What follows belongs to an exercise in optimizing a design on an open flow for small area and a short achievable clock period; a production flow would make more cautious choices. Where RTL was checked, it was by simulation tests only, not by an equivalence proof against the original. Some runs may be left out. An edit can pass the tests and still lose a function that they never use. Only the layout flow was run in run 4; the RTL was not checked for function there.

### design/flow/constraint.sdc
create_clock -name core_clock -period 11.0 [get_ports {clk}]
set_input_delay 2.2000 -clock core_clock [delete_from_list [all_inputs] [get_ports {clk}]]
set_output_delay 2.2000 -clock core_clock [all_outputs]
set_load 0.01 [all_outputs]
### design/flow/config.mk
export PLATFORM = sky130hd
export DESIGN_NAME = yaklasik_carpma
export DESIGN_NICKNAME = yaklasik_carpma
export VERILOG_FILES = /design/flow/design.v
export SDC_FILE = /design/flow/constraint.sdc
export NUM_CORES = 4
export LEC_CHECK = 0
export CAP_MARGIN = 20
export CORE_MARGIN = 2
export CORE_UTILIZATION = 30
export SLEW_MARGIN = 20
### design/flow/design.v
`timescale 1ns / 1ps
module yaklasik_carpma(
    input clk,
    input rst,
    input [31:0]sayi1,
    input [31:0]sayi2,
    output reg [63:0] tahmini_sonuc
    );
    reg [1:0] sayac;
    reg [2:0] sira_sayma;
    reg bellek_kontrol;
    reg [2:0] bellek_bulundu_kontrol_index;
    reg [7:0] gecerli;
    reg [71:0] bellek [7:0];
    reg bellek_kontrol_next;
    reg [2:0] bellek_bulundu_next;
    integer tarama;
    always@(*)begin
        bellek_kontrol_next=0;
        bellek_bulundu_next=0;
        for(tarama=0;tarama<8;tarama=tarama+1)begin
            if(gecerli[tarama]&&bellek[tarama][71:68]==sayi1[31:28]&&bellek[tarama][67:64]==sayi2[31:28])begin
                bellek_kontrol_next=1; 
                bellek_bulundu_next=tarama;
            end
        end
    end
    wire [63:0] carpim = sayi1*sayi2;
    always@(posedge clk) begin
        if(rst)begin
            sayac<=2'd0;
            sira_sayma<=3'd0;
            bellek_kontrol<=1'b0;
            bellek_bulundu_kontrol_index<=3'd0;
            gecerli<=8'd0;
            tahmini_sonuc<=64'd0;
        end
        else begin
            sayac<=sayac+2'd1;
            if(sayac==2'd0)begin
                bellek_kontrol<=bellek_kontrol_next;
                bellek_bulundu_kontrol_index<=bellek_bulundu_next;
            end
            if(sayac==2'd3)begin
                if(bellek_kontrol)begin
                    tahmini_sonuc<=bellek[bellek_bulundu_kontrol_index][63:0];
                end
                else begin
                    tahmini_sonuc<=carpim; 
                    bellek[sira_sayma]<={sayi1[31:28],sayi2[31:28],carpim};
                    gecerli[sira_sayma]<=1'b1;
                    sira_sayma<=sira_sayma+3'd1;
                end
            end
        end
    end
endmodule
### design/flow/run.sh
#!/bin/bash
# synth_recipe.tcl (not shown) runs the flow's synth.tcl, then flattens the netlist and writes it again
# the make line also repeats each setting of config.mk as NAME=value (left out here)
make -C /OpenROAD-flow-scripts/flow DESIGN_CONFIG=/design/flow/config.mk WORK_HOME=/design/flow/orfs CLKGATE_MAP_FILE= SYNTH_SCRIPT=/design/flow/synth_recipe.tcl finish
Figure 1. Supply network (run 1).
Pins as bars on the die edge. Tap cells in grey.
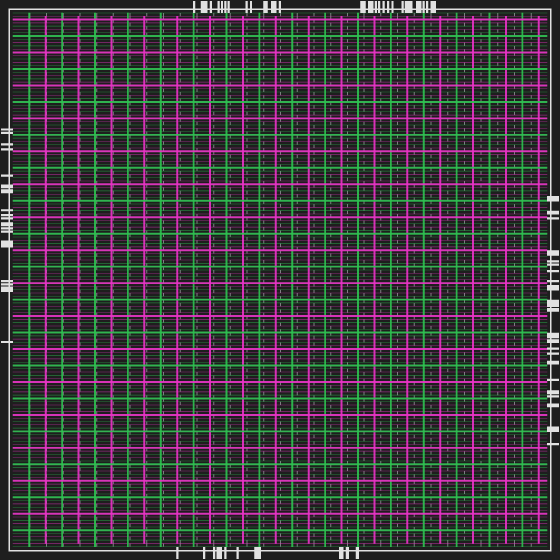
legend:
  green:
    net: VSS
  magenta:
    net: VDD
signal pins: 130
met4 straps: 32
Die Height: 446 microns
area of the core region: 0.194 sq mm
Die X-Extent: 446 microns

Figure 2. Routed metal, one colour a layer (run 1).
The bar under the picture is 100 microns long.
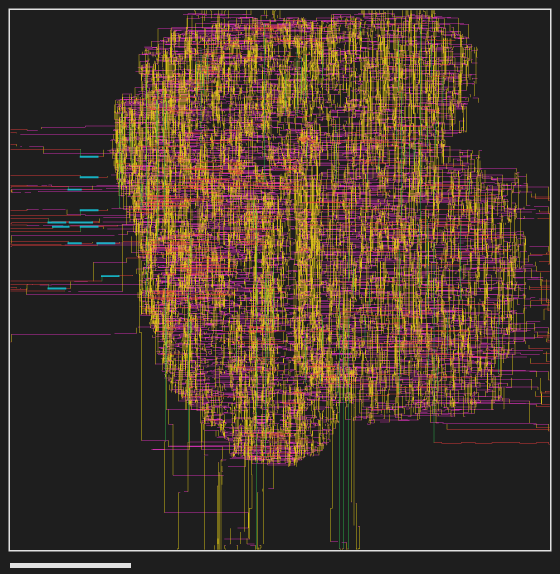
legend:
  cyan:
    layer: metal 5
    wire_length: 162 microns
  green:
    layer: metal 4
    wire_length: 4,090 microns
  red:
    layer: metal 3
    wire_length: 8,990 microns
  magenta:
    layer: metal 1
    wire_length: 69.5 mm
  yellow:
    layer: metal 2
    wire_length: 74.7 mm
WL final: 157,000 microns
drt wl/cell: 20.4 microns
Global Route Usage Sum: 15.9%
via count of the routed design: 36,939

==> run notes, run 1 <==
Critical path:
- The data required time at the worst endpoint is between 10 and 15 ns.
- Counting stages on the worst path, the most repeated cell is sky130_fd_sc_hd__fa_1.
- In this run the register-to-register setup slack is about 7.3 ns.
- For the worst setup path, the data arrival time is around 11 ns.
- The delay of the slowest cell on the worst path is approximately 0.86 ns.
- The largest individual stage delay along the critical path comes from the cell sky130_fd_sc_hd__xnor2_1.
- The buffers plus inverters on the worst setup path is 7.
- The element type at the critical path start is a primary input.
- The number of stages on the worst setup path is 26.

Clocking:
- Clock tree synthesis selected as its root buffer the cell sky130_fd_sc_hd__clkbuf_16.
- The total clock sinks is 660.
- The CTS buffer count is between 50 and 60.
- In this run the deepest clock path goes through 3 buffers.
- TritonCTS built the clock tree.

Cells and area:
- The final design instance area without fill is roughly 0.065 sq mm.
- Among all cell classes, the greatest summed area belongs to multi-input gates.
- The layout overhead on the synthesized area is 11.7%.
- The clock buffer count in the final layout is 73.
- The library cells used most frequently in the layout, excluding fill and tap cells, are 896 x sky130_fd_sc_hd__fa_1, 877 x sky130_fd_sc_hd__inv_1, 576 x sky130_fd_sc_hd__edfxtp_1.
- Across the whole layout, multi-input logic makes up between 50 and 60% of the cell area.
- The flip-flop count of the largest register, all copies and words added is 576.
- The area of the multi-input gates is ~0.035 sq mm.
- The largest registers in the layout are bellek x576, tahmini_sonuc x64, gecerli x8.

Min path:
- For hold timing, the worst endpoint is tahmini_sonuc[39].
- The hold-critical path depth is 2.

Global routing:
- After global routing the overflow that remains totals 0.
- The number of global-route vias before repair is just under 40,000.
- The largest net degree at the start of global routing is 82.
- After global routing, the most crowded layer is met2.

Route:
- The sum of routed wire segments on met1 is 69,500 microns.
- The number of remaining DRC errors is 0.
- The routed design uses ~9000 microns of met3 wire.
- The violation count after the first detailed-routing iteration is approximately 2,800.
- The detail route stage leaves a number of antenna-violating nets equal to 0.

Die:
- The floorplan has around 160 rows.
- The initial core utilization is between 30% and 40%.

Yosys:
- After Yosys synthesis, XOR and XNOR cells account for under 10% of the synthesized area.
- After synthesis, the netlist uses between 60 and 70 different library cells.
- Of all cell types, the one taking the most synthesized area is sky130_fd_sc_hd__fa_1.
- The synthesized netlist cell count is approximately 5,000.
- After synthesis, the most frequently instantiated cells are 896 x sky130_fd_sc_hd__fa_1, 877 x sky130_fd_sc_hd__inv_1, 576 x sky130_fd_sc_hd__edfxtp_1, 563 x sky130_fd_sc_hd__and2_1, 550 x sky130_fd_sc_hd__nand2_1.
- After synthesis, flip-flops and latches occupy ~32% of the total area.
- The number of flops mapped to enable cells by yosys is 576.
- The share of flip-flops with an asynchronous set or reset is 0%.
- Measured against the total synthesized area, the mux share comes to roughly 6.5%.

Timing:
- For the pin with the worst max-slew slack, the measured transition is approximately 1.1 ns.
- The final critical delay including setup and external delays is 10.21 ns.
- The worst-case headroom to the max-slew limit is 27.3%.
- The number of failing hold endpoints at the final stage is 0.

Placement:
- Detailed placement ended at an HPWL of between 100,000 and 150,000 microns.
- OpenSTA, run right after detailed placement, puts the worst setup slack at 0.167 ns.

Status:
- The run finished with no timing, DRC or antenna violations.
Figure 3. Placement view (run 1).
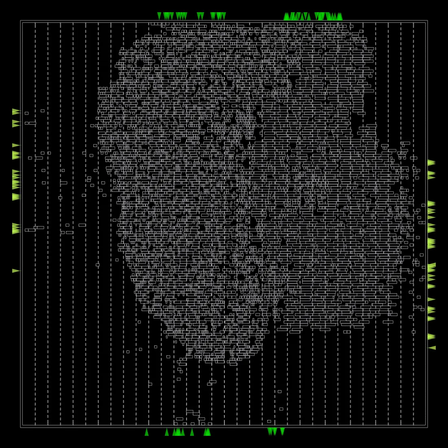
number of flip-flops and latches: 660
final standard cell utilization of the core: 33.6%
Filler Cells Inserted: 19,155
well-tap cell count: 2,542

Figure 4. Placement by cell class (run 1).
Fill, decap, tap and diode cells in grey.
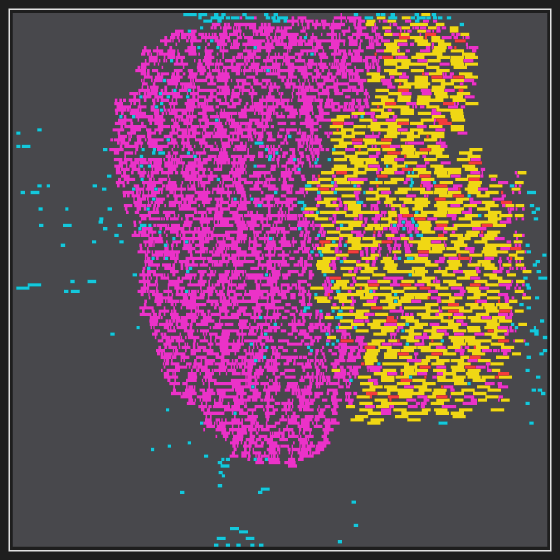

==> run 2: changes to the inputs <==
==> design/flow/design.v (replaced) <==
`timescale 1ns / 1ps
module yaklasik_carpma(
    input clk,
    input rst,
    input [31:0] sayi1,
    input [31:0] sayi2,
    output [63:0] tahmini_sonuc
    );
    reg [1:0]  ph;           
    reg [7:0]  ptr;          
    reg [7:0]  gecerli;      
    reg [7:0]  etiket [0:7];
    reg [63:0] veri [0:7];
    reg [7:0]  isabet;       
    reg [7:0]  osec;         
    reg [31:0] ra, rb;       
    reg [31:0] acc;          
    reg [21:0] alt;          
    wire [7:0] tag = {ra[31:28], rb[31:28]};
    reg  [7:0] esles;
    integer i;
    always @(*) begin
        for (i = 0; i < 8; i = i + 1)
            esles[i] = gecerli[i] && (etiket[i] == tag);
    end
    reg [10:0] bsel;
    always @(*) begin
        case (ph)
            2'd1: bsel = rb[10:0];
            2'd2: bsel = rb[21:11];
            default: bsel = {1'b0, rb[31:22]};
        endcase
    end
    wire [31:0] eklenen = (ph == 2'd1) ? 32'd0 : acc;
    wire [42:0] s = {11'd0, eklenen} + ra * bsel;
    wire [63:0] carpim = {s[41:0], alt};
    wire miss = ~|isabet;
    always @(posedge clk) begin
        ra <= sayi1;
        rb <= sayi2;
        acc <= s[42:11];
        alt <= {s[10:0], alt[21:11]};
        isabet <= esles;
        if (rst) begin
            ph <= 2'd0;
            ptr <= 8'd1;
            gecerli <= 8'd0;
            osec <= 8'd0;
        end else begin
            ph <= ph + 2'd1;
            if (ph == 2'd3) begin
                osec <= miss ? ptr : isabet;
                if (miss) begin
                    gecerli <= gecerli | ptr;
                    ptr <= {ptr[6:0], ptr[7]};
                end
            end
        end
    end
    always @(posedge clk) begin
        for (i = 0; i < 8; i = i + 1)
            if (ph == 2'd3 && miss && ptr[i]) begin
                veri[i] <= carpim;
                etiket[i] <= tag;
            end
    end
    reg [63:0] cikis;
    always @(*) begin
        cikis = 64'd0;
        for (i = 0; i < 8; i = i + 1)
            cikis = cikis | ({64{osec[i]}} & veri[i]);
    end
    assign tahmini_sonuc = cikis;
endmodule
Figure 5. Placement by cell class (run 2).
Fill, decap, tap and diode cells in grey.
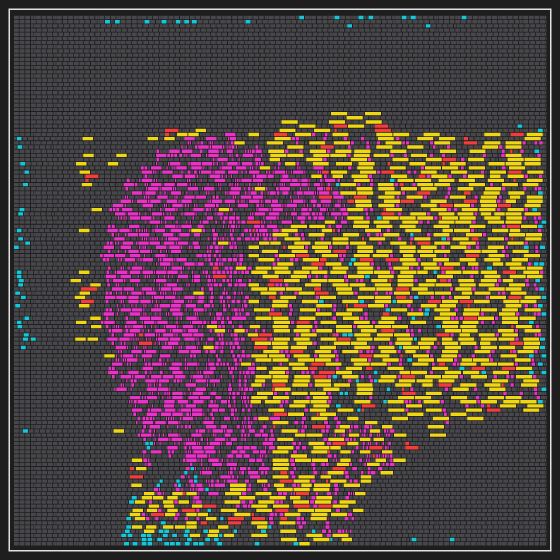
legend:
  cyan:
    class: other buffers and delay cells
    cells: 163
    share_of_their_area: 3.9%
  magenta:
    class: combinational and other logic
    cells: 1,862
    share_of_their_area: 39%
  yellow:
    class: flops
    cells: 728
    share_of_their_area: 51%
  red:
    class: clock drivers and dummy loads
    cells: 143
    share_of_their_area: 6.5%
register fraction of the total cell area: 48.6%
Final Instance Area: 0.0419 sq mm

Figure 6. Placement view (run 2).
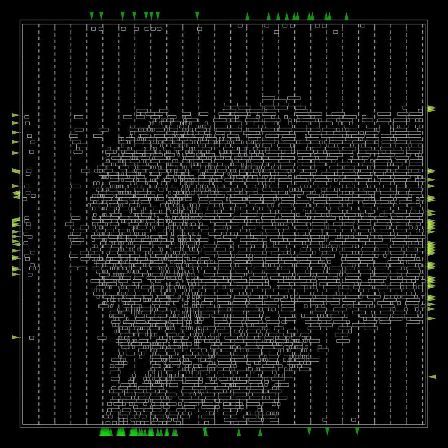
Core Rows: 127
well-tap cell count: 1,612

Figure 7. Supply network (run 2).
Pins as bars on the die edge. Tap cells in grey.
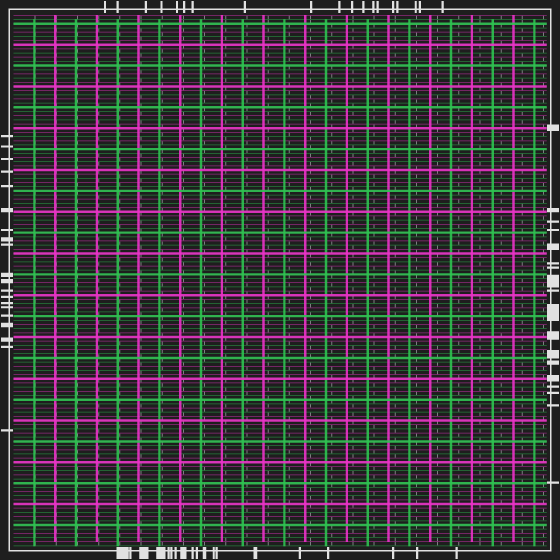
legend:
  magenta:
    net: VDD
  green:
    net: VSS
met1 rails: 128
met4 straps: 25
met5 straps: 25

==> run 2 against run 1 <==
  * Fmax is 32% higher
  * Cell count is 41% lower
  * Die area is 38% lower
  * Synthesized cell count is 45% lower
  * Wire length is 42% lower
  * First-iteration DRC count is 38% lower
  * Critical path type is now reg2reg
  * Largest cell class is now registers
==> run notes, run 2 <==
Timing:
- At the pin with the least slew margin, the transition time is roughly 1.1 ns.
- The worst-case headroom to the max-slew limit is 25.4%.
- The total negative setup slack is 0 ns.
- Between clock sinks in the finished design, the worst skew comes to 0.0599 ns.
- The final critical delay including setup and external delays is roughly 7.8 ns.
- The final-layout worst hold slack is around 0.42 ns.
- The number of failing hold endpoints at the final stage is 0.
- Setup repair after global routing left no endpoint under its margin.

Route:
- The final wirelength is a little over 90,000 microns.
- In the final routed layout, each cell accounts on average for between 20 and 25 microns.
- The via count is roughly 22,000.
- In this run, the number of DRC markers left after iteration 0 of detailed routing was around 1,700.
- The routed design uses about 43,000 microns of met2 wire.
- For this block, wires on met1 add up to 42,500 microns.
- Detailed routing placed a total of 4850 microns of wire on met3.
- The number of remaining DRC errors is 0.
- The number of nets with antenna violations after detailed routing is 0.

Min path:
- The worst hold path passes through 0 cells.
- The end point of the worst hold path is alt[6].

Cells and area:
- The clock buffer count in the final layout is 112.
- The layout overhead on the synthesized area is 15.6%.
- The cell kind with the greatest summed area is registers.
- Leaving out fill and tap cells, the most frequent cells in the layout are 576 x sky130_fd_sc_hd__edfxtp_1, 316 x sky130_fd_sc_hd__inv_1, 301 x sky130_fd_sc_hd__fa_1.
- The count of non-CTS buffers in the layout is roughly 160.
- The area of the multi-input gates is between 0.01 and 0.015 sq mm.
- The number of inserted filler cells in the final layout is between 10,000 and 15,000.
- The count of inverters other than clock inverters in the layout is approximately 320.
- The flip-flop count of the largest register, all copies and words added is slightly above 500.
- The leading cell type in the layout, fill and taps excluded is sky130_fd_sc_hd__edfxtp_1.
- The proportion of cell area occupied by multi-input gates is roughly 34%.
- The clock tree cell share of total cell area is 6.16%.
- The largest registers in the layout are veri x512, etiket x64.
- Cells fill 34.9% of the core in the end.
- For this run, combinational gates with multiple inputs come to around 1,500.
- The antenna diode count is 0.
- Sequential cells placed in the final layout were counted as 728.
- At the end of the flow, the number of nets in the layout was between 3,000 and 4,000.

Placement:
- The HPWL after detailed placement is about 58,000 microns.
- The post-placement setup slack is 3.11 ns.
- At the end of routability-driven placement, the weighted congestion stood at just over 0.8.
- The instance area at placement is between 0.03 and 0.04 sq mm.

Die:
- The initial core utilization is 30.2%.
- The die is about 350 microns tall.
- In this run the count of I/O pins placed on the die edge is 130.
- The total core area is ~0.12 sq mm.
- In this run the horizontal extent of the chip is 352 microns.

Global routing:
- The busiest layer in global routing is met2.
- The global-route usage over all layers is 14.9%.
- Global routing consumed, on the met3 layer, 2.28% of the routing resources.
- Global routing used between 20% and 30% of the available met1 tracks.
- The global-route track usage on met2 is 24.1%.
- Entering global routing, the biggest net connects 65 pins.
- The number of global-route vias before repair is 22,676.
- For this run the aggregate overflow at the end of global routing stands at 0.
- The first global-routing pass estimated around 140,000 microns of wire.

Clocking:
- The number of setup buffers added after CTS is 0.
- The clock tree synthesis step divided the H-tree into 3 levels.
- Buffers inserted to repair hold after CTS numbered 0.
- The post-cts sizing count is 0.
- TritonCTS built the clock tree.
- The root buffer selected by CTS is sky130_fd_sc_hd__clkbuf_16.
- Clock-pin slew was measured on the worst setup and hold paths at around 0.060 ns.
- Counting the buffers created by CTS gives just under 80.
- The longest clock path from root to sink contains 3 buffers.
- The total clock sinks is 728.

Critical path:
- The endpoint of the most critical register-to-register path is veri[6][57].
- The data required time at the worst endpoint is 11.29 ns.
- STA classifies the critical path endpoint as a flop.
- Traced cell by cell, the critical path runs through inv_1, ha_1, nand2_1, o21ai_2, buf_4, nand2_1, fa_1, inv_1, fa_1, inv_1, fa_1, inv_1, fa_1, inv_1, fa_1, inv_1, ha_1, o211ai_1, a31oi_1, a21oi_1, o31a_1, o21a_1, o211a_1, a211oi_1.
- The number of stages on the worst setup path is 24.
- The most critical setup path has its endpoint at veri[6][57].
- The element type at the critical path start is a flop.
- The cell with the largest stage delay on the worst path is sky130_fd_sc_hd__ha_1.
- Among the stages of the critical path, the cell type that occurs most often is sky130_fd_sc_hd__inv_1.
- Counting both buffers and inverters, the worst setup path holds a total of 7.
- Setup slack on the worst reg-to-reg path comes out at between 3 and 4 ns.
- STA puts the critical path data arrival time at around 8.1 ns.
- The delay of the slowest cell on the worst path is a little over 0.8 ns.
- The depth of the worst register-to-register path is 24.

Yosys:
- The most numerous cell in the Yosys netlist is sky130_fd_sc_hd__edfxtp_1.
- Ranked by instance count, the synthesized netlist is headed by 576 x sky130_fd_sc_hd__edfxtp_1, 316 x sky130_fd_sc_hd__inv_1, 301 x sky130_fd_sc_hd__fa_1, 290 x sky130_fd_sc_hd__nand2_1, 267 x sky130_fd_sc_hd__a22oi_1.
- The mux cell area share after synthesis is 0.193%.
- The XOR/XNOR share of the synthesized area is between 2 and 2.5%.
- The count of different cell masters after synthesis is 53.
- The cell count after synthesis came out at around 2,700.
- The leading area contributor after synthesis is sky130_fd_sc_hd__edfxtp_1.
- Of all flip-flops after synthesis, the portion carrying an async set or reset was 0%.
- The fraction of the mapped netlist area in adder cells is roughly a fifth.
- By area the synthesized netlist is led by sky130_fd_sc_hd__edfxtp_1 48%, sky130_fd_sc_hd__fa_1 17%, sky130_fd_sc_hd__dfxtp_1 8.4%.
- The compound-gate portion of the synthesized area is 8.51%.
- The register area share after synthesis is a little under three fifths.
- The number of flops mapped to enable cells by yosys is about 580.
- The number of nets handed over by synthesis was roughly 3,200.

Status:
- The run finished with no timing, DRC or antenna violations.

Flow run:
- The max-capacitance violation count is 0.
Figure 8. Clock network drawn from the DEF (run 2).
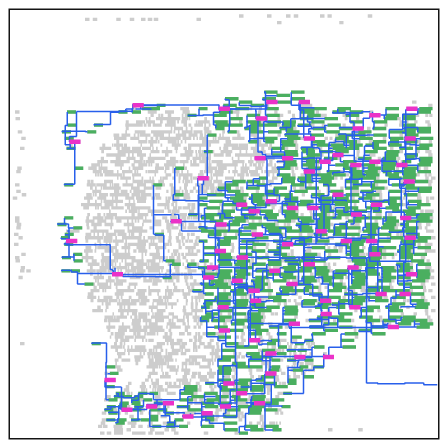

==> run 3: changes to the inputs <==
==> design/flow/design.v (replaced) <==
`timescale 1ns / 1ps
module yaklasik_carpma(
    input clk,
    input rst,
    input [31:0] sayi1,
    input [31:0] sayi2,
    output [63:0] tahmini_sonuc
    );
    reg [1:0]  ph;           
    reg        ilk;          
    reg        son;          
    reg [7:0]  ptr;          
    reg [7:0]  gecerli;      
    reg [7:0]  etiket [0:7];
    reg [63:0] veri [0:7];
    reg [7:0]  yaz;          
    reg [7:0]  isabet;       
    reg [7:0]  osec;         
    reg [31:0] ra;           
    reg [3:0]  rbt;          
    reg [10:0] rbs;          
    reg [31:0] acc;          
    reg [21:0] alt;          
    wire [7:0] tag = {ra[31:28], rbt};
    reg  [7:0] esles;
    integer i;
    always @(*) begin
        for (i = 0; i < 8; i = i + 1)
            esles[i] = gecerli[i] && (etiket[i] == tag);
    end
    wire [31:0] eklenen = ilk ? 32'd0 : acc;
    wire [42:0] s = {11'd0, eklenen} + ra * rbs;
    wire [63:0] carpim = {s[41:0], alt};
    always @(posedge clk) begin
        ra <= sayi1;
        rbt <= sayi2[31:28];
        case (ph)
            2'd0: rbs <= sayi2[10:0];
            2'd1: rbs <= sayi2[21:11];
            default: rbs <= {1'b0, sayi2[31:22]};
        endcase
        acc <= s[42:11];
        alt <= {s[10:0], alt[21:11]};
        isabet <= esles;
        yaz <= (ph == 2'd2 && esles == 8'd0) ? ptr : 8'd0;
        if (rst) begin
            ph <= 2'd0;
            ilk <= 1'b0;
            son <= 1'b0;
            ptr <= 8'd1;
            gecerli <= 8'd0;
            osec <= 8'd0;
        end else begin
            ph <= ph + 2'd1;
            ilk <= (ph == 2'd0);
            son <= (ph == 2'd2);
            if (son) begin
                osec <= (isabet == 8'd0) ? ptr : isabet;
                if (isabet == 8'd0) begin
                    gecerli <= gecerli | ptr;
                    ptr <= {ptr[6:0], ptr[7]};
                end
            end
        end
    end
    always @(posedge clk) begin
        for (i = 0; i < 8; i = i + 1)
            if (yaz[i]) begin
                veri[i] <= carpim;
                etiket[i] <= tag;
            end
    end
    reg [63:0] cikis;
    always @(*) begin
        cikis = 64'd0;
        for (i = 0; i < 8; i = i + 1)
            cikis = cikis | ({64{osec[i]}} & veri[i]);
    end
    assign tahmini_sonuc = cikis;
endmodule
Figure 9. Clock network drawn from the DEF (run 3).
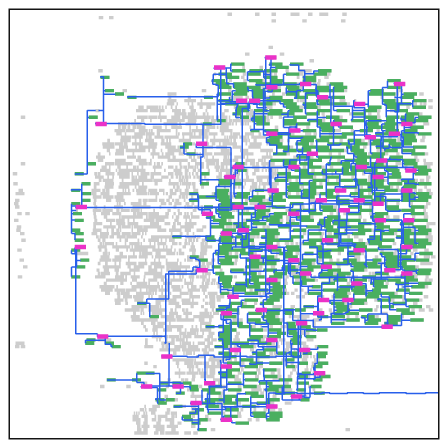
legend:
  blue:
    item: clock wires
    length: 9,040 microns
  green:
    item: flip-flops
    count: 721
  magenta:
    item: clock drivers
    count: 77
routed clock nets: 78

Figure 10. Placement view (run 3).
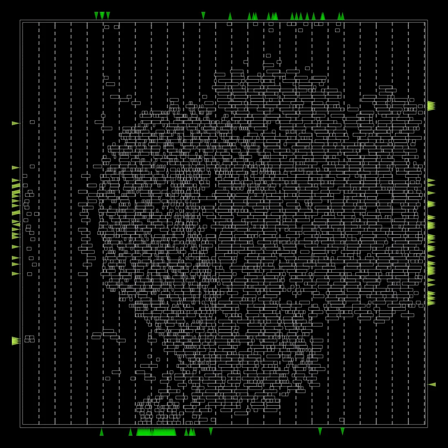
area of the core region: 0.119 sq mm
final standard cell utilization of the core: 34.8%
number of flip-flops and latches: 721
final cell count without fillers: 4,473

==> run 3 against run 2 <==
  * Still clean
  * Global-route usage is 0.076 points lower
  * Synthesized area fell by 0.85%
  * Setup slack improved by 1.2 ns
  * Utilization decreased by 0.17 points
  * Non-clock buffer count is 5 lower
  * Flip-flop and latch count shrank 7
  * First-iteration DRC count fell by 12%
  * Fmax increased by 18%
  * Largest cell class unchanged
==> run notes, run 3 <==
Timing:
- The number of failing hold endpoints at the final stage is 0.
- The final-layout worst hold slack is between 0.4 and 0.5 ns.
- The total negative setup slack is 0 ns.
- The smallest clock period supported by the final layout is computed as 6.56 ns.
- The transition time of the tightest slew-check pin is approximately 1.1 ns.

Route:
- In the routed design, unresolved DRC markers number 0.
- The number of nets with antenna violations after detailed routing is 0.
- The amount of wire on met3 after detailed routing is 5290 microns.

Cells and area:
- The clock tree cell share of total cell area is about 6.2%.
- The area growth from synthesis to layout is 15.5%.
- Multi-input gates account for 33.7% of the area.
- The final design instance area without fill is 0.0416 sq mm.
- The number of antenna diodes in the final layout is 2.
- The count of non-CTS buffers in the layout is 158.
- The largest registers in the layout are veri x512, etiket x64.
- In the final layout, the multi-input gates occupy between 0.01 and 0.015 sq mm.
- The multi-input gate count is around 1,500.
- The flip-flop count of the largest register, all copies and words added is approximately 510.
- In the layout the commonest cells are 576 x sky130_fd_sc_hd__edfxtp_1, 315 x sky130_fd_sc_hd__inv_1, 304 x sky130_fd_sc_hd__nand2_1.

Min path:
- The path with the worst hold slack has its endpoint at alt[4].
- The hold-critical path depth is 0.

Yosys:
- The portion of synthesized area spent on multiplexers is less than 1%.
- The fraction of the mapped netlist area in adder cells is 19.7%.
- The compound-gate portion of the synthesized area is 8.13%.
- Of the total synthesized cell area, the portion taken by XOR and XNOR cells is under 10%.
- For this run, asynchronously set or reset flops after synthesis account for 0%.
- Sequential cells were found to cover between 50% and 60% of the synthesized design area.
- Yosys attributes the largest share of cell area to sky130_fd_sc_hd__edfxtp_1 48%, sky130_fd_sc_hd__fa_1 17%, sky130_fd_sc_hd__dfxtp_1 8.1%.
- The largest total area in the synthesized netlist belongs to sky130_fd_sc_hd__edfxtp_1.
- The number of nets handed over by synthesis was approximately 3,200.
- After technology mapping, the gate count stands at approximately 2,700.
- Counting flops with a built-in enable in the synthesized netlist gives between 500 and 600.

Flow run:
- The max-capacitance violation count is 0.

Critical path:
- The worst register-to-register path ends at veri[0][61].
- The worst setup path is launched from a flop.
- The most numerous cell type found on the critical path is sky130_fd_sc_hd__fa_1.
- The cell with the largest stage delay on the worst path is sky130_fd_sc_hd__dfxtp_2.
- The critical path ends at veri[0][61].
- The data required time at the worst endpoint is ~11 ns.
- The worst setup slack for register-to-register paths is roughly 4.4 ns.

Placement:
- Prior to clock tree synthesis, the placed netlist has a worst setup slack of ~4.5 ns.
- The congestion estimate from routability-driven global placement came to around 0.80.
- Detailed placement finished with a half-perimeter wire length of about 57,000 microns.

Global routing:
- The busiest layer in global routing is met2.
- Global routing used 20.4% of the available met1 tracks.
- The number of global-route vias before repair came to ~23,000.
- The global-route track usage on met2 is around 24%.
- Entering global routing, the biggest net connects between 60 and 70 pins.

Clocking:
- The number of post-CTS setup repair buffers is 0.
- The clock-pin slew on the worst setup and hold paths is about 0.060 ns.
- The maximum number of buffers from clock root to sink is 3.
- The TritonCTS clock tree is yes.
- The total clock sinks is 721.
- The H-tree was split into 3 levels.
- The post-cts sizing count is 0.
- Buffers inserted to repair hold after CTS numbered 0.
- The root buffer selected by CTS is sky130_fd_sc_hd__clkbuf_16.

Status:
- The run finished with no timing, DRC or antenna violations.

Die:
- The count of inserted tapcells is approximately 1,600.
- The number of rows in the core area is approximately 130.
- The chip width is ~350 microns.
- For this configuration, the core starts out at a cell density of around 30%.
Figure 11. Routed metal, one colour a layer (run 3).
The bar under the picture is 100 microns long.
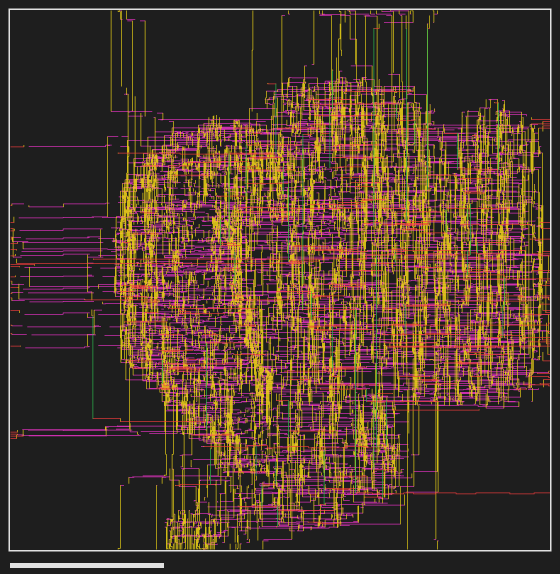
via count of the routed design: 21,325
WL final: 89,700 microns
Global Route Usage Sum: 14.8%
drt wl/cell: 20.1 microns

Figure 12. Placement by cell class (run 3).
Fill, decap, tap and diode cells in grey.
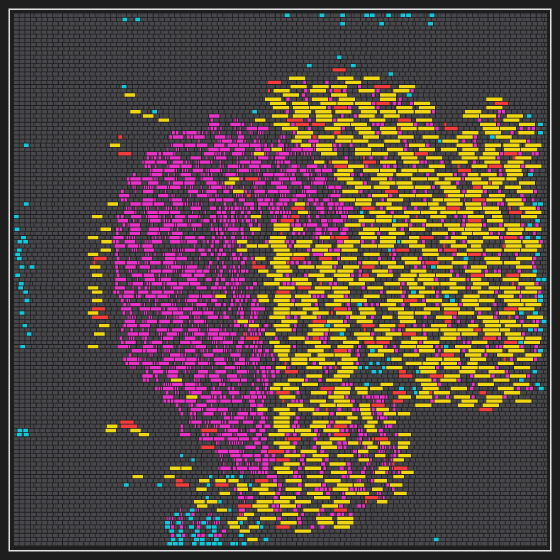

## Run 4: files that changed since run 3, shown whole
removed: design/flow/run.sh
==> design/flow/design.v <==
`timescale 1ns / 1ps
module yaklasik_carpma(
    input clk,
    input rst,
    input [31:0] sayi1,
    input [31:0] sayi2,
    output [63:0] tahmini_sonuc
    );
    reg [1:0]  ph;           
    reg        ilk;          
    reg        ilkn;         
    reg [7:0]  ptr;          
    reg [7:0]  gecerli;      
    reg [7:0]  etiket [0:7];
    reg [63:0] veri [0:7];
    reg [7:0]  yaz;          
    reg [7:0]  isabet;       
    reg        son;          
    reg [63:0] cikis;        
    reg [7:0]  osec;         
    reg [31:0] ra;           
    reg [3:0]  rbt;          
    reg [4:0]  bir, iki, uc, dort, eks;   
    reg [1:0]  ust;          
    reg [33:0] ra3;          
    reg [48:0] ts, tc;       
    reg [16:0] lt;           
    wire [7:0] tag = {ra[31:28], rbt};
    reg  [7:0] esles;
    integer i;
    always @(*) begin
        for (i = 0; i < 8; i = i + 1)
            esles[i] = gecerli[i] && (etiket[i] == tag);
    end
    wire [15:0] yb = (ph == 2'd0) ? sayi2[15:0] : sayi2[31:16];
    wire [18:0] ybx = {2'b00, yb, 1'b0};
    reg [4:0] bir_n, iki_n, uc_n, dort_n, eks_n;
    reg [2:0] v, m;
    always @(*) begin
        for (i = 0; i < 5; i = i + 1) begin
            v = {2'b00, ybx[3*i]} + {2'b00, ybx[3*i+1]} + {1'b0, ybx[3*i+2], 1'b0};
            m = ybx[3*i+3] ? 3'd4 - v : v;
            bir_n[i] = (m == 3'd1);
            iki_n[i] = (m == 3'd2);
            uc_n[i] = (m == 3'd3);
            dort_n[i] = (m == 3'd4);
            eks_n[i] = ybx[3*i+3];
        end
    end
    wire [1:0] ust_n = {yb[15] & yb[14], yb[15] ^ yb[14]};
    wire [33:0] a1 = {2'b00, ra};
    wire [33:0] a2 = {1'b0, ra, 1'b0};
    wire [33:0] a4 = {ra, 2'b00};
    wire [33:0] pp0 = ({34{bir[0]}} & a1 | {34{iki[0]}} & a2 | {34{uc[0]}} & ra3 | {34{dort[0]}} & a4) ^ {34{eks[0]}};
    wire [33:0] pp1 = ({34{bir[1]}} & a1 | {34{iki[1]}} & a2 | {34{uc[1]}} & ra3 | {34{dort[1]}} & a4) ^ {34{eks[1]}};
    wire [33:0] pp2 = ({34{bir[2]}} & a1 | {34{iki[2]}} & a2 | {34{uc[2]}} & ra3 | {34{dort[2]}} & a4) ^ {34{eks[2]}};
    wire [33:0] pp3 = ({34{bir[3]}} & a1 | {34{iki[3]}} & a2 | {34{uc[3]}} & ra3 | {34{dort[3]}} & a4) ^ {34{eks[3]}};
    wire [33:0] pp4 = ({34{bir[4]}} & a1 | {34{iki[4]}} & a2 | {34{uc[4]}} & ra3 | {34{dort[4]}} & a4) ^ {34{eks[4]}};
    wire [32:0] pp5 = {33{ust[0]}} & a1[32:0] | {33{ust[1]}} & a2[32:0];
    wire [32:0] tsa = ts[48:16] & {33{~ilk}};
    wire [32:0] tca = tc[48:16] & {33{ilkn}};
    wire s1, k2;
    wire s3, k4;
    wire s5, k6;
    wire s7, k8;
    wire s9, k10;
    wire s11, k12;
    wire s13, k14;
    wire s15, k16;
    wire s17, k18;
    wire s19, k20;
    wire s21, k22;
    wire s23, k24;
    wire s25, k26;
    wire s27, k28;
    wire s29, k30;
    wire s31, k32;
    wire s33, k34;
    wire s35, k36;
    wire s37, k38;
    wire s39, k40;
    wire s41, k42;
    wire s43, k44;
    wire s45, k46;
    wire s47, k48;
    wire s49, k50;
    wire s51, k52;
    wire s53, k54;
    wire s55, k56;
    wire s57, k58;
    wire s59, k60;
    wire s61, k62;
    wire s63, k64;
    wire s65, k66;
    wire s67, k68;
    wire s69, k70;
    wire s71, k72;
    wire s73, k74;
    wire s75, k76;
    wire s77, k78;
    wire s79, k80;
    wire s81, k82;
    wire s83, k84;
    wire s85, k86;
    wire s87, k88;
    wire s89, k90;
    wire s91, k92;
    wire s93, k94;
    wire s95, k96;
    wire s97, k98;
    wire s99, k100;
    wire s101, k102;
    wire s103, k104;
    wire s105, k106;
    wire s107, k108;
    wire s109, k110;
    wire s111, k112;
    wire s113, k114;
    wire s115, k116;
    wire s117, k118;
    wire s119, k120;
    wire s121, k122;
    wire s123, k124;
    wire s125, k126;
    wire s127, k128;
    wire s129, k130;
    wire s131, k132;
    wire s133, k134;
    wire s135, k136;
    wire s137, k138;
    wire s139, k140;
    wire s141, k142;
    wire s143, k144;
    wire s145, k146;
    wire s147, k148;
    wire s149, k150;
    wire s151, k152;
    wire s153, k154;
    wire s155, k156;
    wire s157, k158;
    wire s159, k160;
    wire s161, k162;
    wire s163, k164;
    wire s165, k166;
    wire s167, k168;
    wire s169, k170;
    wire s171, k172;
    wire s173, k174;
    wire s175, k176;
    wire s177, k178;
    wire s179, k180;
    wire s181, k182;
    wire s183, k184;
    wire s185, k186;
    wire s187, k188;
    wire s189, k190;
    wire s191, k192;
    wire s193, k194;
    wire s195, k196;
    wire s197, k198;
    wire s199, k200;
    wire s201, k202;
    wire s203, k204;
    wire s205, k206;
    wire s207, k208;
    wire s209, k210;
    wire s211, k212;
    wire s213, k214;
    wire s215, k216;
    wire s217, k218;
    wire s219, k220;
    wire s221, k222;
    wire s223, k224;
    wire s225, k226;
    wire s227, k228;
    wire s229, k230;
    wire s231, k232;
    wire s233, k234;
    wire s235, k236;
    wire s237, k238;
    wire s239, k240;
    wire s241, k242;
    wire s243, k244;
    wire s245, k246;
    wire s247, k248;
    wire s249, k250;
    wire s251, k252;
    wire s253, k254;
    wire s255, k256;
    wire s257, k258;
    wire s259, k260;
    wire s261, k262;
    wire s263, k264;
    wire s265, k266;
    wire s267, k268;
    wire s269, k270;
    wire s271, k272;
    wire s273, k274;
    wire s275, k276;
    wire s277, k278;
    wire s279, k280;
    wire s281, k282;
    wire s283, k284;
    wire s285, k286;
    wire s287, k288;
    wire s289, k290;
    wire s291, k292;
    wire s293, k294;
    wire s295, k296;
    wire s297, k298;
    wire s299, k300;
    wire s301, k302;
    wire s303, k304;
    wire s305, k306;
    wire s307, k308;
    wire s309, k310;
    wire s311, k312;
    wire s313, k314;
    wire s315, k316;
    wire s317, k318;
    wire s319, k320;
    wire s321, k322;
    wire s323, k324;
    wire s325, k326;
    wire s327, k328;
    wire s329, k330;
    wire s331, k332;
    wire s333, k334;
    wire s335, k336;
    wire s337, k338;
    wire s339, k340;
    wire s341, k342;
    wire s343, k344;
    wire s345, k346;
    wire s347, k348;
    wire s349, k350;
    wire s351, k352;
    wire s353, k354;
    wire s355, k356;
    wire s357, k358;
    wire s359, k360;
    wire s361, k362;
    wire s363, k364;
    wire s365, k366;
    wire s367, k368;
    wire s369, k370;
    wire s371, k372;
    wire s373, k374;
    wire s375, k376;
    wire s377, k378;
    wire s379, k380;
    wire s381, k382;
    wire s383, k384;
    wire s385, k386;
    wire s387, k388;
    wire s389, k390;
    wire s391, k392;
    wire s393, k394;
    wire s395, k396;
    wire s397, k398;
    wire s399, k400;
    wire s401, k402;
    wire s403, k404;
    wire s405, k406;
    wire s407, k408;
    wire s409, k410;
    wire s411, k412;
    wire s413, k414;
    wire s415, k416;
    wire s417, k418;
    wire s419, k420;
    wire s421, k422;
    wire s423, k424;
    wire s425, k426;
    wire s427, k428;
    wire s429, k430;
    wire s431, k432;
    wire s433, k434;
    wire s435, k436;
    wire s437, k438;
    wire s439, k440;
    wire s441, k442;
    wire s443, k444;
    wire s445, k446;
    wire s447, k448;
    wire s449, k450;
    wire s451, k452;
    wire s453, k454;
    wire s455, k456;
    wire s457, k458;
    wire s459, k460;
    wire s461, k462;
    wire s463, k464;
    wire s465, k466;
    yarim_toplayici us1 (eks[3], tsa[9], s1, k2);
    yarim_toplayici us3 (tsa[10], tca[10], s3, k4);
    yarim_toplayici us5 (tsa[11], tca[11], s5, k6);
    tam_toplayici us7 (eks[4], tsa[12], tca[12], s7, k8);
    yarim_toplayici us9 (pp0[12], pp1[9], s9, k10);
    tam_toplayici us11 (tsa[13], tca[13], pp0[13], s11, k12);
    yarim_toplayici us13 (pp1[10], pp2[7], s13, k14);
    tam_toplayici us15 (tsa[14], tca[14], pp0[14], s15, k16);
    yarim_toplayici us17 (pp1[11], pp2[8], s17, k18);
    tam_toplayici us19 (tsa[15], tca[15], pp5[0], s19, k20);
    tam_toplayici us21 (pp0[15], pp1[12], pp2[9], s21, k22);
    tam_toplayici us23 (tsa[16], tca[16], pp5[1], s23, k24);
    tam_toplayici us25 (pp0[16], pp1[13], pp2[10], s25, k26);
    tam_toplayici us27 (tsa[17], tca[17], pp5[2], s27, k28);
    tam_toplayici us29 (pp0[17], pp1[14], pp2[11], s29, k30);
    tam_toplayici us31 (tsa[18], tca[18], pp5[3], s31, k32);
    tam_toplayici us33 (pp0[18], pp1[15], pp2[12], s33, k34);
    yarim_toplayici us35 (pp3[9], pp4[6], s35, k36);
    tam_toplayici us37 (tsa[19], tca[19], pp5[4], s37, k38);
    tam_toplayici us39 (pp0[19], pp1[16], pp2[13], s39, k40);
    tam_toplayici us41 (pp3[10], pp4[7], ilkn, s41, k42);
    tam_toplayici us43 (tsa[20], tca[20], pp5[5], s43, k44);
    tam_toplayici us45 (pp0[20], pp1[17], pp2[14], s45, k46);
    tam_toplayici us47 (pp3[11], pp4[8], ilkn, s47, k48);
    tam_toplayici us49 (tsa[21], tca[21], pp5[6], s49, k50);
    tam_toplayici us51 (pp0[21], pp1[18], pp2[15], s51, k52);
    yarim_toplayici us53 (pp3[12], pp4[9], s53, k54);
    tam_toplayici us55 (tsa[22], tca[22], pp5[7], s55, k56);
    tam_toplayici us57 (pp0[22], pp1[19], pp2[16], s57, k58);
    tam_toplayici us59 (pp3[13], pp4[10], ilkn, s59, k60);
    tam_toplayici us61 (tsa[23], tca[23], pp5[8], s61, k62);
    tam_toplayici us63 (pp0[23], pp1[20], pp2[17], s63, k64);
    tam_toplayici us65 (pp3[14], pp4[11], ilkn, s65, k66);
    tam_toplayici us67 (tsa[24], tca[24], pp5[9], s67, k68);
    tam_toplayici us69 (pp0[24], pp1[21], pp2[18], s69, k70);
    yarim_toplayici us71 (pp3[15], pp4[12], s71, k72);
    tam_toplayici us73 (tsa[25], tca[25], pp5[10], s73, k74);
    tam_toplayici us75 (pp0[25], pp1[22], pp2[19], s75, k76);
    tam_toplayici us77 (pp3[16], pp4[13], ilkn, s77, k78);
    tam_toplayici us79 (tsa[26], tca[26], pp5[11], s79, k80);
    tam_toplayici us81 (pp0[26], pp1[23], pp2[20], s81, k82);
    tam_toplayici us83 (pp3[17], pp4[14], ilkn, s83, k84);
    tam_toplayici us85 (tsa[27], tca[27], pp5[12], s85, k86);
    tam_toplayici us87 (pp0[27], pp1[24], pp2[21], s87, k88);
    yarim_toplayici us89 (pp3[18], pp4[15], s89, k90);
    tam_toplayici us91 (tsa[28], tca[28], pp5[13], s91, k92);
    tam_toplayici us93 (pp0[28], pp1[25], pp2[22], s93, k94);
    tam_toplayici us95 (pp3[19], pp4[16], ilkn, s95, k96);
    tam_toplayici us97 (tsa[29], tca[29], pp5[14], s97, k98);
    tam_toplayici us99 (pp0[29], pp1[26], pp2[23], s99, k100);
    tam_toplayici us101 (pp3[20], pp4[17], ilkn, s101, k102);
    tam_toplayici us103 (tsa[30], tca[30], pp5[15], s103, k104);
    tam_toplayici us105 (pp0[30], pp1[27], pp2[24], s105, k106);
    yarim_toplayici us107 (pp3[21], pp4[18], s107, k108);
    tam_toplayici us109 (tsa[31], tca[31], pp5[16], s109, k110);
    tam_toplayici us111 (pp0[31], pp1[28], pp2[25], s111, k112);
    tam_toplayici us113 (pp3[22], pp4[19], ilkn, s113, k114);
    tam_toplayici us115 (tsa[32], tca[32], pp5[17], s115, k116);
    tam_toplayici us117 (pp0[32], pp1[29], pp2[26], s117, k118);
    tam_toplayici us119 (pp3[23], pp4[20], ilkn, s119, k120);
    tam_toplayici us121 (pp5[18], pp0[33], pp1[30], s121, k122);
    tam_toplayici us123 (pp2[27], pp3[24], pp4[21], s123, k124);
    tam_toplayici us125 (~eks[0], pp5[19], pp1[31], s125, k126);
    yarim_toplayici us127 (pp5[20], pp1[32], s127, k128);
    yarim_toplayici us129 (pp5[21], pp1[33], s129, k130);
    yarim_toplayici us131 (eks[1], tsa[3], s131, k132);
    yarim_toplayici us133 (tsa[4], tca[4], s133, k134);
    yarim_toplayici us135 (tsa[5], tca[5], s135, k136);
    tam_toplayici us137 (eks[2], tsa[6], tca[6], s137, k138);
    yarim_toplayici us139 (pp0[6], pp1[3], s139, k140);
    tam_toplayici us141 (tsa[7], tca[7], pp0[7], s141, k142);
    yarim_toplayici us143 (pp1[4], pp2[1], s143, k144);
    tam_toplayici us145 (tsa[8], tca[8], pp0[8], s145, k146);
    yarim_toplayici us147 (pp1[5], pp2[2], s147, k148);
    tam_toplayici us149 (tca[9], s1, pp0[9], s149, k150);
    tam_toplayici us151 (pp1[6], pp2[3], pp3[0], s151, k152);
    tam_toplayici us153 (k2, s3, pp0[10], s153, k154);
    tam_toplayici us155 (pp1[7], pp2[4], pp3[1], s155, k156);
    tam_toplayici us157 (k4, s5, pp0[11], s157, k158);
    tam_toplayici us159 (pp1[8], pp2[5], pp3[2], s159, k160);
    tam_toplayici us161 (k6, pp2[6], pp3[3], s161, k162);
    tam_toplayici us163 (pp4[0], s7, s9, s163, k164);
    tam_toplayici us165 (pp3[4], pp4[1], k8, s165, k166);
    tam_toplayici us167 (k10, s13, s11, s167, k168);
    tam_toplayici us169 (pp3[5], pp4[2], k14, s169, k170);
    tam_toplayici us171 (s17, k12, s15, s171, k172);
    tam_toplayici us173 (pp3[6], pp4[3], k18, s173, k174);
    tam_toplayici us175 (s19, k16, s21, s175, k176);
    tam_toplayici us177 (pp3[7], pp4[4], k20, s177, k178);
    tam_toplayici us179 (s23, k22, s25, s179, k180);
    tam_toplayici us181 (pp3[8], pp4[5], k24, s181, k182);
    tam_toplayici us183 (s27, k26, s29, s183, k184);
    tam_toplayici us185 (ilkn, s35, k28, s185, k186);
    tam_toplayici us187 (s31, k30, s33, s187, k188);
    tam_toplayici us189 (k36, k32, s37, s189, k190);
    tam_toplayici us191 (k34, s39, s41, s191, k192);
    tam_toplayici us193 (k38, s43, k40, s193, k194);
    tam_toplayici us195 (s45, k42, s47, s195, k196);
    tam_toplayici us197 (s53, k44, s49, s197, k198);
    tam_toplayici us199 (k46, s51, k48, s199, k200);
    tam_toplayici us201 (k54, k50, s55, s201, k202);
    tam_toplayici us203 (k52, s57, s59, s203, k204);
    tam_toplayici us205 (k56, s61, k58, s205, k206);
    tam_toplayici us207 (s63, k60, s65, s207, k208);
    tam_toplayici us209 (s71, k62, s67, s209, k210);
    tam_toplayici us211 (k64, s69, k66, s211, k212);
    tam_toplayici us213 (k72, k68, s73, s213, k214);
    tam_toplayici us215 (k70, s75, s77, s215, k216);
    tam_toplayici us217 (k74, s79, k76, s217, k218);
    tam_toplayici us219 (s81, k78, s83, s219, k220);
    tam_toplayici us221 (s89, k80, s85, s221, k222);
    tam_toplayici us223 (k82, s87, k84, s223, k224);
    tam_toplayici us225 (k90, k86, s91, s225, k226);
    tam_toplayici us227 (k88, s93, s95, s227, k228);
    tam_toplayici us229 (k92, s97, k94, s229, k230);
    tam_toplayici us231 (s99, k96, s101, s231, k232);
    tam_toplayici us233 (s107, k98, s103, s233, k234);
    tam_toplayici us235 (k100, s105, k102, s235, k236);
    tam_toplayici us237 (k108, k104, s109, s237, k238);
    tam_toplayici us239 (k106, s111, s113, s239, k240);
    tam_toplayici us241 (k110, s115, k112, s241, k242);
    tam_toplayici us243 (s117, k114, s119, s243, k244);
    tam_toplayici us245 (ilkn, k116, k118, s245, k246);
    tam_toplayici us247 (s121, s123, k120, s247, k248);
    tam_toplayici us249 (pp2[28], pp3[25], pp4[22], s249, k250);
    tam_toplayici us251 (k122, k124, s125, s251, k252);
    tam_toplayici us253 (pp2[29], pp3[26], pp4[23], s253, k254);
    tam_toplayici us255 (ilkn, s127, k126, s255, k256);
    tam_toplayici us257 (pp2[30], pp3[27], pp4[24], s257, k258);
    tam_toplayici us259 (ilkn, k128, s129, s259, k260);
    tam_toplayici us261 (~eks[1], pp5[22], pp2[31], s261, k262);
    tam_toplayici us263 (pp3[28], pp4[25], k130, s263, k264);
    tam_toplayici us265 (pp5[23], pp2[32], pp3[29], s265, k266);
    yarim_toplayici us267 (pp4[26], ilkn, s267, k268);
    tam_toplayici us269 (pp5[24], pp2[33], pp3[30], s269, k270);
    yarim_toplayici us271 (pp4[27], ilkn, s271, k272);
    tam_toplayici us273 (~eks[2], pp5[25], pp3[31], s273, k274);
    yarim_toplayici us275 (pp5[26], pp3[32], s275, k276);
    yarim_toplayici us277 (pp5[27], pp3[33], s277, k278);
    yarim_toplayici us279 (eks[0], tsa[0], s279, k280);
    yarim_toplayici us281 (tsa[1], tca[1], s281, k282);
    yarim_toplayici us283 (tsa[2], tca[2], s283, k284);
    tam_toplayici us285 (tca[3], s131, pp0[3], s285, k286);
    tam_toplayici us287 (k132, s133, pp0[4], s287, k288);
    tam_toplayici us289 (k134, s135, pp0[5], s289, k290);
    tam_toplayici us291 (k136, pp2[0], s137, s291, k292);
    tam_toplayici us293 (k138, k140, s143, s293, k294);
    tam_toplayici us295 (k144, s147, k142, s295, k296);
    tam_toplayici us297 (k148, k146, s149, s297, k298);
    tam_toplayici us299 (k150, k152, s153, s299, k300);
    tam_toplayici us301 (k154, k156, s157, s301, k302);
    tam_toplayici us303 (k158, k160, s161, s303, k304);
    tam_toplayici us305 (k162, s165, k164, s305, k306);
    tam_toplayici us307 (k166, s169, k168, s307, k308);
    tam_toplayici us309 (k170, s173, k172, s309, k310);
    tam_toplayici us311 (k174, s177, k176, s311, k312);
    tam_toplayici us313 (k178, s181, k180, s313, k314);
    tam_toplayici us315 (k182, s185, k184, s315, k316);
    tam_toplayici us317 (k186, s189, k188, s317, k318);
    tam_toplayici us319 (k190, s193, k192, s319, k320);
    tam_toplayici us321 (s197, k194, s199, s321, k322);
    tam_toplayici us323 (k198, s201, k200, s323, k324);
    tam_toplayici us325 (k202, s205, k204, s325, k326);
    tam_toplayici us327 (s209, k206, s211, s327, k328);
    tam_toplayici us329 (k210, s213, k212, s329, k330);
    tam_toplayici us331 (k214, s217, k216, s331, k332);
    tam_toplayici us333 (s221, k218, s223, s333, k334);
    tam_toplayici us335 (k222, s225, k224, s335, k336);
    tam_toplayici us337 (k226, s229, k228, s337, k338);
    tam_toplayici us339 (s233, k230, s235, s339, k340);
    tam_toplayici us341 (k234, s237, k236, s341, k342);
    tam_toplayici us343 (k238, s241, k240, s343, k344);
    tam_toplayici us345 (k242, s245, s247, s345, k346);
    tam_toplayici us347 (s249, k246, k248, s347, k348);
    tam_toplayici us349 (k250, s253, k252, s349, k350);
    tam_toplayici us351 (k254, s257, s259, s351, k352);
    tam_toplayici us353 (k258, s261, k260, s353, k354);
    tam_toplayici us355 (s267, k262, s265, s355, k356);
    tam_toplayici us357 (k268, s271, k266, s357, k358);
    tam_toplayici us359 (pp4[28], k272, k270, s359, k360);
    tam_toplayici us361 (pp4[29], ilkn, s275, s361, k362);
    tam_toplayici us363 (pp4[30], ilkn, k276, s363, k364);
    tam_toplayici us365 (~eks[3], pp5[28], pp4[31], s365, k366);
    yarim_toplayici us367 (pp5[29], pp4[32], s367, k368);
    yarim_toplayici us369 (pp5[30], pp4[33], s369, k370);
    yarim_toplayici us371 (tca[0], s279, s371, k372);
    tam_toplayici us373 (k280, s281, pp0[1], s373, k374);
    tam_toplayici us375 (k282, s283, pp0[2], s375, k376);
    tam_toplayici us377 (k284, pp1[0], s285, s377, k378);
    tam_toplayici us379 (pp1[1], k286, s287, s379, k380);
    tam_toplayici us381 (pp1[2], k288, s289, s381, k382);
    tam_toplayici us383 (s139, k290, s291, s383, k384);
    tam_toplayici us385 (s141, k292, s293, s385, k386);
    tam_toplayici us387 (s145, k294, s295, s387, k388);
    tam_toplayici us389 (s151, k296, s297, s389, k390);
    tam_toplayici us391 (s155, k298, s299, s391, k392);
    tam_toplayici us393 (s159, k300, s301, s393, k394);
    tam_toplayici us395 (s163, k302, s303, s395, k396);
    tam_toplayici us397 (k304, s167, s305, s397, k398);
    tam_toplayici us399 (s171, k306, s307, s399, k400);
    tam_toplayici us401 (s175, k308, s309, s401, k402);
    tam_toplayici us403 (s179, k310, s311, s403, k404);
    tam_toplayici us405 (s183, k312, s313, s405, k406);
    tam_toplayici us407 (s187, k314, s315, s407, k408);
    tam_toplayici us409 (s191, k316, s317, s409, k410);
    tam_toplayici us411 (s195, k318, s319, s411, k412);
    tam_toplayici us413 (k196, k320, s321, s413, k414);
    tam_toplayici us415 (s203, k322, s323, s415, k416);
    tam_toplayici us417 (s207, k324, s325, s417, k418);
    tam_toplayici us419 (k208, k326, s327, s419, k420);
    tam_toplayici us421 (s215, k328, s329, s421, k422);
    tam_toplayici us423 (s219, k330, s331, s423, k424);
    tam_toplayici us425 (k220, k332, s333, s425, k426);
    tam_toplayici us427 (s227, k334, s335, s427, k428);
    tam_toplayici us429 (s231, k336, s337, s429, k430);
    tam_toplayici us431 (k232, k338, s339, s431, k432);
    tam_toplayici us433 (s239, k340, s341, s433, k434);
    tam_toplayici us435 (s243, k342, s343, s435, k436);
    tam_toplayici us437 (k244, k344, s345, s437, k438);
    tam_toplayici us439 (s251, k346, s347, s439, k440);
    tam_toplayici us441 (s255, k348, s349, s441, k442);
    tam_toplayici us443 (k256, s351, k350, s443, k444);
    tam_toplayici us445 (s263, s353, k352, s445, k446);
    tam_toplayici us447 (k264, s355, k354, s447, k448);
    tam_toplayici us449 (s269, k356, s357, s449, k450);
    tam_toplayici us451 (s273, k358, s359, s451, k452);
    tam_toplayici us453 (k274, s361, k360, s453, k454);
    tam_toplayici us455 (s277, k362, s363, s455, k456);
    tam_toplayici us457 (k278, s365, k364, s457, k458);
    tam_toplayici us459 (ilkn, s367, k366, s459, k460);
    tam_toplayici us461 (ilkn, k368, s369, s461, k462);
    tam_toplayici us463 (~eks[4], pp5[31], k370, s463, k464);
    yarim_toplayici us465 (pp5[32], ilkn, s465, k466);
    wire [48:0] ns, nc;
    assign ns[0] = s371;
    assign nc[0] = pp0[0];
    assign ns[1] = k372;
    assign nc[1] = s373;
    assign ns[2] = k374;
    assign nc[2] = s375;
    assign ns[3] = k376;
    assign nc[3] = s377;
    assign ns[4] = k378;
    assign nc[4] = s379;
    assign ns[5] = k380;
    assign nc[5] = s381;
    assign ns[6] = k382;
    assign nc[6] = s383;
    assign ns[7] = k384;
    assign nc[7] = s385;
    assign ns[8] = k386;
    assign nc[8] = s387;
    assign ns[9] = k388;
    assign nc[9] = s389;
    assign ns[10] = k390;
    assign nc[10] = s391;
    assign ns[11] = k392;
    assign nc[11] = s393;
    assign ns[12] = k394;
    assign nc[12] = s395;
    assign ns[13] = k396;
    assign nc[13] = s397;
    assign ns[14] = k398;
    assign nc[14] = s399;
    assign ns[15] = k400;
    assign nc[15] = s401;
    assign ns[16] = k402;
    assign nc[16] = s403;
    assign ns[17] = k404;
    assign nc[17] = s405;
    assign ns[18] = k406;
    assign nc[18] = s407;
    assign ns[19] = k408;
    assign nc[19] = s409;
    assign ns[20] = k410;
    assign nc[20] = s411;
    assign ns[21] = k412;
    assign nc[21] = s413;
    assign ns[22] = k414;
    assign nc[22] = s415;
    assign ns[23] = k416;
    assign nc[23] = s417;
    assign ns[24] = k418;
    assign nc[24] = s419;
    assign ns[25] = k420;
    assign nc[25] = s421;
    assign ns[26] = k422;
    assign nc[26] = s423;
    assign ns[27] = k424;
    assign nc[27] = s425;
    assign ns[28] = k426;
    assign nc[28] = s427;
    assign ns[29] = k428;
    assign nc[29] = s429;
    assign ns[30] = k430;
    assign nc[30] = s431;
    assign ns[31] = k432;
    assign nc[31] = s433;
    assign ns[32] = k434;
    assign nc[32] = s435;
    assign ns[33] = k436;
    assign nc[33] = s437;
    assign ns[34] = k438;
    assign nc[34] = s439;
    assign ns[35] = k440;
    assign nc[35] = s441;
    assign ns[36] = k442;
    assign nc[36] = s443;
    assign ns[37] = k444;
    assign nc[37] = s445;
    assign ns[38] = k446;
    assign nc[38] = s447;
    assign ns[39] = k448;
    assign nc[39] = s449;
    assign ns[40] = k450;
    assign nc[40] = s451;
    assign ns[41] = k452;
    assign nc[41] = s453;
    assign ns[42] = k454;
    assign nc[42] = s455;
    assign ns[43] = k456;
    assign nc[43] = s457;
    assign ns[44] = k458;
    assign nc[44] = s459;
    assign ns[45] = k460;
    assign nc[45] = s461;
    assign ns[46] = k462;
    assign nc[46] = s463;
    assign ns[47] = k464;
    assign nc[47] = s465;
    assign ns[48] = k466;
    assign nc[48] = 1'b0;
    wire [7:0] okusec = (son ? isabet : osec) & {8{~rst}};
    reg [63:0] okunan;
    always @(*) begin
        okunan = 64'd0;
        for (i = 0; i < 8; i = i + 1)
            okunan = okunan | ({64{okusec[i]}} & veri[i]);
    end
    wire [47:0] ust48 = ts[47:0] + tc[47:0] + {47'd0, lt[16]};
    wire [63:0] carpim = {ust48, lt[15:0]};
    wire [63:0] cikis_n = okunan | ({64{son && !rst && isabet == 8'd0}} & carpim);
    always @(posedge clk) begin
        ra <= sayi1;
        rbt <= sayi2[31:28];
        ra3 <= {2'b00, sayi1} + {1'b0, sayi1, 1'b0};
        bir <= bir_n;
        iki <= iki_n;
        uc <= uc_n;
        dort <= dort_n;
        eks <= eks_n;
        ust <= ust_n;
        ts <= ns;
        tc <= nc;
        lt <= {1'b0, ts[15:0]} + {1'b0, tc[15:0]};
        isabet <= esles;
        yaz <= (ph == 2'd2 && esles == 8'd0) ? ptr : 8'd0;
        cikis <= cikis_n;
        if (rst) begin
            ph <= 2'd0;
            ilk <= 1'b0;
            ilkn <= 1'b1;
            son <= 1'b0;
            osec <= 8'd0;
            ptr <= 8'd1;
            gecerli <= 8'd0;
        end else begin
            ph <= ph + 2'd1;
            ilk <= (ph == 2'd0);
            ilkn <= (ph != 2'd0);
            son <= (ph == 2'd2);
            if (son) begin
                osec <= (isabet == 8'd0) ? ptr : isabet;
                if (isabet == 8'd0) begin
                    gecerli <= gecerli | ptr;
                    ptr <= {ptr[6:0], ptr[7]};
                end
            end
        end
    end
    always @(posedge clk) begin
        for (i = 0; i < 8; i = i + 1)
            if (yaz[i]) begin
                veri[i] <= carpim;
                etiket[i] <= tag;
            end
    end
    assign tahmini_sonuc = cikis;
endmodule
module tam_toplayici(input a, input b, input c, output s, output co);
    assign s = a ^ b ^ c;
    assign co = (a & b) | (a & c) | (b & c);
endmodule
module yarim_toplayici(input a, input b, output s, output co);
    assign s = a ^ b;
    assign co = a & b;
endmodule
==> design/flow/flow/run.sh <==
#!/bin/bash
# The standard layout, with two changes to how it is made:
# - timing repair aims at a tighter slack target (repair_timing -setup_margin),
#   so that it also works on paths that already meet the clock period;
# - the port buffers are plain buf_1 cells (repair resizes them as needed).
set -euo pipefail
export SETUP_SLACK_MARGIN=7.5
export BUFFER_PORTS_ARGS="-buffer_cell sky130_fd_sc_hd__buf_1"
bash standard.sh > standard_run.log 2>&1
==> design/flow/standard.sh <==
#!/bin/bash
# synth_recipe.tcl (not shown) runs the flow's synth.tcl, then flattens the netlist and writes it again
# the make line also repeats each setting of config.mk as NAME=value (left out here)
make -C /OpenROAD-flow-scripts/flow DESIGN_CONFIG=/design/flow/config.mk WORK_HOME=/design/flow/orfs CLKGATE_MAP_FILE= SYNTH_SCRIPT=/design/flow/synth_recipe.tcl "${@:-finish}"
==> design/flow/config.mk <==
export PLATFORM = sky130hd
export DESIGN_NAME = yaklasik_carpma
export DESIGN_NICKNAME = yaklasik_carpma
export VERILOG_FILES = /design/flow/design.v
export SDC_FILE = /design/flow/constraint.sdc
export NUM_CORES = 4
export LEC_CHECK = 0
export CAP_MARGIN = 20
export CORE_MARGIN = 2
export CORE_UTILIZATION = 50
export CTS_CLUSTER_DIAMETER = 120
export CTS_CLUSTER_SIZE = 22
export SLEW_MARGIN = 20
export SYNTH_HIERARCHICAL = 1
export SYNTH_MINIMUM_KEEP_SIZE = 0
Figure 13. Placement by cell class (run 4).
Fill, decap, tap and diode cells in grey.
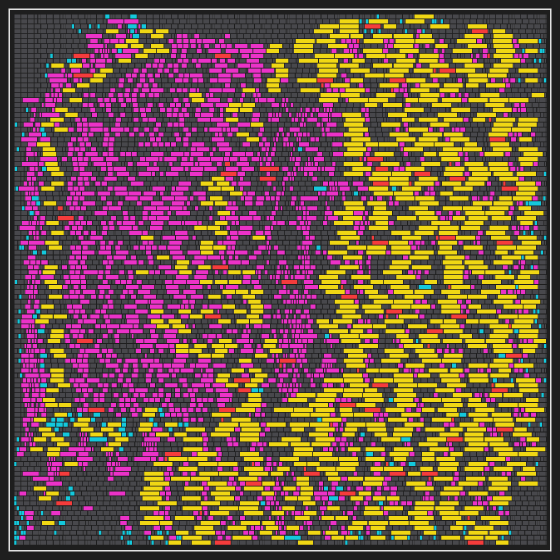
legend:
  magenta:
    class: combinational and other logic
    cells: 2,124
    share_of_their_area: 43%
  red:
    class: clock drivers and dummy loads
    cells: 85
    share_of_their_area: 3.1%
  yellow:
    class: flops
    cells: 895
    share_of_their_area: 51%
  cyan:
    class: other buffers and delay cells
    cells: 209
    share_of_their_area: 2.8%

Figure 14. Routed metal, one colour a layer (run 4).
The bar under the picture is 100 microns long.
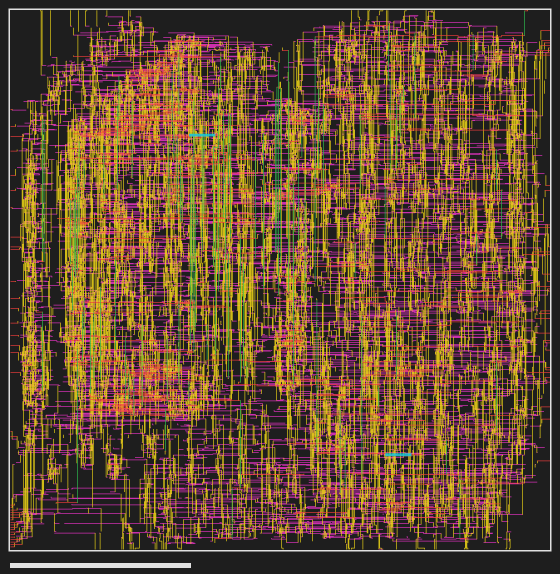
Global Route Usage Sum: 27.2%
WL final: 124,000 microns

==> run 4 against run 3 <==
  * Still clean on timing, DRC and antenna
  * Sequential share of layout area rose by 1.0 points
  * Flip-flop and latch count rose by 174
  * Final area rose by 15%
  * Via count rose by 33%
  * Clock skew fell by 0.022 ns
  * Cell count barely moved
  * Fmax rose by 68%
  * Die area fell by 27%
  * Wire length rose by 38%
  * Critical endpoint is now ra3[31]
==> run notes, run 4 <==
Status:
- The run finished with no timing, DRC or antenna violations.

Clocking:
- The clock-pin slew on the worst setup and hold paths is 0.09 ns.
- Buffers added to address setup during post-CTS repair amount to 17.
- In this run, CTS created clock tree buffers numbering 47.
- The TritonCTS clock tree is yes.
- The root buffer selected by CTS is sky130_fd_sc_hd__clkbuf_16.
- No sink is reached through more buffers than the 3 on the longest clock path.
- In this run, post-CTS hold repair placed 0 buffers.

Cells and area:
- Summing all multi-input logic gate instances after layout gives about 0.02 sq mm.
- The antenna diode count is 2.
- The register with the most flip-flops in the layout has 512 of them.
- The multi-input gate count is slightly above 2,000.
- Compared with the post-synthesis result, the final layout area differs by 9.78%.
- At the end of the flow, the number of nets in the layout was roughly 3,700.
- Leaving out fill and tap cells, the most frequent cell in the layout is sky130_fd_sc_hd__edfxtp_1.
- The post-layout utilization of the core is between 50% and 60%.
- The sequential share of cell area is 49.8%.
- The final standard cell count with taps included and fillers excluded is about 4,500.
- The clock buffer count in the final layout is 78.
- The number of inserted filler cells in the final layout is roughly 7,100.
- The fraction of layout cells with a size suffix above 1 is 10.4%.
- In the layout the commonest cells are 576 x sky130_fd_sc_hd__edfxtp_1, 286 x sky130_fd_sc_hd__dfxtp_1, 247 x sky130_fd_sc_hd__a22o_1.
- In the final layout, the registers with the most flip-flops are veri x512, cikis x64, etiket x64.

Yosys:
- The commonest cells after synthesis are 576 x sky130_fd_sc_hd__edfxtp_1, 319 x sky130_fd_sc_hd__dfxtp_1, 258 x sky130_fd_sc_hd__xnor2_1, 247 x sky130_fd_sc_hd__a22o_1, 217 x sky130_fd_sc_hd__clkbuf_1.
- Of the post-synthesis cell area, the part taken by muxes is less than 1%.
- sky130_fd_sc_hd__edfxtp_1 takes more of the synthesized area than any other cell.
- In this run, synthesis inferred 576 flip-flops with an integrated enable.
- Sorting the synthesized cells by area gives the leading types as sky130_fd_sc_hd__edfxtp_1 40%, sky130_fd_sc_hd__dfxtp_1 15%, sky130_fd_sc_hd__fa_1 9.5%.
- Summing the areas of all fa, ha and maj instances in the mapped netlist gives between 10% and 20% of the synthesized area.
- The share of flip-flops with an asynchronous set or reset is 0%.
- Counting every net in the synthesized netlist gives between 3,000 and 4,000.
- Counting every instance in the synthesized netlist gives 3,286.
- The synthesized netlist devotes 6.57% of its cell area to XOR and XNOR gates.
- The synthesized cell area is around 0.043 sq mm.
- The register area share after synthesis is between 50% and 60%.

Global routing:
- For this run, global-route usage on met1 was measured as between 30% and 40%.
- The global-route wire length before repair is 184,000 microns.
- After global routing, the most crowded layer is met2.
- The number of global-route vias before repair came to 28,666.
- Global routing used 3.32% of the available met3 tracks.
- For this run the aggregate overflow at the end of global routing stands at 0.

Flow run:
- The max-capacitance violation count is 0.

Route:
- After detailed routing, the average wire length per cell comes to about 28 microns.
- The detail route stage leaves a number of antenna-violating nets equal to 0.
- The via count is about 28,000.
- The amount of wire on met3 after detailed routing is about 7600 microns.
- The wire length on met2 is 61,000 microns.
- For this block, wires on met1 add up to around 51,000 microns.
- For this block, the initial DRC count from the detailed router was about 3,000.

Critical path:
- The cell with the largest stage delay on the worst path is sky130_fd_sc_hd__fa_2.
- The depth of the worst register-to-register path is 8.
- Traced cell by cell, the critical path runs through buf_8, ha_4, inv_2, fa_2, nor2b_4, o2111ai_2, a21boi_2, a2111oi_4, buf_4, o31ai_4, nand2_2, o211ai_1, a21oi_2, xnor2_1.
- The endpoint of the worst setup timing path is ra3[31].
- The worst setup slack for register-to-register paths is 7.54 ns.
- The data required time at the worst endpoint is between 10 and 15 ns.
- At the worst endpoint, the arrival time is 4.46 ns.
- The number of stages on the worst setup path is 14.
- The delay of the slowest cell on the worst path is around 0.37 ns.
- The element type at the critical path start is a primary input.
- The worst setup path is captured at a flop.
- The critical path contains buffers and inverters numbering 3 combined.
- The endpoint of the most critical register-to-register path is tc[27].

Placement:
- The instance area at placement is ~0.045 sq mm.
- The HPWL after detailed placement is about 81,000 microns.
- The post-placement setup slack is between 5 and 6 ns.

Timing:
- The final clock skew is 0.0281 ns.
- For the finished layout, the period the worst path requires is between 3 and 4 ns.
- The transition time of the tightest slew-check pin is between 1 and 1.5 ns.
- The total negative setup slack is 0 ns.
- Setup repair after global routing could not meet its margin everywhere.
- The worst pin sits at a relative slew slack of 27.5%.
- The number of failing hold endpoints at the final stage came to 0.
- Final hold analysis gives a worst-case slack of approximately 0.41 ns.

Min path:
- The end point of the worst hold path is ph[0].
- Counting instances, the worst hold path has a depth of 1.

Die:
- Once the floorplan was initialized, standard cells occupied between 50% and 60% of the core.
- Tap insertion was completed with ~1,200 tapcells.
- The total core area is a little under 0.09 sq mm.
- The chip width is between 200 and 300 microns.
- Pin placement for this block handled 130 I/O pins.
- The die height is between 200 and 300 microns.
Figure 15. Placement view (run 4).
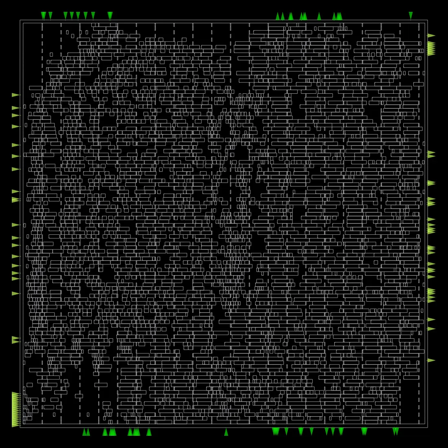
Core Rows: 108
number of flip-flops and latches: 895

Figure 16. Supply network (run 4).
Pins as bars on the die edge. Tap cells in grey.
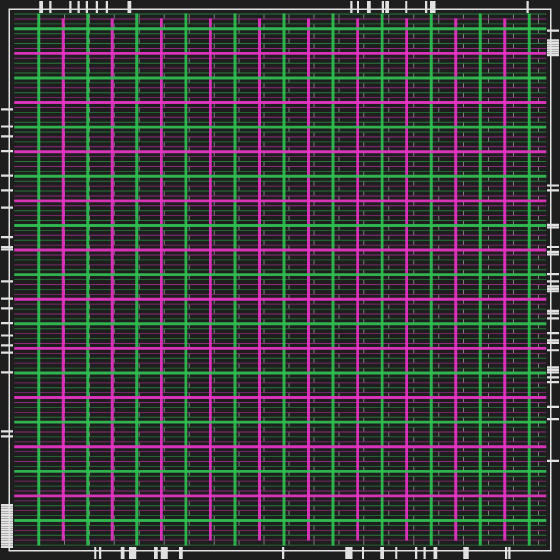

--- run 5: outline of the changes from run 4 ---
design/flow/design.v: 691 -> 816 lines; modules unchanged: 2
  yaklasik_carpma: edited, 682 -> 807 lines
==> design/flow/run.sh (new file) <==
#!/bin/bash
# synth_recipe.tcl (not shown) runs the flow's synth.tcl, then flattens the netlist and writes it again
# the make line also repeats each setting of config.mk as NAME=value (left out here)
make -C /OpenROAD-flow-scripts/flow DESIGN_CONFIG=/design/flow/config.mk WORK_HOME=/design/flow/orfs CLKGATE_MAP_FILE= SYNTH_SCRIPT=/design/flow/synth_recipe.tcl finish
--- a/design/flow/config.mk
+++ b/design/flow/config.mk
@@ -8,7 +8,5 @@
 export CAP_MARGIN = 20
 export CORE_MARGIN = 2
-export CORE_UTILIZATION = 50
-export CTS_CLUSTER_DIAMETER = 120
-export CTS_CLUSTER_SIZE = 22
+export CORE_UTILIZATION = 30
 export SLEW_MARGIN = 20
 export SYNTH_HIERARCHICAL = 1
removed: design/flow/flow/run.sh
removed: design/flow/standard.sh
Figure 17. Supply network (run 5).
Pins as bars on the die edge. Tap cells in grey.
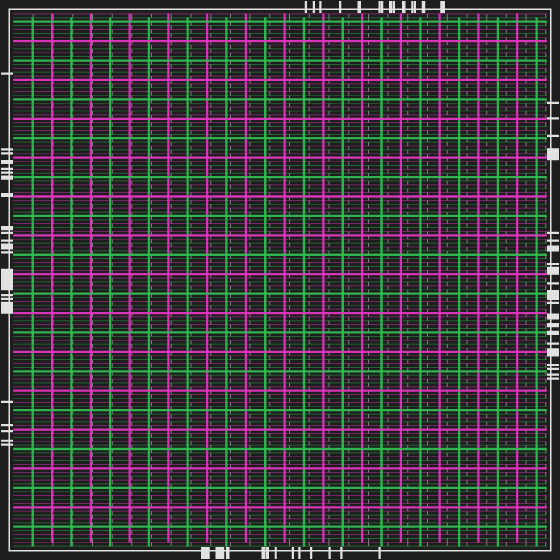
Die Height: 378 microns
Die X-Extent: 378 microns

Figure 18. Placement by cell class (run 5).
Fill, decap, tap and diode cells in grey.
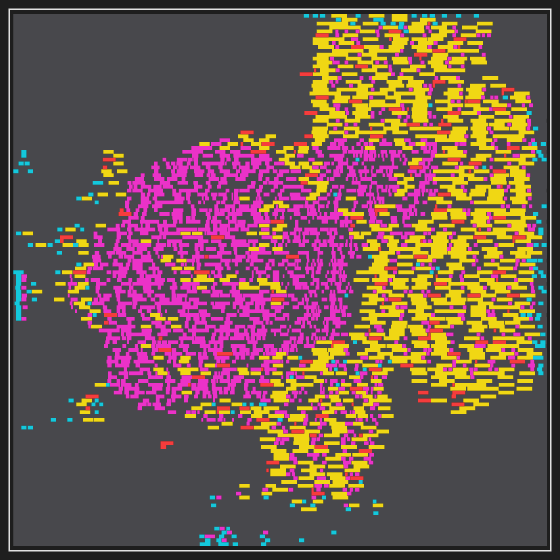
legend:
  cyan:
    class: other buffers and delay cells
    cells: 170
    share_of_their_area: 3.5%
  yellow:
    class: flops
    cells: 808
    share_of_their_area: 49%
  magenta:
    class: combinational and other logic
    cells: 2,120
    share_of_their_area: 42%
  red:
    class: clock drivers and dummy loads
    cells: 156
    share_of_their_area: 5.9%

==> run 5 against run 4 <==
  * Global-route usage fell by 11 points
  * Setup slack got worse by 1.2 ns
  * Register-to-register slack got worse by 0.84 ns
  * Clock skew rose by 0.0021 ns
  * Worst hold slack got worse by 0.065 ns
  * Wire length fell by 5.2%
  * Synthesized area fell by 3.3%
  * Flip-flop and latch count fell by 87
  * First-iteration DRC count fell by 11%
  * Synthesized cell count fell by 3.3%
  * Critical endpoint is now tahmini_sonuc[6]
==> run notes, run 5 <==
Status:
- The flow ran to the end and the layout has no timing, DRC or antenna violations.

Clocking:
- The tree is rooted in a sky130_fd_sc_hd__clkbuf_16.
- The CTS buffer count is 87.
- The number of post-CTS setup repair buffers is 0.
- The H-tree generated during clock tree synthesis spans 3 levels.
- The TritonCTS clock tree is yes.
- No sink is reached through more buffers than the 3 on the longest clock path.
- The post-cts sizing count is 0.
- After clock tree synthesis, the flow added hold-fix buffers numbering 0.
- After clock tree synthesis, the clock-pin slew on the worst setup and hold paths is 0.06 ns.

Timing:
- The number of failing hold endpoints at the final stage is 0.
- The final critical delay including setup and external delays is around 5 ns.
- The worst-case headroom to the max-slew limit is between 20% and 30%.
- For the pin with the worst max-slew slack, the measured transition is approximately 1.2 ns.
- In the final timing run, aggregate negative setup slack is 0 ns.
- Across the routed clock network, the largest skew measured is approximately 0.03 ns.
- Setup repair after global routing left no endpoint under its margin.

Global routing:
- The busiest layer in global routing is met2.
- The number of global-route vias before repair came to approximately 27,000.
- For met3 alone, demand over resource in global routing was around 3.2%.
- The global-route wire length before repair is between 150,000 and 200,000 microns.
- The global-route usage over all layers is 16.3%.

Placement:
- The HPWL after detailed placement is 73,800 microns.
- The congestion estimate from routability-driven global placement came to between 0.8 and 0.9.
- The instance area at placement is 0.0450 sq mm.
- Timing analysis after detailed placement gives a worst setup slack of about 6.6 ns.

Yosys:
- After synthesis the cells add up to 0.0420 sq mm.
- The synthesized netlist devotes 18.0% of its cell area to adder and majority cells.
- Yosys attributes the largest share of cell area to sky130_fd_sc_hd__edfxtp_1 41%, sky130_fd_sc_hd__fa_1 13%, sky130_fd_sc_hd__dfxtp_1 11%.
- The commonest cells after synthesis are 576 x sky130_fd_sc_hd__edfxtp_1, 504 x sky130_fd_sc_hd__a22oi_1, 356 x sky130_fd_sc_hd__xnor2_1, 282 x sky130_fd_sc_hd__fa_1, 232 x sky130_fd_sc_hd__dfxtp_1.
- In this run, synthesis inferred about 580 flip-flops with an integrated enable.
- By instance count, the leading cell after synthesis is sky130_fd_sc_hd__edfxtp_1.
- The XOR/XNOR share of the synthesized area is about 8.3%.
- The register area share after synthesis is 52.3%.
- The count of different cell masters after synthesis is 63.
- The mux cell area share after synthesis is less than 1%.
- The cell count after synthesis came out at approximately 3,200.

Cells and area:
- Across the whole layout, multi-input logic makes up between 30% and 40% of the cell area.
- In the final design database the tool counted roughly 3,700 nets.
- Sequential cells make up around 46% of the cell area.
- Counting the clock-network buffers in the layout gives approximately 110.
- The fraction of layout cells with a size suffix above 1 is approximately 6.9%.
- The fraction of final cell area spent on clock buffers and inverters in this run is roughly 5.6%.
- The multi-input gate count is just over 2,000.
- The layout has 97 inverters outside the clock class.
- The post-layout utilization of the core is between 30 and 40%.
- The count of non-CTS buffers in the layout is 170.
- After filler insertion, the fill cell instance count of the layout stands at 13,666.
- Relative to the synthesized area, the layout overhead comes to 13.7%.
- In the final layout, the registers with the most flip-flops are veri x512, etiket x64, ts x49.

Route:
- Detailed routing inserted a total of about 27,000 vias.
- The wire length on met2 is 52,400 microns.
- The routed design has about 120,000 microns of wire.
- In the routed design, unresolved DRC markers number 0.
- In the detailed route, the total length drawn on met3 is 9310 microns.
- The average wire per cell in the routed design is 22.9 microns.
- The sum of routed wire segments on met1 is around 53,000 microns.

Critical path:
- The number of stages on the worst setup path is 4.
- The endpoint arrival time on the critical path is slightly below 3 ns.
- The element type at the critical path start is a flop.
- For flop-to-flop paths, the worst setup slack is approximately 6.7 ns.
- On the worst path, the slowest cell contributes a delay of 0.73 ns.
- The cell with the largest stage delay on the worst path is sky130_fd_sc_hd__buf_4.
- The endpoint of the most critical register-to-register path is veri[7][63].
- The endpoint of the worst setup timing path is tahmini_sonuc[6].
- At the worst endpoint, the required time is ~9 ns.

Die:
- The count of inserted tapcells is approximately 1,900.
- The initial core utilization is 30.2%.
- The number of primary I/O pins is 130.

Min path:
- The hold-critical path depth is 0.
Figure 19. Routed metal, one colour a layer (run 5).
The bar under the picture is 100 microns long.
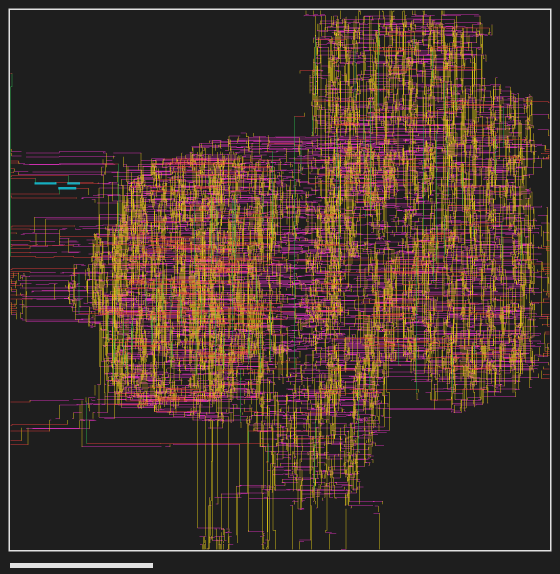
legend:
  green:
    layer: metal 4
    wire_length: 2,710 microns
  red:
    layer: metal 3
    wire_length: 9,310 microns
  yellow:
    layer: metal 2
    wire_length: 52.4 mm
  cyan:
    layer: metal 5
    wire_length: 32.2 microns
  magenta:
    layer: metal 1
    wire_length: 53.3 mm

Figure 20. Placement view (run 5).
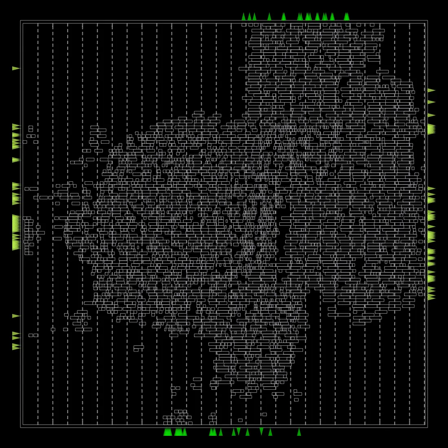

--- run 6: outline of the changes from run 5 ---
design/flow/design.v: 816 -> 867 lines; modules unchanged: 2
  yaklasik_carpma: edited, 807 -> 858 lines
--- a/design/flow/config.mk
+++ b/design/flow/config.mk
@@ -6,8 +6,8 @@
 export NUM_CORES = 4
 export LEC_CHECK = 0
-export CAP_MARGIN = 20
+export CAP_MARGIN = 50
 export CORE_MARGIN = 2
 export CORE_UTILIZATION = 30
-export SLEW_MARGIN = 20
+export SLEW_MARGIN = 70
 export SYNTH_HIERARCHICAL = 1
 export SYNTH_MINIMUM_KEEP_SIZE = 0
Figure 21. Placement view (run 6).
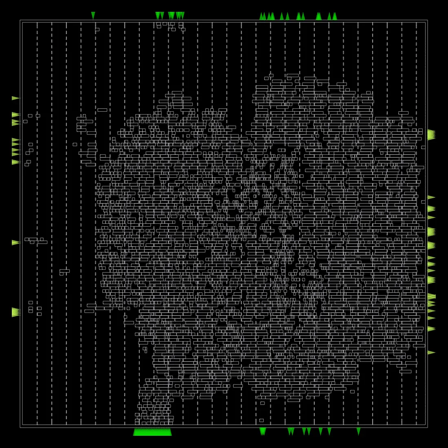
register fraction of the total cell area: 45.0%
final standard cell utilization of the core: 35.6%

Figure 22. Clock network drawn from the DEF (run 6).
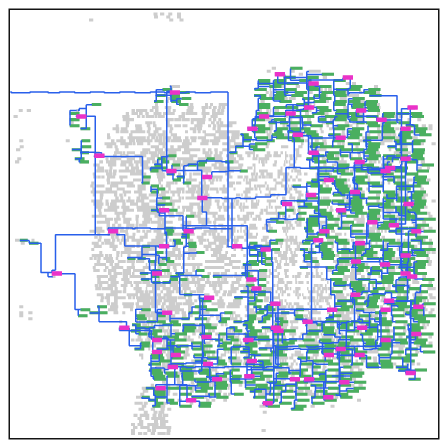
clock latency of the later-clocked register in the worst-skew pair: 0.71 ns
maximum clock skew at final layout: 0.0351 ns

Figure 23. Supply network (run 6).
Pins as bars on the die edge. Tap cells in grey.
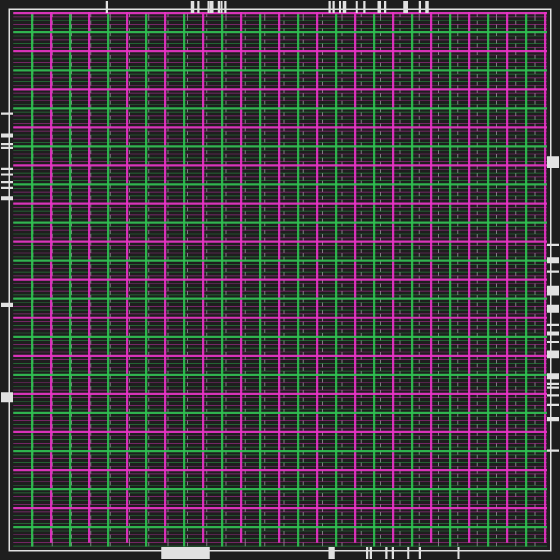
Die Height: 386 microns
area of the core region: 0.145 sq mm
Die X-Extent: 386 microns

==> run 6 against run 5 <==
  * Register-to-register slack improved by 0.40 ns
  * Via count grew 7.9%
  * Still clean on timing, DRC and antenna
  * Count of clock-buffer cells in the layout up 12
  * Largest cell class unchanged
  * First-iteration DRC count up 14%
  * Final area grew 8.4%
  * Non-clock buffer count is 57 higher
  * Wire length up 13%
  * Cell count increased by 4.3%
  * Clock skew up 0.0049 ns
  * Global-route usage up 1.3 points
==> run notes, run 6 <==
Status:
- The run finished with no timing, DRC or antenna violations.

Timing:
- The final critical delay including setup and external delays is 4.17 ns.
- Setup repair after global routing left no endpoint under its margin.
- The number of failing hold endpoints at the final stage is 0.
- Summed over all failing endpoints, the final setup total negative slack is 0 ns.
- The final-layout worst hold slack is 0.355 ns.

Global routing:
- The global routing stage identified its most utilized layer as met2.
- The fraction of met1 tracks used by global routing is 23.3%.
- After global routing the overflow that remains totals 0.
- For this run, the total global-route usage over all layers was measured as roughly 18%.
- The global-route track usage on met2 is roughly 30%.
- The number of global-route vias before repair is 28,961.
- The global-route wire length before repair is roughly 200,000 microns.
- For this run, global-route usage on met3 was measured as 3.14%.

Yosys:
- The fraction of the mapped netlist area in adder cells is about 16%.
- The leading area contributor after synthesis is sky130_fd_sc_hd__edfxtp_1.
- The synthesized netlist occupies a cell area of approximately 0.044 sq mm.
- The most used flip-flop cell after synthesis is sky130_fd_sc_hd__edfxtp_1.
- After synthesis, the share of flip-flops with an asynchronous set or reset is 0%.
- The number of flops mapped to enable cells by yosys is ~580.
- The total nets after synthesis is 3,779.
- By count the netlist is led by 576 x sky130_fd_sc_hd__edfxtp_1, 328 x sky130_fd_sc_hd__a22oi_1, 324 x sky130_fd_sc_hd__xnor2_1, 298 x sky130_fd_sc_hd__fa_1, 289 x sky130_fd_sc_hd__dfxtp_1.
- By area the synthesized netlist is led by sky130_fd_sc_hd__edfxtp_1 40%, sky130_fd_sc_hd__fa_1 14%, sky130_fd_sc_hd__dfxtp_1 13%.
- The compound-gate portion of the synthesized area is 13.1%.
- The synthesized netlist cell count is between 3,000 and 4,000.
- The register area share after synthesis is a little over half.
- The most common cell in the synthesized netlist is sky130_fd_sc_hd__edfxtp_1.

Cells and area:
- The register with the most flip-flops in the layout has between 500 and 600 of them.
- The proportion of cell area occupied by multi-input gates is a little under two fifths.
- The cell kind with the greatest summed area is registers.
- The repair_antennas step left the layout with diodes totalling 0.
- The library cell used most frequently in the layout, excluding fill and tap cells, is sky130_fd_sc_hd__edfxtp_1.
- After filler insertion, the fill cell instance count of the layout stands at roughly 14,000.
- Non-clock inverters in the final layout number 44.
- In the final layout, the registers with the most flip-flops are veri x512, cikis x64, etiket x64.
- The final design instance area without fill is around 0.052 sq mm.
- For this run, combinational gates with multiple inputs come to between 2,000 and 2,500.
- Compared with the post-synthesis result, the final layout area differs by 18.4%.
- The fraction of layout cells with a size suffix above 1 is 11.1%.
- The clock buffer count in the final layout is 119.
- The count of non-CTS buffers in the layout is between 200 and 250.
- The area of the multi-input gates is 0.0197 sq mm.
- The final standard cell count with taps included and fillers excluded is 5,355.
- veri holds more flip-flops than any other register.
- In the layout the commonest cells are 576 x sky130_fd_sc_hd__edfxtp_1, 328 x sky130_fd_sc_hd__a22oi_1, 316 x sky130_fd_sc_hd__xnor2_1.
- For this run, the post-layout net count is 3,824.
- Sequential cells placed in the final layout were counted as between 800 and 900.

Critical path:
- The worst setup path is captured at an output pin.
- The worst register-to-register path ends at tc[33].
- The buffers plus inverters on the worst setup path is 1.
- Among all stages on the critical path, the largest delay is contributed by sky130_fd_sc_hd__clkdlybuf4s50_1.
- The endpoint of the worst setup timing path is tahmini_sonuc[35].
- In this run the number of cells on the critical path is 1.
- Traced cell by cell, the critical path runs through clkdlybuf4s50_1.
- The depth of the worst register-to-register path is 8.
- The endpoint arrival time on the critical path is roughly 2.0 ns.
- The element type at the critical path start is a flop.
- The delay of the slowest cell on the worst path is 0.72 ns.

Route:
- In the final routing, the length of wire on met1 measures ~56,000 microns.
- Wire segments on met2 add up to roughly 64,000 microns in the final route.
- The via count is between 20,000 and 30,000.
- The average wire per cell in the routed design is 24.7 microns.
- Summed over all nets, wire length on met3 after detailed routing comes to approximately 9600 microns.
- The detail route stage leaves a number of antenna-violating nets equal to 0.

Min path:
- The path with the worst hold slack has its endpoint at lc[8].
- Counting instances, the worst hold path has a depth of 0.

Clocking:
- The maximum number of buffers from clock root to sink is 3.
- The total clock sinks is just under 900.
- In this run, CTS created clock tree buffers numbering between 80 and 90.
- Clock-pin slew was measured on the worst setup and hold paths at roughly 0.06 ns.
- The number of gates resized after CTS was 0.
- The total number of H-tree levels is 3.
- The tree is rooted in a sky130_fd_sc_hd__clkbuf_16.
- The hold buffer count at CTS is 0.

Placement:
- The post-placement setup slack is ~7.1 ns.
- The instance area at placement is about 0.049 sq mm.
- The HPWL after detailed placement is roughly 90,000 microns.
- The congestion estimate from routability-driven global placement came to between 0.9 and 1.

Die:
- The count of inserted tapcells is around 1,900.
- In this run the core area contains 140 standard-cell rows.
- For this configuration, the core starts out at a cell density of 30.1%.
Figure 24. Routed metal, one colour a layer (run 6).
The bar under the picture is 100 microns long.
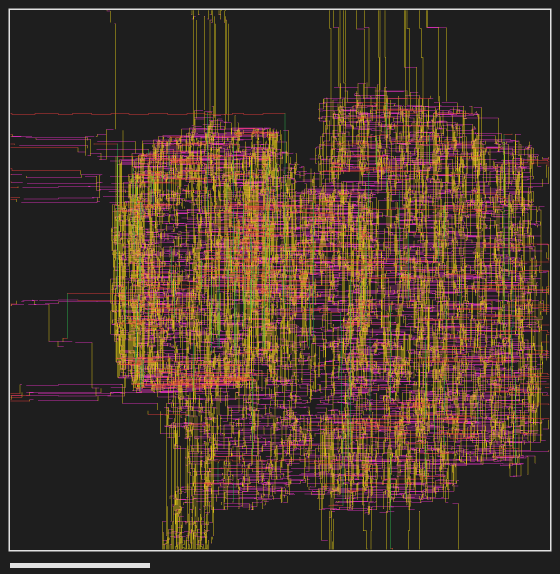

==> run 7: changes to the inputs <==
--- a/design/flow/config.mk
+++ b/design/flow/config.mk
@@ -6,8 +6,8 @@
 export NUM_CORES = 4
 export LEC_CHECK = 0
-export CAP_MARGIN = 50
+export CAP_MARGIN = 20
 export CORE_MARGIN = 2
 export CORE_UTILIZATION = 30
-export SLEW_MARGIN = 70
+export SLEW_MARGIN = 20
 export SYNTH_HIERARCHICAL = 1
 export SYNTH_MINIMUM_KEEP_SIZE = 0
Figure 25. Routed metal, one colour a layer (run 7).
The bar under the picture is 100 microns long.
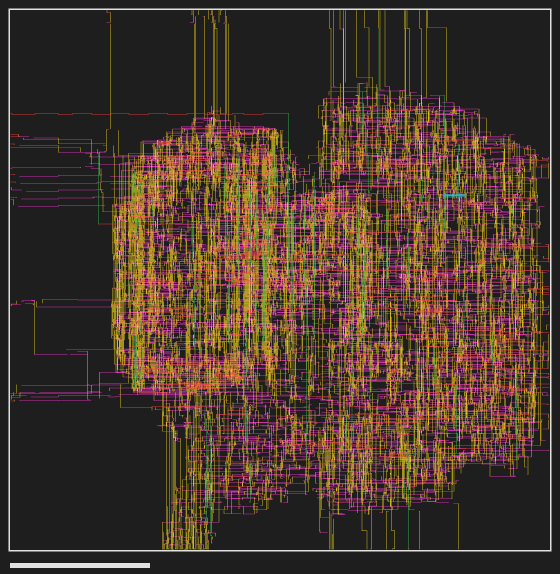
legend:
  yellow:
    layer: metal 2
    wire_length: 62.9 mm
  magenta:
    layer: metal 1
    wire_length: 55.3 mm
  green:
    layer: metal 4
    wire_length: 4,010 microns
  red:
    layer: metal 3
    wire_length: 8,930 microns
  cyan:
    layer: metal 5
    wire_length: 13.8 microns

Figure 26. Placement view (run 7).
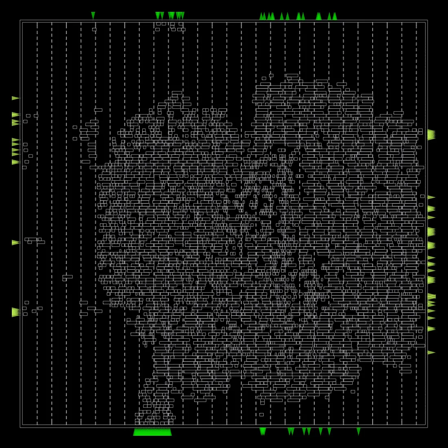
final cell count without fillers: 5,299
final standard cell utilization of the core: 34.3%
Core Rows: 140
well-tap cell count: 1,917
Filler Cells Inserted: 14,010

==> run 7 against run 6 <==
  * Setup slack worse by 0.036 ns
  * Worst hold slack worse by 0.043 ns
  * First-iteration DRC count down 3.4%
  * Final area down 3.8%
  * Synthesized area unchanged
  * Flip-flop and latch count unchanged
  * Critical path type is now in2reg
  * Largest cell class unchanged
  * Highest routed layer is now met5
==> run notes, run 7 <==
Placement:
- The instance area at placement is between 0.04 and 0.05 sq mm.
- The post-placement setup slack is between 6 and 7 ns.
- The HPWL after detailed placement is roughly 84,000 microns.
- The weighted congestion at the end of routability-driven global placement is just over 0.9.

Critical path:
- The data required time at the worst endpoint is roughly 12 ns.
- Counting cells, the worst reg-to-reg path comes to 8.
- For this run, the slowest stage of the critical path takes approximately 0.75 ns.
- On the critical path, the stage with the largest delay is an instance of sky130_fd_sc_hd__buf_4.
- Counting buffers and inverters, the worst setup path is 7 cells deep.
- The number of buffers and inverters on the critical path is 3.
- The endpoint of the most critical register-to-register path is tc[31].
- STA classifies the critical path startpoint as a primary input.
- The cell occurring most often along the worst timing path is sky130_fd_sc_hd__buf_4.
- The setup check on the worst reg-to-reg path leaves a slack of between 6 and 7 ns.

Route:
- The via count is roughly 29,000.
- The violation count after the first detailed-routing iteration is ~2,900.
- The wire length on met2 is 62,900 microns.
- The number of nets with antenna violations after detailed routing is 0.
- The number of remaining DRC errors is 0.
- The sum of routed wire segments on met1 is ~55,000 microns.
- The via count normalized by instance count is roughly 5.4.
- The average wire per cell in the routed design is ~25 microns.
- Wire segments on met3 add up to around 8900 microns in the final route.

Timing:
- The number of failing hold endpoints at the final stage came to 0.
- The clock period could shrink to approximately 4.2 ns.
- Setup repair after global routing left no endpoint under its margin.
- The worst-case headroom to the max-slew limit is between 20 and 30%.
- The final-layout worst hold slack is 0.312 ns.
- The final clock skew is between 0.05 and 0.06 ns.

Cells and area:
- The count of sequential standard cells is 865.
- The cell kind with the greatest summed area is registers.
- The post-layout net count is between 3,000 and 4,000.
- Of the total standard cell area in the layout, the sequential portion is about 47%.
- The count of inverters other than clock inverters in the layout is 44.
- In the final layout, multi-input gates take up 39.1% of the cell area.
- In the layout the commonest cells are 576 x sky130_fd_sc_hd__edfxtp_1, 328 x sky130_fd_sc_hd__a22oi_1, 324 x sky130_fd_sc_hd__xnor2_1.
- The fraction of layout cells with a size suffix above 1 is slightly above 7%.
- Counting flops per register, the top entry is veri.
- The clock tree cell share of total cell area is 6.02%.
- In the final layout, the multi-input gates occupy between 0.015 and 0.02 sq mm.
- The multi-input gate count is between 2,000 and 2,500.
- The register with the most flip-flops in the layout has between 500 and 600 of them.
- After layout, the clock buffer instance count stands at 118.

Clocking:
- The clock passes through at most 3 buffers.
- The total clock sinks is a little under 900.
- After clock tree synthesis, the repair step resized 0 gates.
- CTS placed an instance of sky130_fd_sc_hd__clkbuf_16 at the clock tree root.
- The TritonCTS clock tree is yes.
- For the worst-skew pair, the clock arrives at the later sink with an insertion delay of 0.67 ns.
- TritonCTS created 88 clock buffers.
- The clock-pin slew on the worst setup and hold paths is approximately 0.070 ns.
- In this run the post-CTS setup repair buffer count came out at 0.

Min path:
- In this run the worst hold path is classified as reg2reg.
- The end point of the worst hold path is ls[8].

Yosys:
- Sorting the synthesized cells by area gives the leading types as sky130_fd_sc_hd__edfxtp_1 40%, sky130_fd_sc_hd__fa_1 14%, sky130_fd_sc_hd__dfxtp_1 13%.
- The commonest cells after synthesis are 576 x sky130_fd_sc_hd__edfxtp_1, 328 x sky130_fd_sc_hd__a22oi_1, 324 x sky130_fd_sc_hd__xnor2_1, 298 x sky130_fd_sc_hd__fa_1, 289 x sky130_fd_sc_hd__dfxtp_1.
- Synthesis handed over a netlist of about 3,300 instances.
- sky130_fd_sc_hd__edfxtp_1 is the most common cell in the netlist.
- Counting flops with a built-in enable in the synthesized netlist gives between 500 and 600.
- The fraction of the mapped netlist area in adder cells is between 15 and 20%.
- The area share of the largest cell type after synthesis is around two fifths.
- Synthesis instantiated 73 different standard cells from the library.
- The XOR/XNOR share of the synthesized area is between 7 and 8%.
- The largest total area in the synthesized netlist belongs to sky130_fd_sc_hd__edfxtp_1.
- The total nets after synthesis is between 3,000 and 4,000.
- The share of flip-flops with an asynchronous set or reset is 0%.
- The compound-gate portion of the synthesized area is a little over an eighth.
- In this run the cell area of the synthesized design comes to ~0.044 sq mm.
- The most used flip-flop cell after synthesis is sky130_fd_sc_hd__edfxtp_1.
- The register area share after synthesis is approximately 53%.

Global routing:
- The global routing usage on met3 is around 2.8%.
- The busiest layer in global routing is met2.
- After global routing the overflow that remains totals 0.
- The global-route usage over all layers is between 10% and 20%.
- The global-route track usage on met2 is approximately 29%.
- The fraction of met1 tracks used by global routing is 23.3%.
- The first global-routing pass estimated just under 200,000 microns of wire.

Die:
- Measured along the y axis, the die boundary spans between 300 and 400 microns.
- The number of primary I/O pins is 130.
- In this run the horizontal extent of the chip is just under 400 microns.
- The initial core utilization is a little under a third.

Flow run:
- The max-capacitance violation count is 0.

Status:
- The run finished with no timing, DRC or antenna violations.
Figure 27. Clock network drawn from the DEF (run 7).
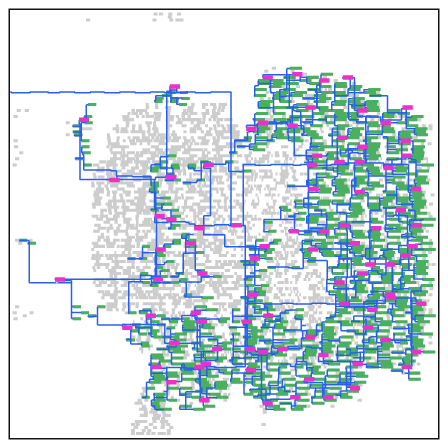
legend:
  magenta:
    item: clock drivers
    count: 88
  blue:
    item: clock wires
    length: 10,400 microns
  green:
    item: flip-flops
    count: 865
routed clock nets: 89

Figure 28. Placement by cell class (run 7).
Fill, decap, tap and diode cells in grey.
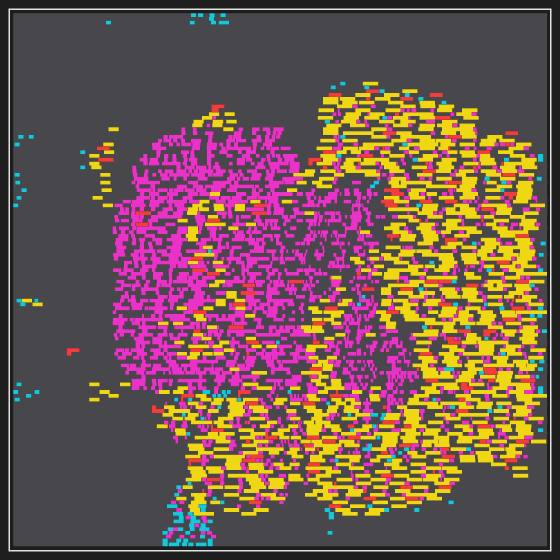

--- run 8: outline of the changes from run 7 ---
design/flow/design.v: 867 -> 879 lines; modules unchanged: 2
  yaklasik_carpma: edited, 858 -> 867 lines
  sifirla: new, 3 lines
==> module sifirla as of run 8 <==
module sifirla(input d, input r, output q);
    assign q = d & ~r;
endmodule
==> design/flow/flow/run.sh (new file) <==
#!/bin/bash
# The standard layout, with timing repair aimed at a tighter slack target
# (repair_timing -setup_margin) so that it also works on paths that already
# meet the clock period.  Everything else is the standard flow.
set -euo pipefail
export SETUP_SLACK_MARGIN=7.5
bash standard.sh > standard_run.log 2>&1
==> design/flow/standard.sh (new file) <==
#!/bin/bash
# synth_recipe.tcl (not shown) runs the flow's synth.tcl, then flattens the netlist and writes it again
# the make line also repeats each setting of config.mk as NAME=value (left out here)
make -C /OpenROAD-flow-scripts/flow DESIGN_CONFIG=/design/flow/config.mk WORK_HOME=/design/flow/orfs CLKGATE_MAP_FILE= SYNTH_SCRIPT=/design/flow/synth_recipe.tcl "${@:-finish}"
removed: design/flow/run.sh
Figure 29. Placement by cell class (run 8).
Fill, decap, tap and diode cells in grey.
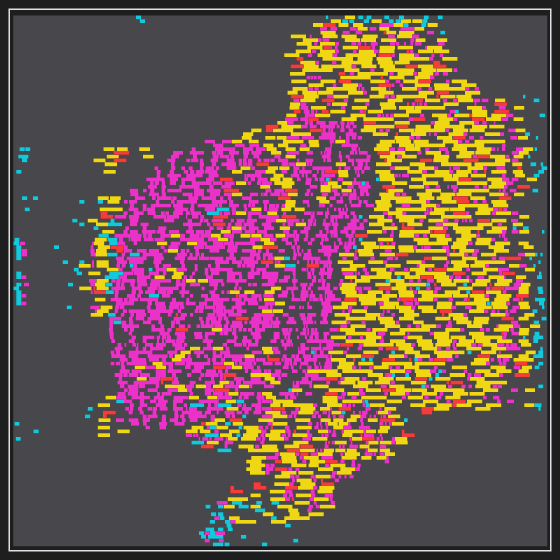
legend:
  magenta:
    class: combinational and other logic
    cells: 2,215
    share_of_their_area: 42%
  yellow:
    class: flops
    cells: 874
    share_of_their_area: 47%
  cyan:
    class: other buffers and delay cells
    cells: 198
    share_of_their_area: 4.3%
  red:
    class: clock drivers and dummy loads
    cells: 171
    share_of_their_area: 6.4%

Figure 30. Supply network (run 8).
Pins as bars on the die edge. Tap cells in grey.
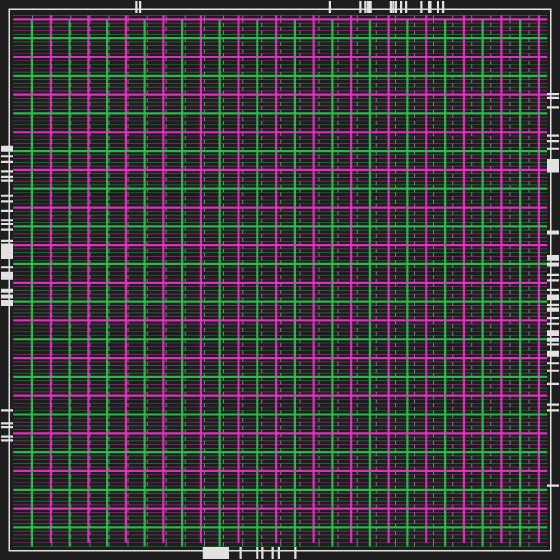
legend:
  green:
    net: VSS
  magenta:
    net: VDD
met5 straps: 28
met1 rails: 142
tap cells: 1,930
met4 straps: 28
signal pins: 130

==> run 8 against run 7 <==
  * Still clean
  * First-iteration DRC count is 5.4% lower
  * Setup slack better by 0.73 ns
  * Global-route usage is 0.89 points lower
  * Wire length is 1.4% lower
  * Critical path depth is 1 higher
  * Non-clock buffer count is 26 higher
  * Via count is 0.53% lower
  * Count of clock-buffer cells in the layout is 4 higher
  * Register-to-register slack better by 0.63 ns
  * Final area is 4.3% higher
  * Highest routed layer unchanged
==> run notes, run 8 <==
Global routing:
- The global-route track usage on met2 is 25.8%.
- For this run the aggregate overflow at the end of global routing stands at 0.
- The number of global-route vias before repair is 28,753.
- Entering global routing, the biggest net connects 65 pins.
- For met1 alone, demand over resource in global routing was between 20% and 30%.
- The global-route wire length before repair is between 150,000 and 200,000 microns.
- The global-route usage over all layers is between 10% and 20%.

Cells and area:
- The layout overhead on the synthesized area is 15.9%.
- The antenna diode count is 2.
- Of the total standard cell area in the layout, the sequential portion is between 40% and 50%.
- The top cell types in the final layout, fill and taps aside, are 576 x sky130_fd_sc_hd__edfxtp_1, 375 x sky130_fd_sc_hd__a22oi_1, 325 x sky130_fd_sc_hd__xnor2_1.
- Leaving out fill and tap cells, the most frequent cell in the layout is sky130_fd_sc_hd__edfxtp_1.
- The post-layout net count is 3,842.
- The plain and repair buffers instantiated in the layout total slightly below 200.
- The final standard cell count with taps included and fillers excluded is around 5,400.
- The design has a little under 900 sequential cells.
- The multi-input combinational cells in the finished layout cover a total of ~0.021 sq mm.
- between 2,000 and 2,500 cells are multi-input combinational gates.
- Measured on the finished design, the core utilization comes to a little over a third.
- The proportion of cell area occupied by multi-input gates is between 30% and 40%.
- The number of inserted filler cells in the final layout is about 14,000.
- The register with the most flip-flops in the layout has 512 of them.
- The final design instance area without fill is around 0.052 sq mm.
- In the final layout, the registers with the most flip-flops are veri x512, cikis x64, etiket x64.

Min path:
- The end point of the worst hold path is ls[5].
- The worst min-delay path class is reg2reg.

Yosys:
- For this run, the leading register cell type out of synthesis is sky130_fd_sc_hd__edfxtp_1.
- The synthesized cell area is about 0.045 sq mm.
- The XOR/XNOR share of the synthesized area is approximately 7.7%.
- After synthesis, the cell types taking the most area are sky130_fd_sc_hd__edfxtp_1 39%, sky130_fd_sc_hd__dfxtp_1 13%, sky130_fd_sc_hd__fa_1 13%.
- The compound-gate portion of the synthesized area is about an eighth.
- The most numerous cell in the Yosys netlist is sky130_fd_sc_hd__edfxtp_1.
- The synthesized netlist cell count is 3,349.
- After synthesis, the netlist uses 83 different library cells.
- Of all flip-flops after synthesis, the portion carrying an async set or reset was 0%.
- In this run, synthesis inferred roughly 580 flip-flops with an integrated enable.
- The total nets after synthesis is ~3,800.

Critical path:
- For the worst setup path, the data arrival time is 4.06 ns.
- The worst setup path is captured at a flop.
- The worst register-to-register path ends at tc[32].
- Traced cell by cell, the critical path runs through buf_16, a22oi_1, xnor2_1, fa_1, fa_1, fa_1, fa_1, fa_1.
- The cell with the largest stage delay on the worst path is sky130_fd_sc_hd__dfxtp_4.
- Measured in cells, the most critical reg-to-reg path has a length of 8.
- STA classifies the critical path startpoint as a flop.
- The worst setup slack for register-to-register paths is 7.52 ns.
- The cell occurring most often along the worst timing path is sky130_fd_sc_hd__fa_1.
- In this run the number of cells on the critical path is 8.
- The number of buffers and inverters on the critical path is 1.

Clocking:
- Clock latency on the worst-skew pair, taken at its later pin, is 0.72 ns.
- Clock-pin slew was measured on the worst setup and hold paths at about 0.060 ns.
- The CTS buffer count is 92.
- The total number of H-tree levels is 3.
- TritonCTS built the clock tree.
- The tree is rooted in a sky130_fd_sc_hd__clkbuf_16.
- The maximum number of buffers from clock root to sink is 3.
- The hold buffer count at CTS is 0.

Route:
- The amount of wire on met3 after detailed routing is 10,400 microns.
- The final wirelength is 129,000 microns.
- For this block, wires on met1 add up to 56,700 microns.
- The violation count after the first detailed-routing iteration is 2,715.
- The via count is 28,383.
- The number of nets with antenna violations after detailed routing is 0.
- The wire length on met2 is 58,700 microns.
- Dividing the detail-routed via count by the number of cells gives roughly 5.3.

Timing:
- The number of failing hold endpoints at the final stage is 0.
- At the pin with the least slew margin, the transition time is 1.08 ns.
- Setup repair after global routing could not meet its margin everywhere.
- Hold is met by ~0.34 ns.
- The final critical delay including setup and external delays is about 3.5 ns.

Flow run:
- The max-capacitance violation count is 0.

Die:
- The total core area is ~0.15 sq mm.
- The number of primary I/O pins is 130.
- The number of rows in the core area is 141.

Placement:
- The HPWL after detailed placement is 79,600 microns.
- The congestion estimate from routability-driven global placement came to about 0.88.
- The instance area at placement is 0.0478 sq mm.
- The post-placement setup slack is between 6 and 7 ns.

Status:
- The flow ran to the end and the layout has no timing, DRC or antenna violations.
Figure 31. Clock network drawn from the DEF (run 8).
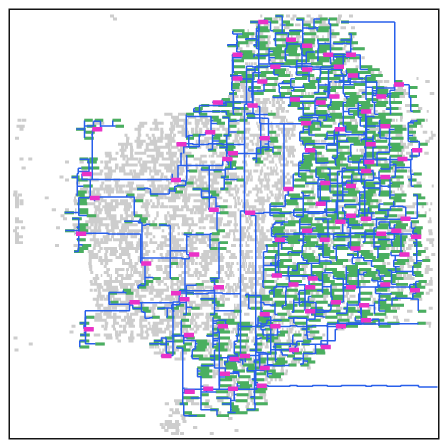
legend:
  magenta:
    item: clock drivers
    count: 92
  green:
    item: flip-flops
    count: 874
  blue:
    item: clock wires
    length: 11,000 microns
routed clock nets: 93

Figure 32. Placement view (run 8).
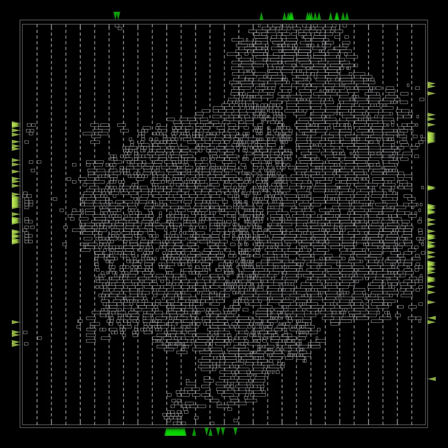

==> run 9: changes to the inputs <==
==> design/flow/run.sh (new file) <==
#!/bin/bash
# synth_recipe.tcl (not shown) runs the flow's synth.tcl, then flattens the netlist and writes it again
# the make line also repeats each setting of config.mk as NAME=value (left out here)
make -C /OpenROAD-flow-scripts/flow DESIGN_CONFIG=/design/flow/config.mk WORK_HOME=/design/flow/orfs CLKGATE_MAP_FILE= SYNTH_SCRIPT=/design/flow/synth_recipe.tcl finish
removed: design/flow/flow/run.sh
removed: design/flow/standard.sh
Figure 33. Placement view (run 9).
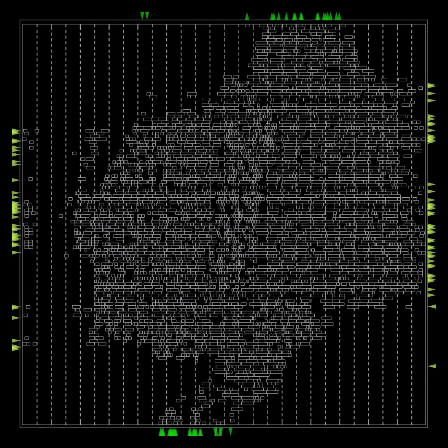
final cell count without fillers: 5,371
final standard cell utilization of the core: 34.4%
well-tap cell count: 1,930
area of the core region: 0.148 sq mm
Core Rows: 141

Figure 34. Clock network drawn from the DEF (run 9).
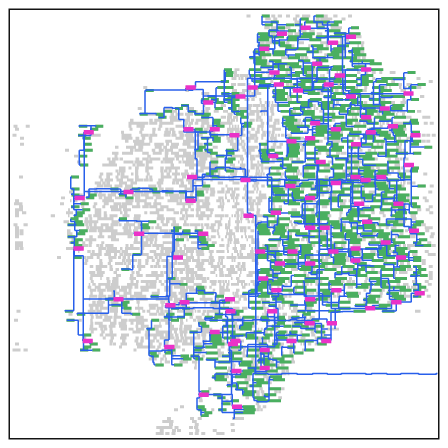
legend:
  blue:
    item: clock wires
    length: 11,000 microns
  green:
    item: flip-flops
    count: 874
  magenta:
    item: clock drivers
    count: 94
routed clock nets: 95

==> run 9 against run 8 <==
  * Wire length fell by 2.5%
  * Largest cell class unchanged
  * Still clean
  * First-iteration DRC count rose by 10%
==> run notes, run 9 <==
Critical path:
- The data required time at the worst endpoint is 8.80 ns.
- Setup slack on the worst reg-to-reg path comes out at a little over 7 ns.
- The critical path endpoint category is an output pin.
- The critical path ends at tahmini_sonuc[46].
- In this run the number of cells on the critical path is 1.
- For this run, the slowest stage of the critical path takes just under 0.6 ns.
- The endpoint of the most critical register-to-register path is tc[33].
- The signal on the critical path passes through clkdlybuf4s50_1.
- STA classifies the critical path startpoint as a flop.
- The endpoint arrival time on the critical path is 1.75 ns.
- Measured in cells, the most critical reg-to-reg path has a length of 7.
- The largest individual stage delay along the critical path comes from the cell sky130_fd_sc_hd__clkdlybuf4s50_1.
- Together, buffers and inverters on the worst path number 1.

Flow run:
- The tool flagged a number of max-cap violations equal to 0.

Placement:
- Routability-driven placement finished with a final weighted congestion of 0.868.
- The instance area at placement is 0.0478 sq mm.
- Summed over all nets, the half-perimeter wirelength after detailed placement is 78,600 microns.

Clocking:
- The longest clock path from root to sink contains 3 buffers.
- Clock latency on the worst-skew pair, taken at its later pin, is about 0.72 ns.
- The total number of H-tree levels is 3.
- Buffers inserted to repair hold after CTS numbered 0.
- After clock tree synthesis, the repair step resized 0 gates.
- The number of post-CTS setup repair buffers is 0.
- TritonCTS built the clock tree.
- CTS saw slightly below 900 sinks.
- The CTS buffer count is between 90 and 100.

Yosys:
- The number of nets in the synthesized netlist is 3,810.
- The share of flip-flops with an asynchronous set or reset is 0%.
- The most used flip-flop cell after synthesis is sky130_fd_sc_hd__edfxtp_1.
- Yosys mapped the design onto 83 distinct sky130hd cell types.
- Of all cell types, the one taking the most synthesized area is sky130_fd_sc_hd__edfxtp_1.
- The mux cell area share after synthesis is less than 1%.
- The number of flops mapped to enable cells by yosys is between 500 and 600.
- After technology mapping, the gate count stands at ~3,300.
- After Yosys synthesis, full adders, half adders and majority gates account for between 10% and 20% of the synthesized area.
- The top cell type by area accounts for about two fifths of the synthesized area.
- The compound-gate portion of the synthesized area is 13.2%.
- Summing the areas of all xor and xnor instances in the mapped netlist gives just under 8% of the synthesized area.
- Ranked by instance count, the synthesized netlist is headed by 576 x sky130_fd_sc_hd__edfxtp_1, 377 x sky130_fd_sc_hd__a22oi_1, 340 x sky130_fd_sc_hd__xnor2_1, 298 x sky130_fd_sc_hd__dfxtp_1, 298 x sky130_fd_sc_hd__fa_1.
- After synthesis, the cell types taking the most area are sky130_fd_sc_hd__edfxtp_1 39%, sky130_fd_sc_hd__dfxtp_1 13%, sky130_fd_sc_hd__fa_1 13%.
- Of the synthesized area, sequential elements account for between 50% and 60%.

Global routing:
- In the global route stage, met2 resource usage came out at roughly 26%.
- The global-route wire length before repair is approximately 190,000 microns.
- For this run, the total global-route usage over all layers was measured as about 16%.
- The busiest layer in global routing is met2.
- The fraction of met1 tracks used by global routing is 22.3%.
- After global routing the overflow that remains totals 0.
- The largest net degree at the start of global routing is slightly below 70.

Route:
- The sum of routed wire segments on met1 is 55,100 microns.
- The via count normalized by instance count is approximately 5.3.
- The violation count after the first detailed-routing iteration is around 3,000.
- The number of remaining DRC errors is 0.
- The final wirelength is approximately 130,000 microns.
- The number of nets with antenna violations after detailed routing is 0.
- The routed layout has about 28,000 vias.

Cells and area:
- After layout, the clock buffer instance count stands at approximately 120.
- Leaving out fill and tap cells, the most frequent cells in the layout are 576 x sky130_fd_sc_hd__edfxtp_1, 377 x sky130_fd_sc_hd__a22oi_1, 339 x sky130_fd_sc_hd__xnor2_1.
- The flip-flop count of the largest register, all copies and words added is 512.
- The largest registers in the layout are veri x512, cikis x64, etiket x64.
- The clock network takes up 6.08% of total cell area after layout.
- Of the cells placed in the final design, the portion with a size suffix greater than 1 is a little under a tenth.
- The sequential share of cell area is a little under half.
- The area of the multi-input gates is a little over 0.02 sq mm.
- The post-layout net count is approximately 3,800.
- Ranked by total area, the top cell class in this layout is registers.
- The repair_antennas step left the layout with diodes totalling 2.
- More flip-flops sit in one register than any other, and that register is veri.
- After layout, the buffer instance count without clock buffers stands at between 150 and 200.
- Leaving out fill and tap cells, the most frequent cell in the layout is sky130_fd_sc_hd__edfxtp_1.
- Compared with the post-synthesis result, the final layout area differs by 13.7%.
- There are ~900 flip-flops and latches.

Timing:
- The worst-case headroom to the max-slew limit is about a quarter.
- The total negative setup slack is 0 ns.
- The final clock skew is approximately 0.045 ns.
- Setup repair after global routing left no endpoint under its margin.
- After layout, the minimum clock period comes to roughly 3.9 ns.
- The number of failing hold endpoints at the final stage is 0.
- The transition time of the tightest slew-check pin is 1.10 ns.
- Across all hold checks on the routed design, the worst slack comes to 0.355 ns.

Die:
- The initial core utilization is a little under a third.
- The number of primary I/O pins is 130.

Min path:
- For hold timing, the worst endpoint is lc[10].
- The min-delay analysis places its worst path in the category reg2reg.
- Counting instances, the worst hold path has a depth of 0.

Status:
- The flow ran to the end and the layout has no timing, DRC or antenna violations.
Figure 35. Supply network (run 9).
Pins as bars on the die edge. Tap cells in grey.
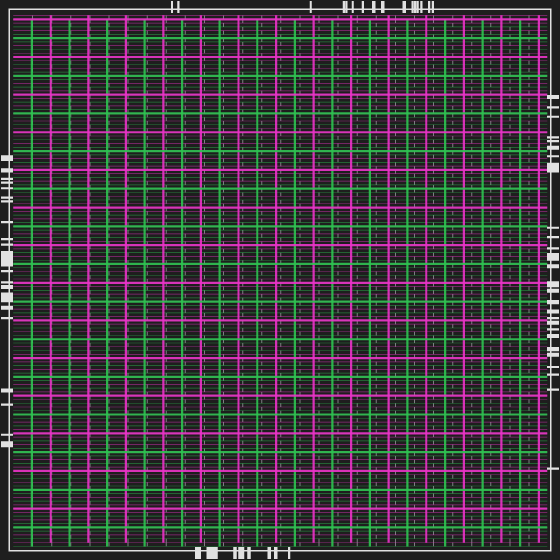
Die Height: 390 microns
Die X-Extent: 390 microns


==> layout pictures side by side <==
Routed metal, one colour a layer.
The bar under the picture is 100 microns long.
shot_01.png
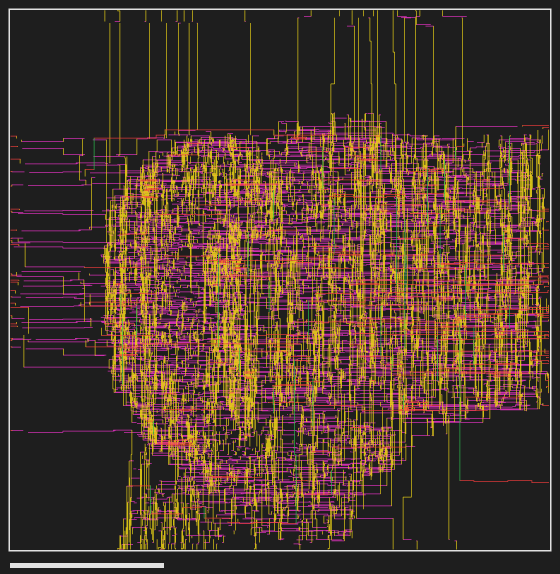
shot_02.png
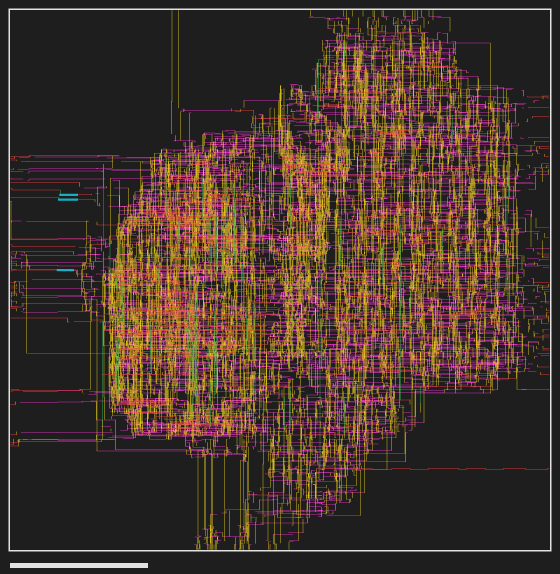
Run 9 is shot_02.png.
Run 2 is shot_01.png.
- largest die: shot_02.png
- most wire: shot_02.png

Key to shot_02.png:
legend:
  magenta:
    layer: metal 1
    wire_length: 55.1 mm
  cyan:
    layer: metal 5
    wire_length: 35.9 microns
  yellow:
    layer: metal 2
    wire_length: 57.2 mm
  green:
    layer: metal 4
    wire_length: 3,360 microns
  red:
    layer: metal 3
    wire_length: 10,400 microns


==> layout pictures side by side <==
Clock network drawn from the DEF.
(a)
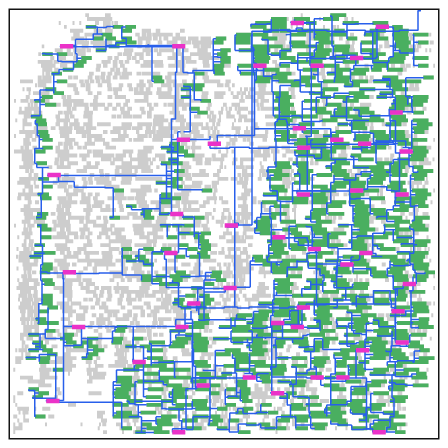
(b)
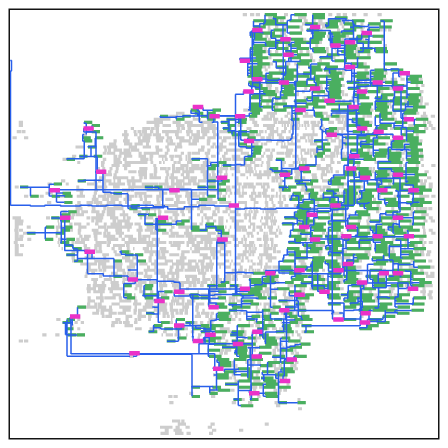
(c)
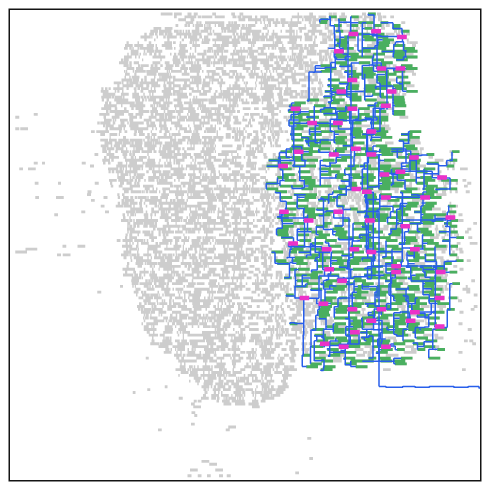
- run 4 = (a)
- run 1 = (c)
- run 5 = (b)
- fewest sequential cells: (c)

Key to (c):
legend:
  magenta:
    item: clock drivers
    count: 57
  blue:
    item: clock wires
    length: 7,570 microns
  green:
    item: flip-flops
    count: 660
routed clock nets: 58

## re-timing with driven ports
The flow's constraints put no driver on any port. The routed layouts listed below were extracted and timed again, unchanged, in two steps. Step 1, drivers: a clkbuf_16 drives clk and a buf_2 each remaining input, both assumed. Step 2 times the ports against the registers' clock, not the clock port: input delays grow and output delays shrink by t, the midpoint of the rising clock arrivals with the driver on. a / b / c = ideal / step 1 / step 2; a / b = the first two.
run	t (ns)	slack for setup (ns)	worst register clock-pin slew, ns	worst slew at a driven data input, ns
run 1	0.684	0.785 / 0.724 / 0.040	0.07 / 0.07	0.24
run 2	0.678	3.244 / 3.244 / 3.244	0.07 / 0.07	0.04
run 3	0.708	4.436 / 4.436 / 4.436	0.07 / 0.07	0.07
run 4	0.708	7.089 / 7.108 / 6.401	0.10 / 0.10	0.05
run 5	0.732	5.873 / 5.802 / 6.534	0.07 / 0.07	0.08
run 6	0.771	6.832 / 6.759 / 7.102	0.07 / 0.07	0.06
run 7	0.714	6.796 / 6.809 / 6.119	0.07 / 0.07	0.05
run 8	0.771	7.521 / 7.484 / 6.981	0.07 / 0.07	0.06
run 9	0.766	7.052 / 6.980 / 7.015	0.07 / 0.07	0.07
After both steps every run listed still meets setup and hold. For run 1, which loses most, drivers alone change the setup slack by -0.061 ns; drivers and shift together by -0.745 ns.
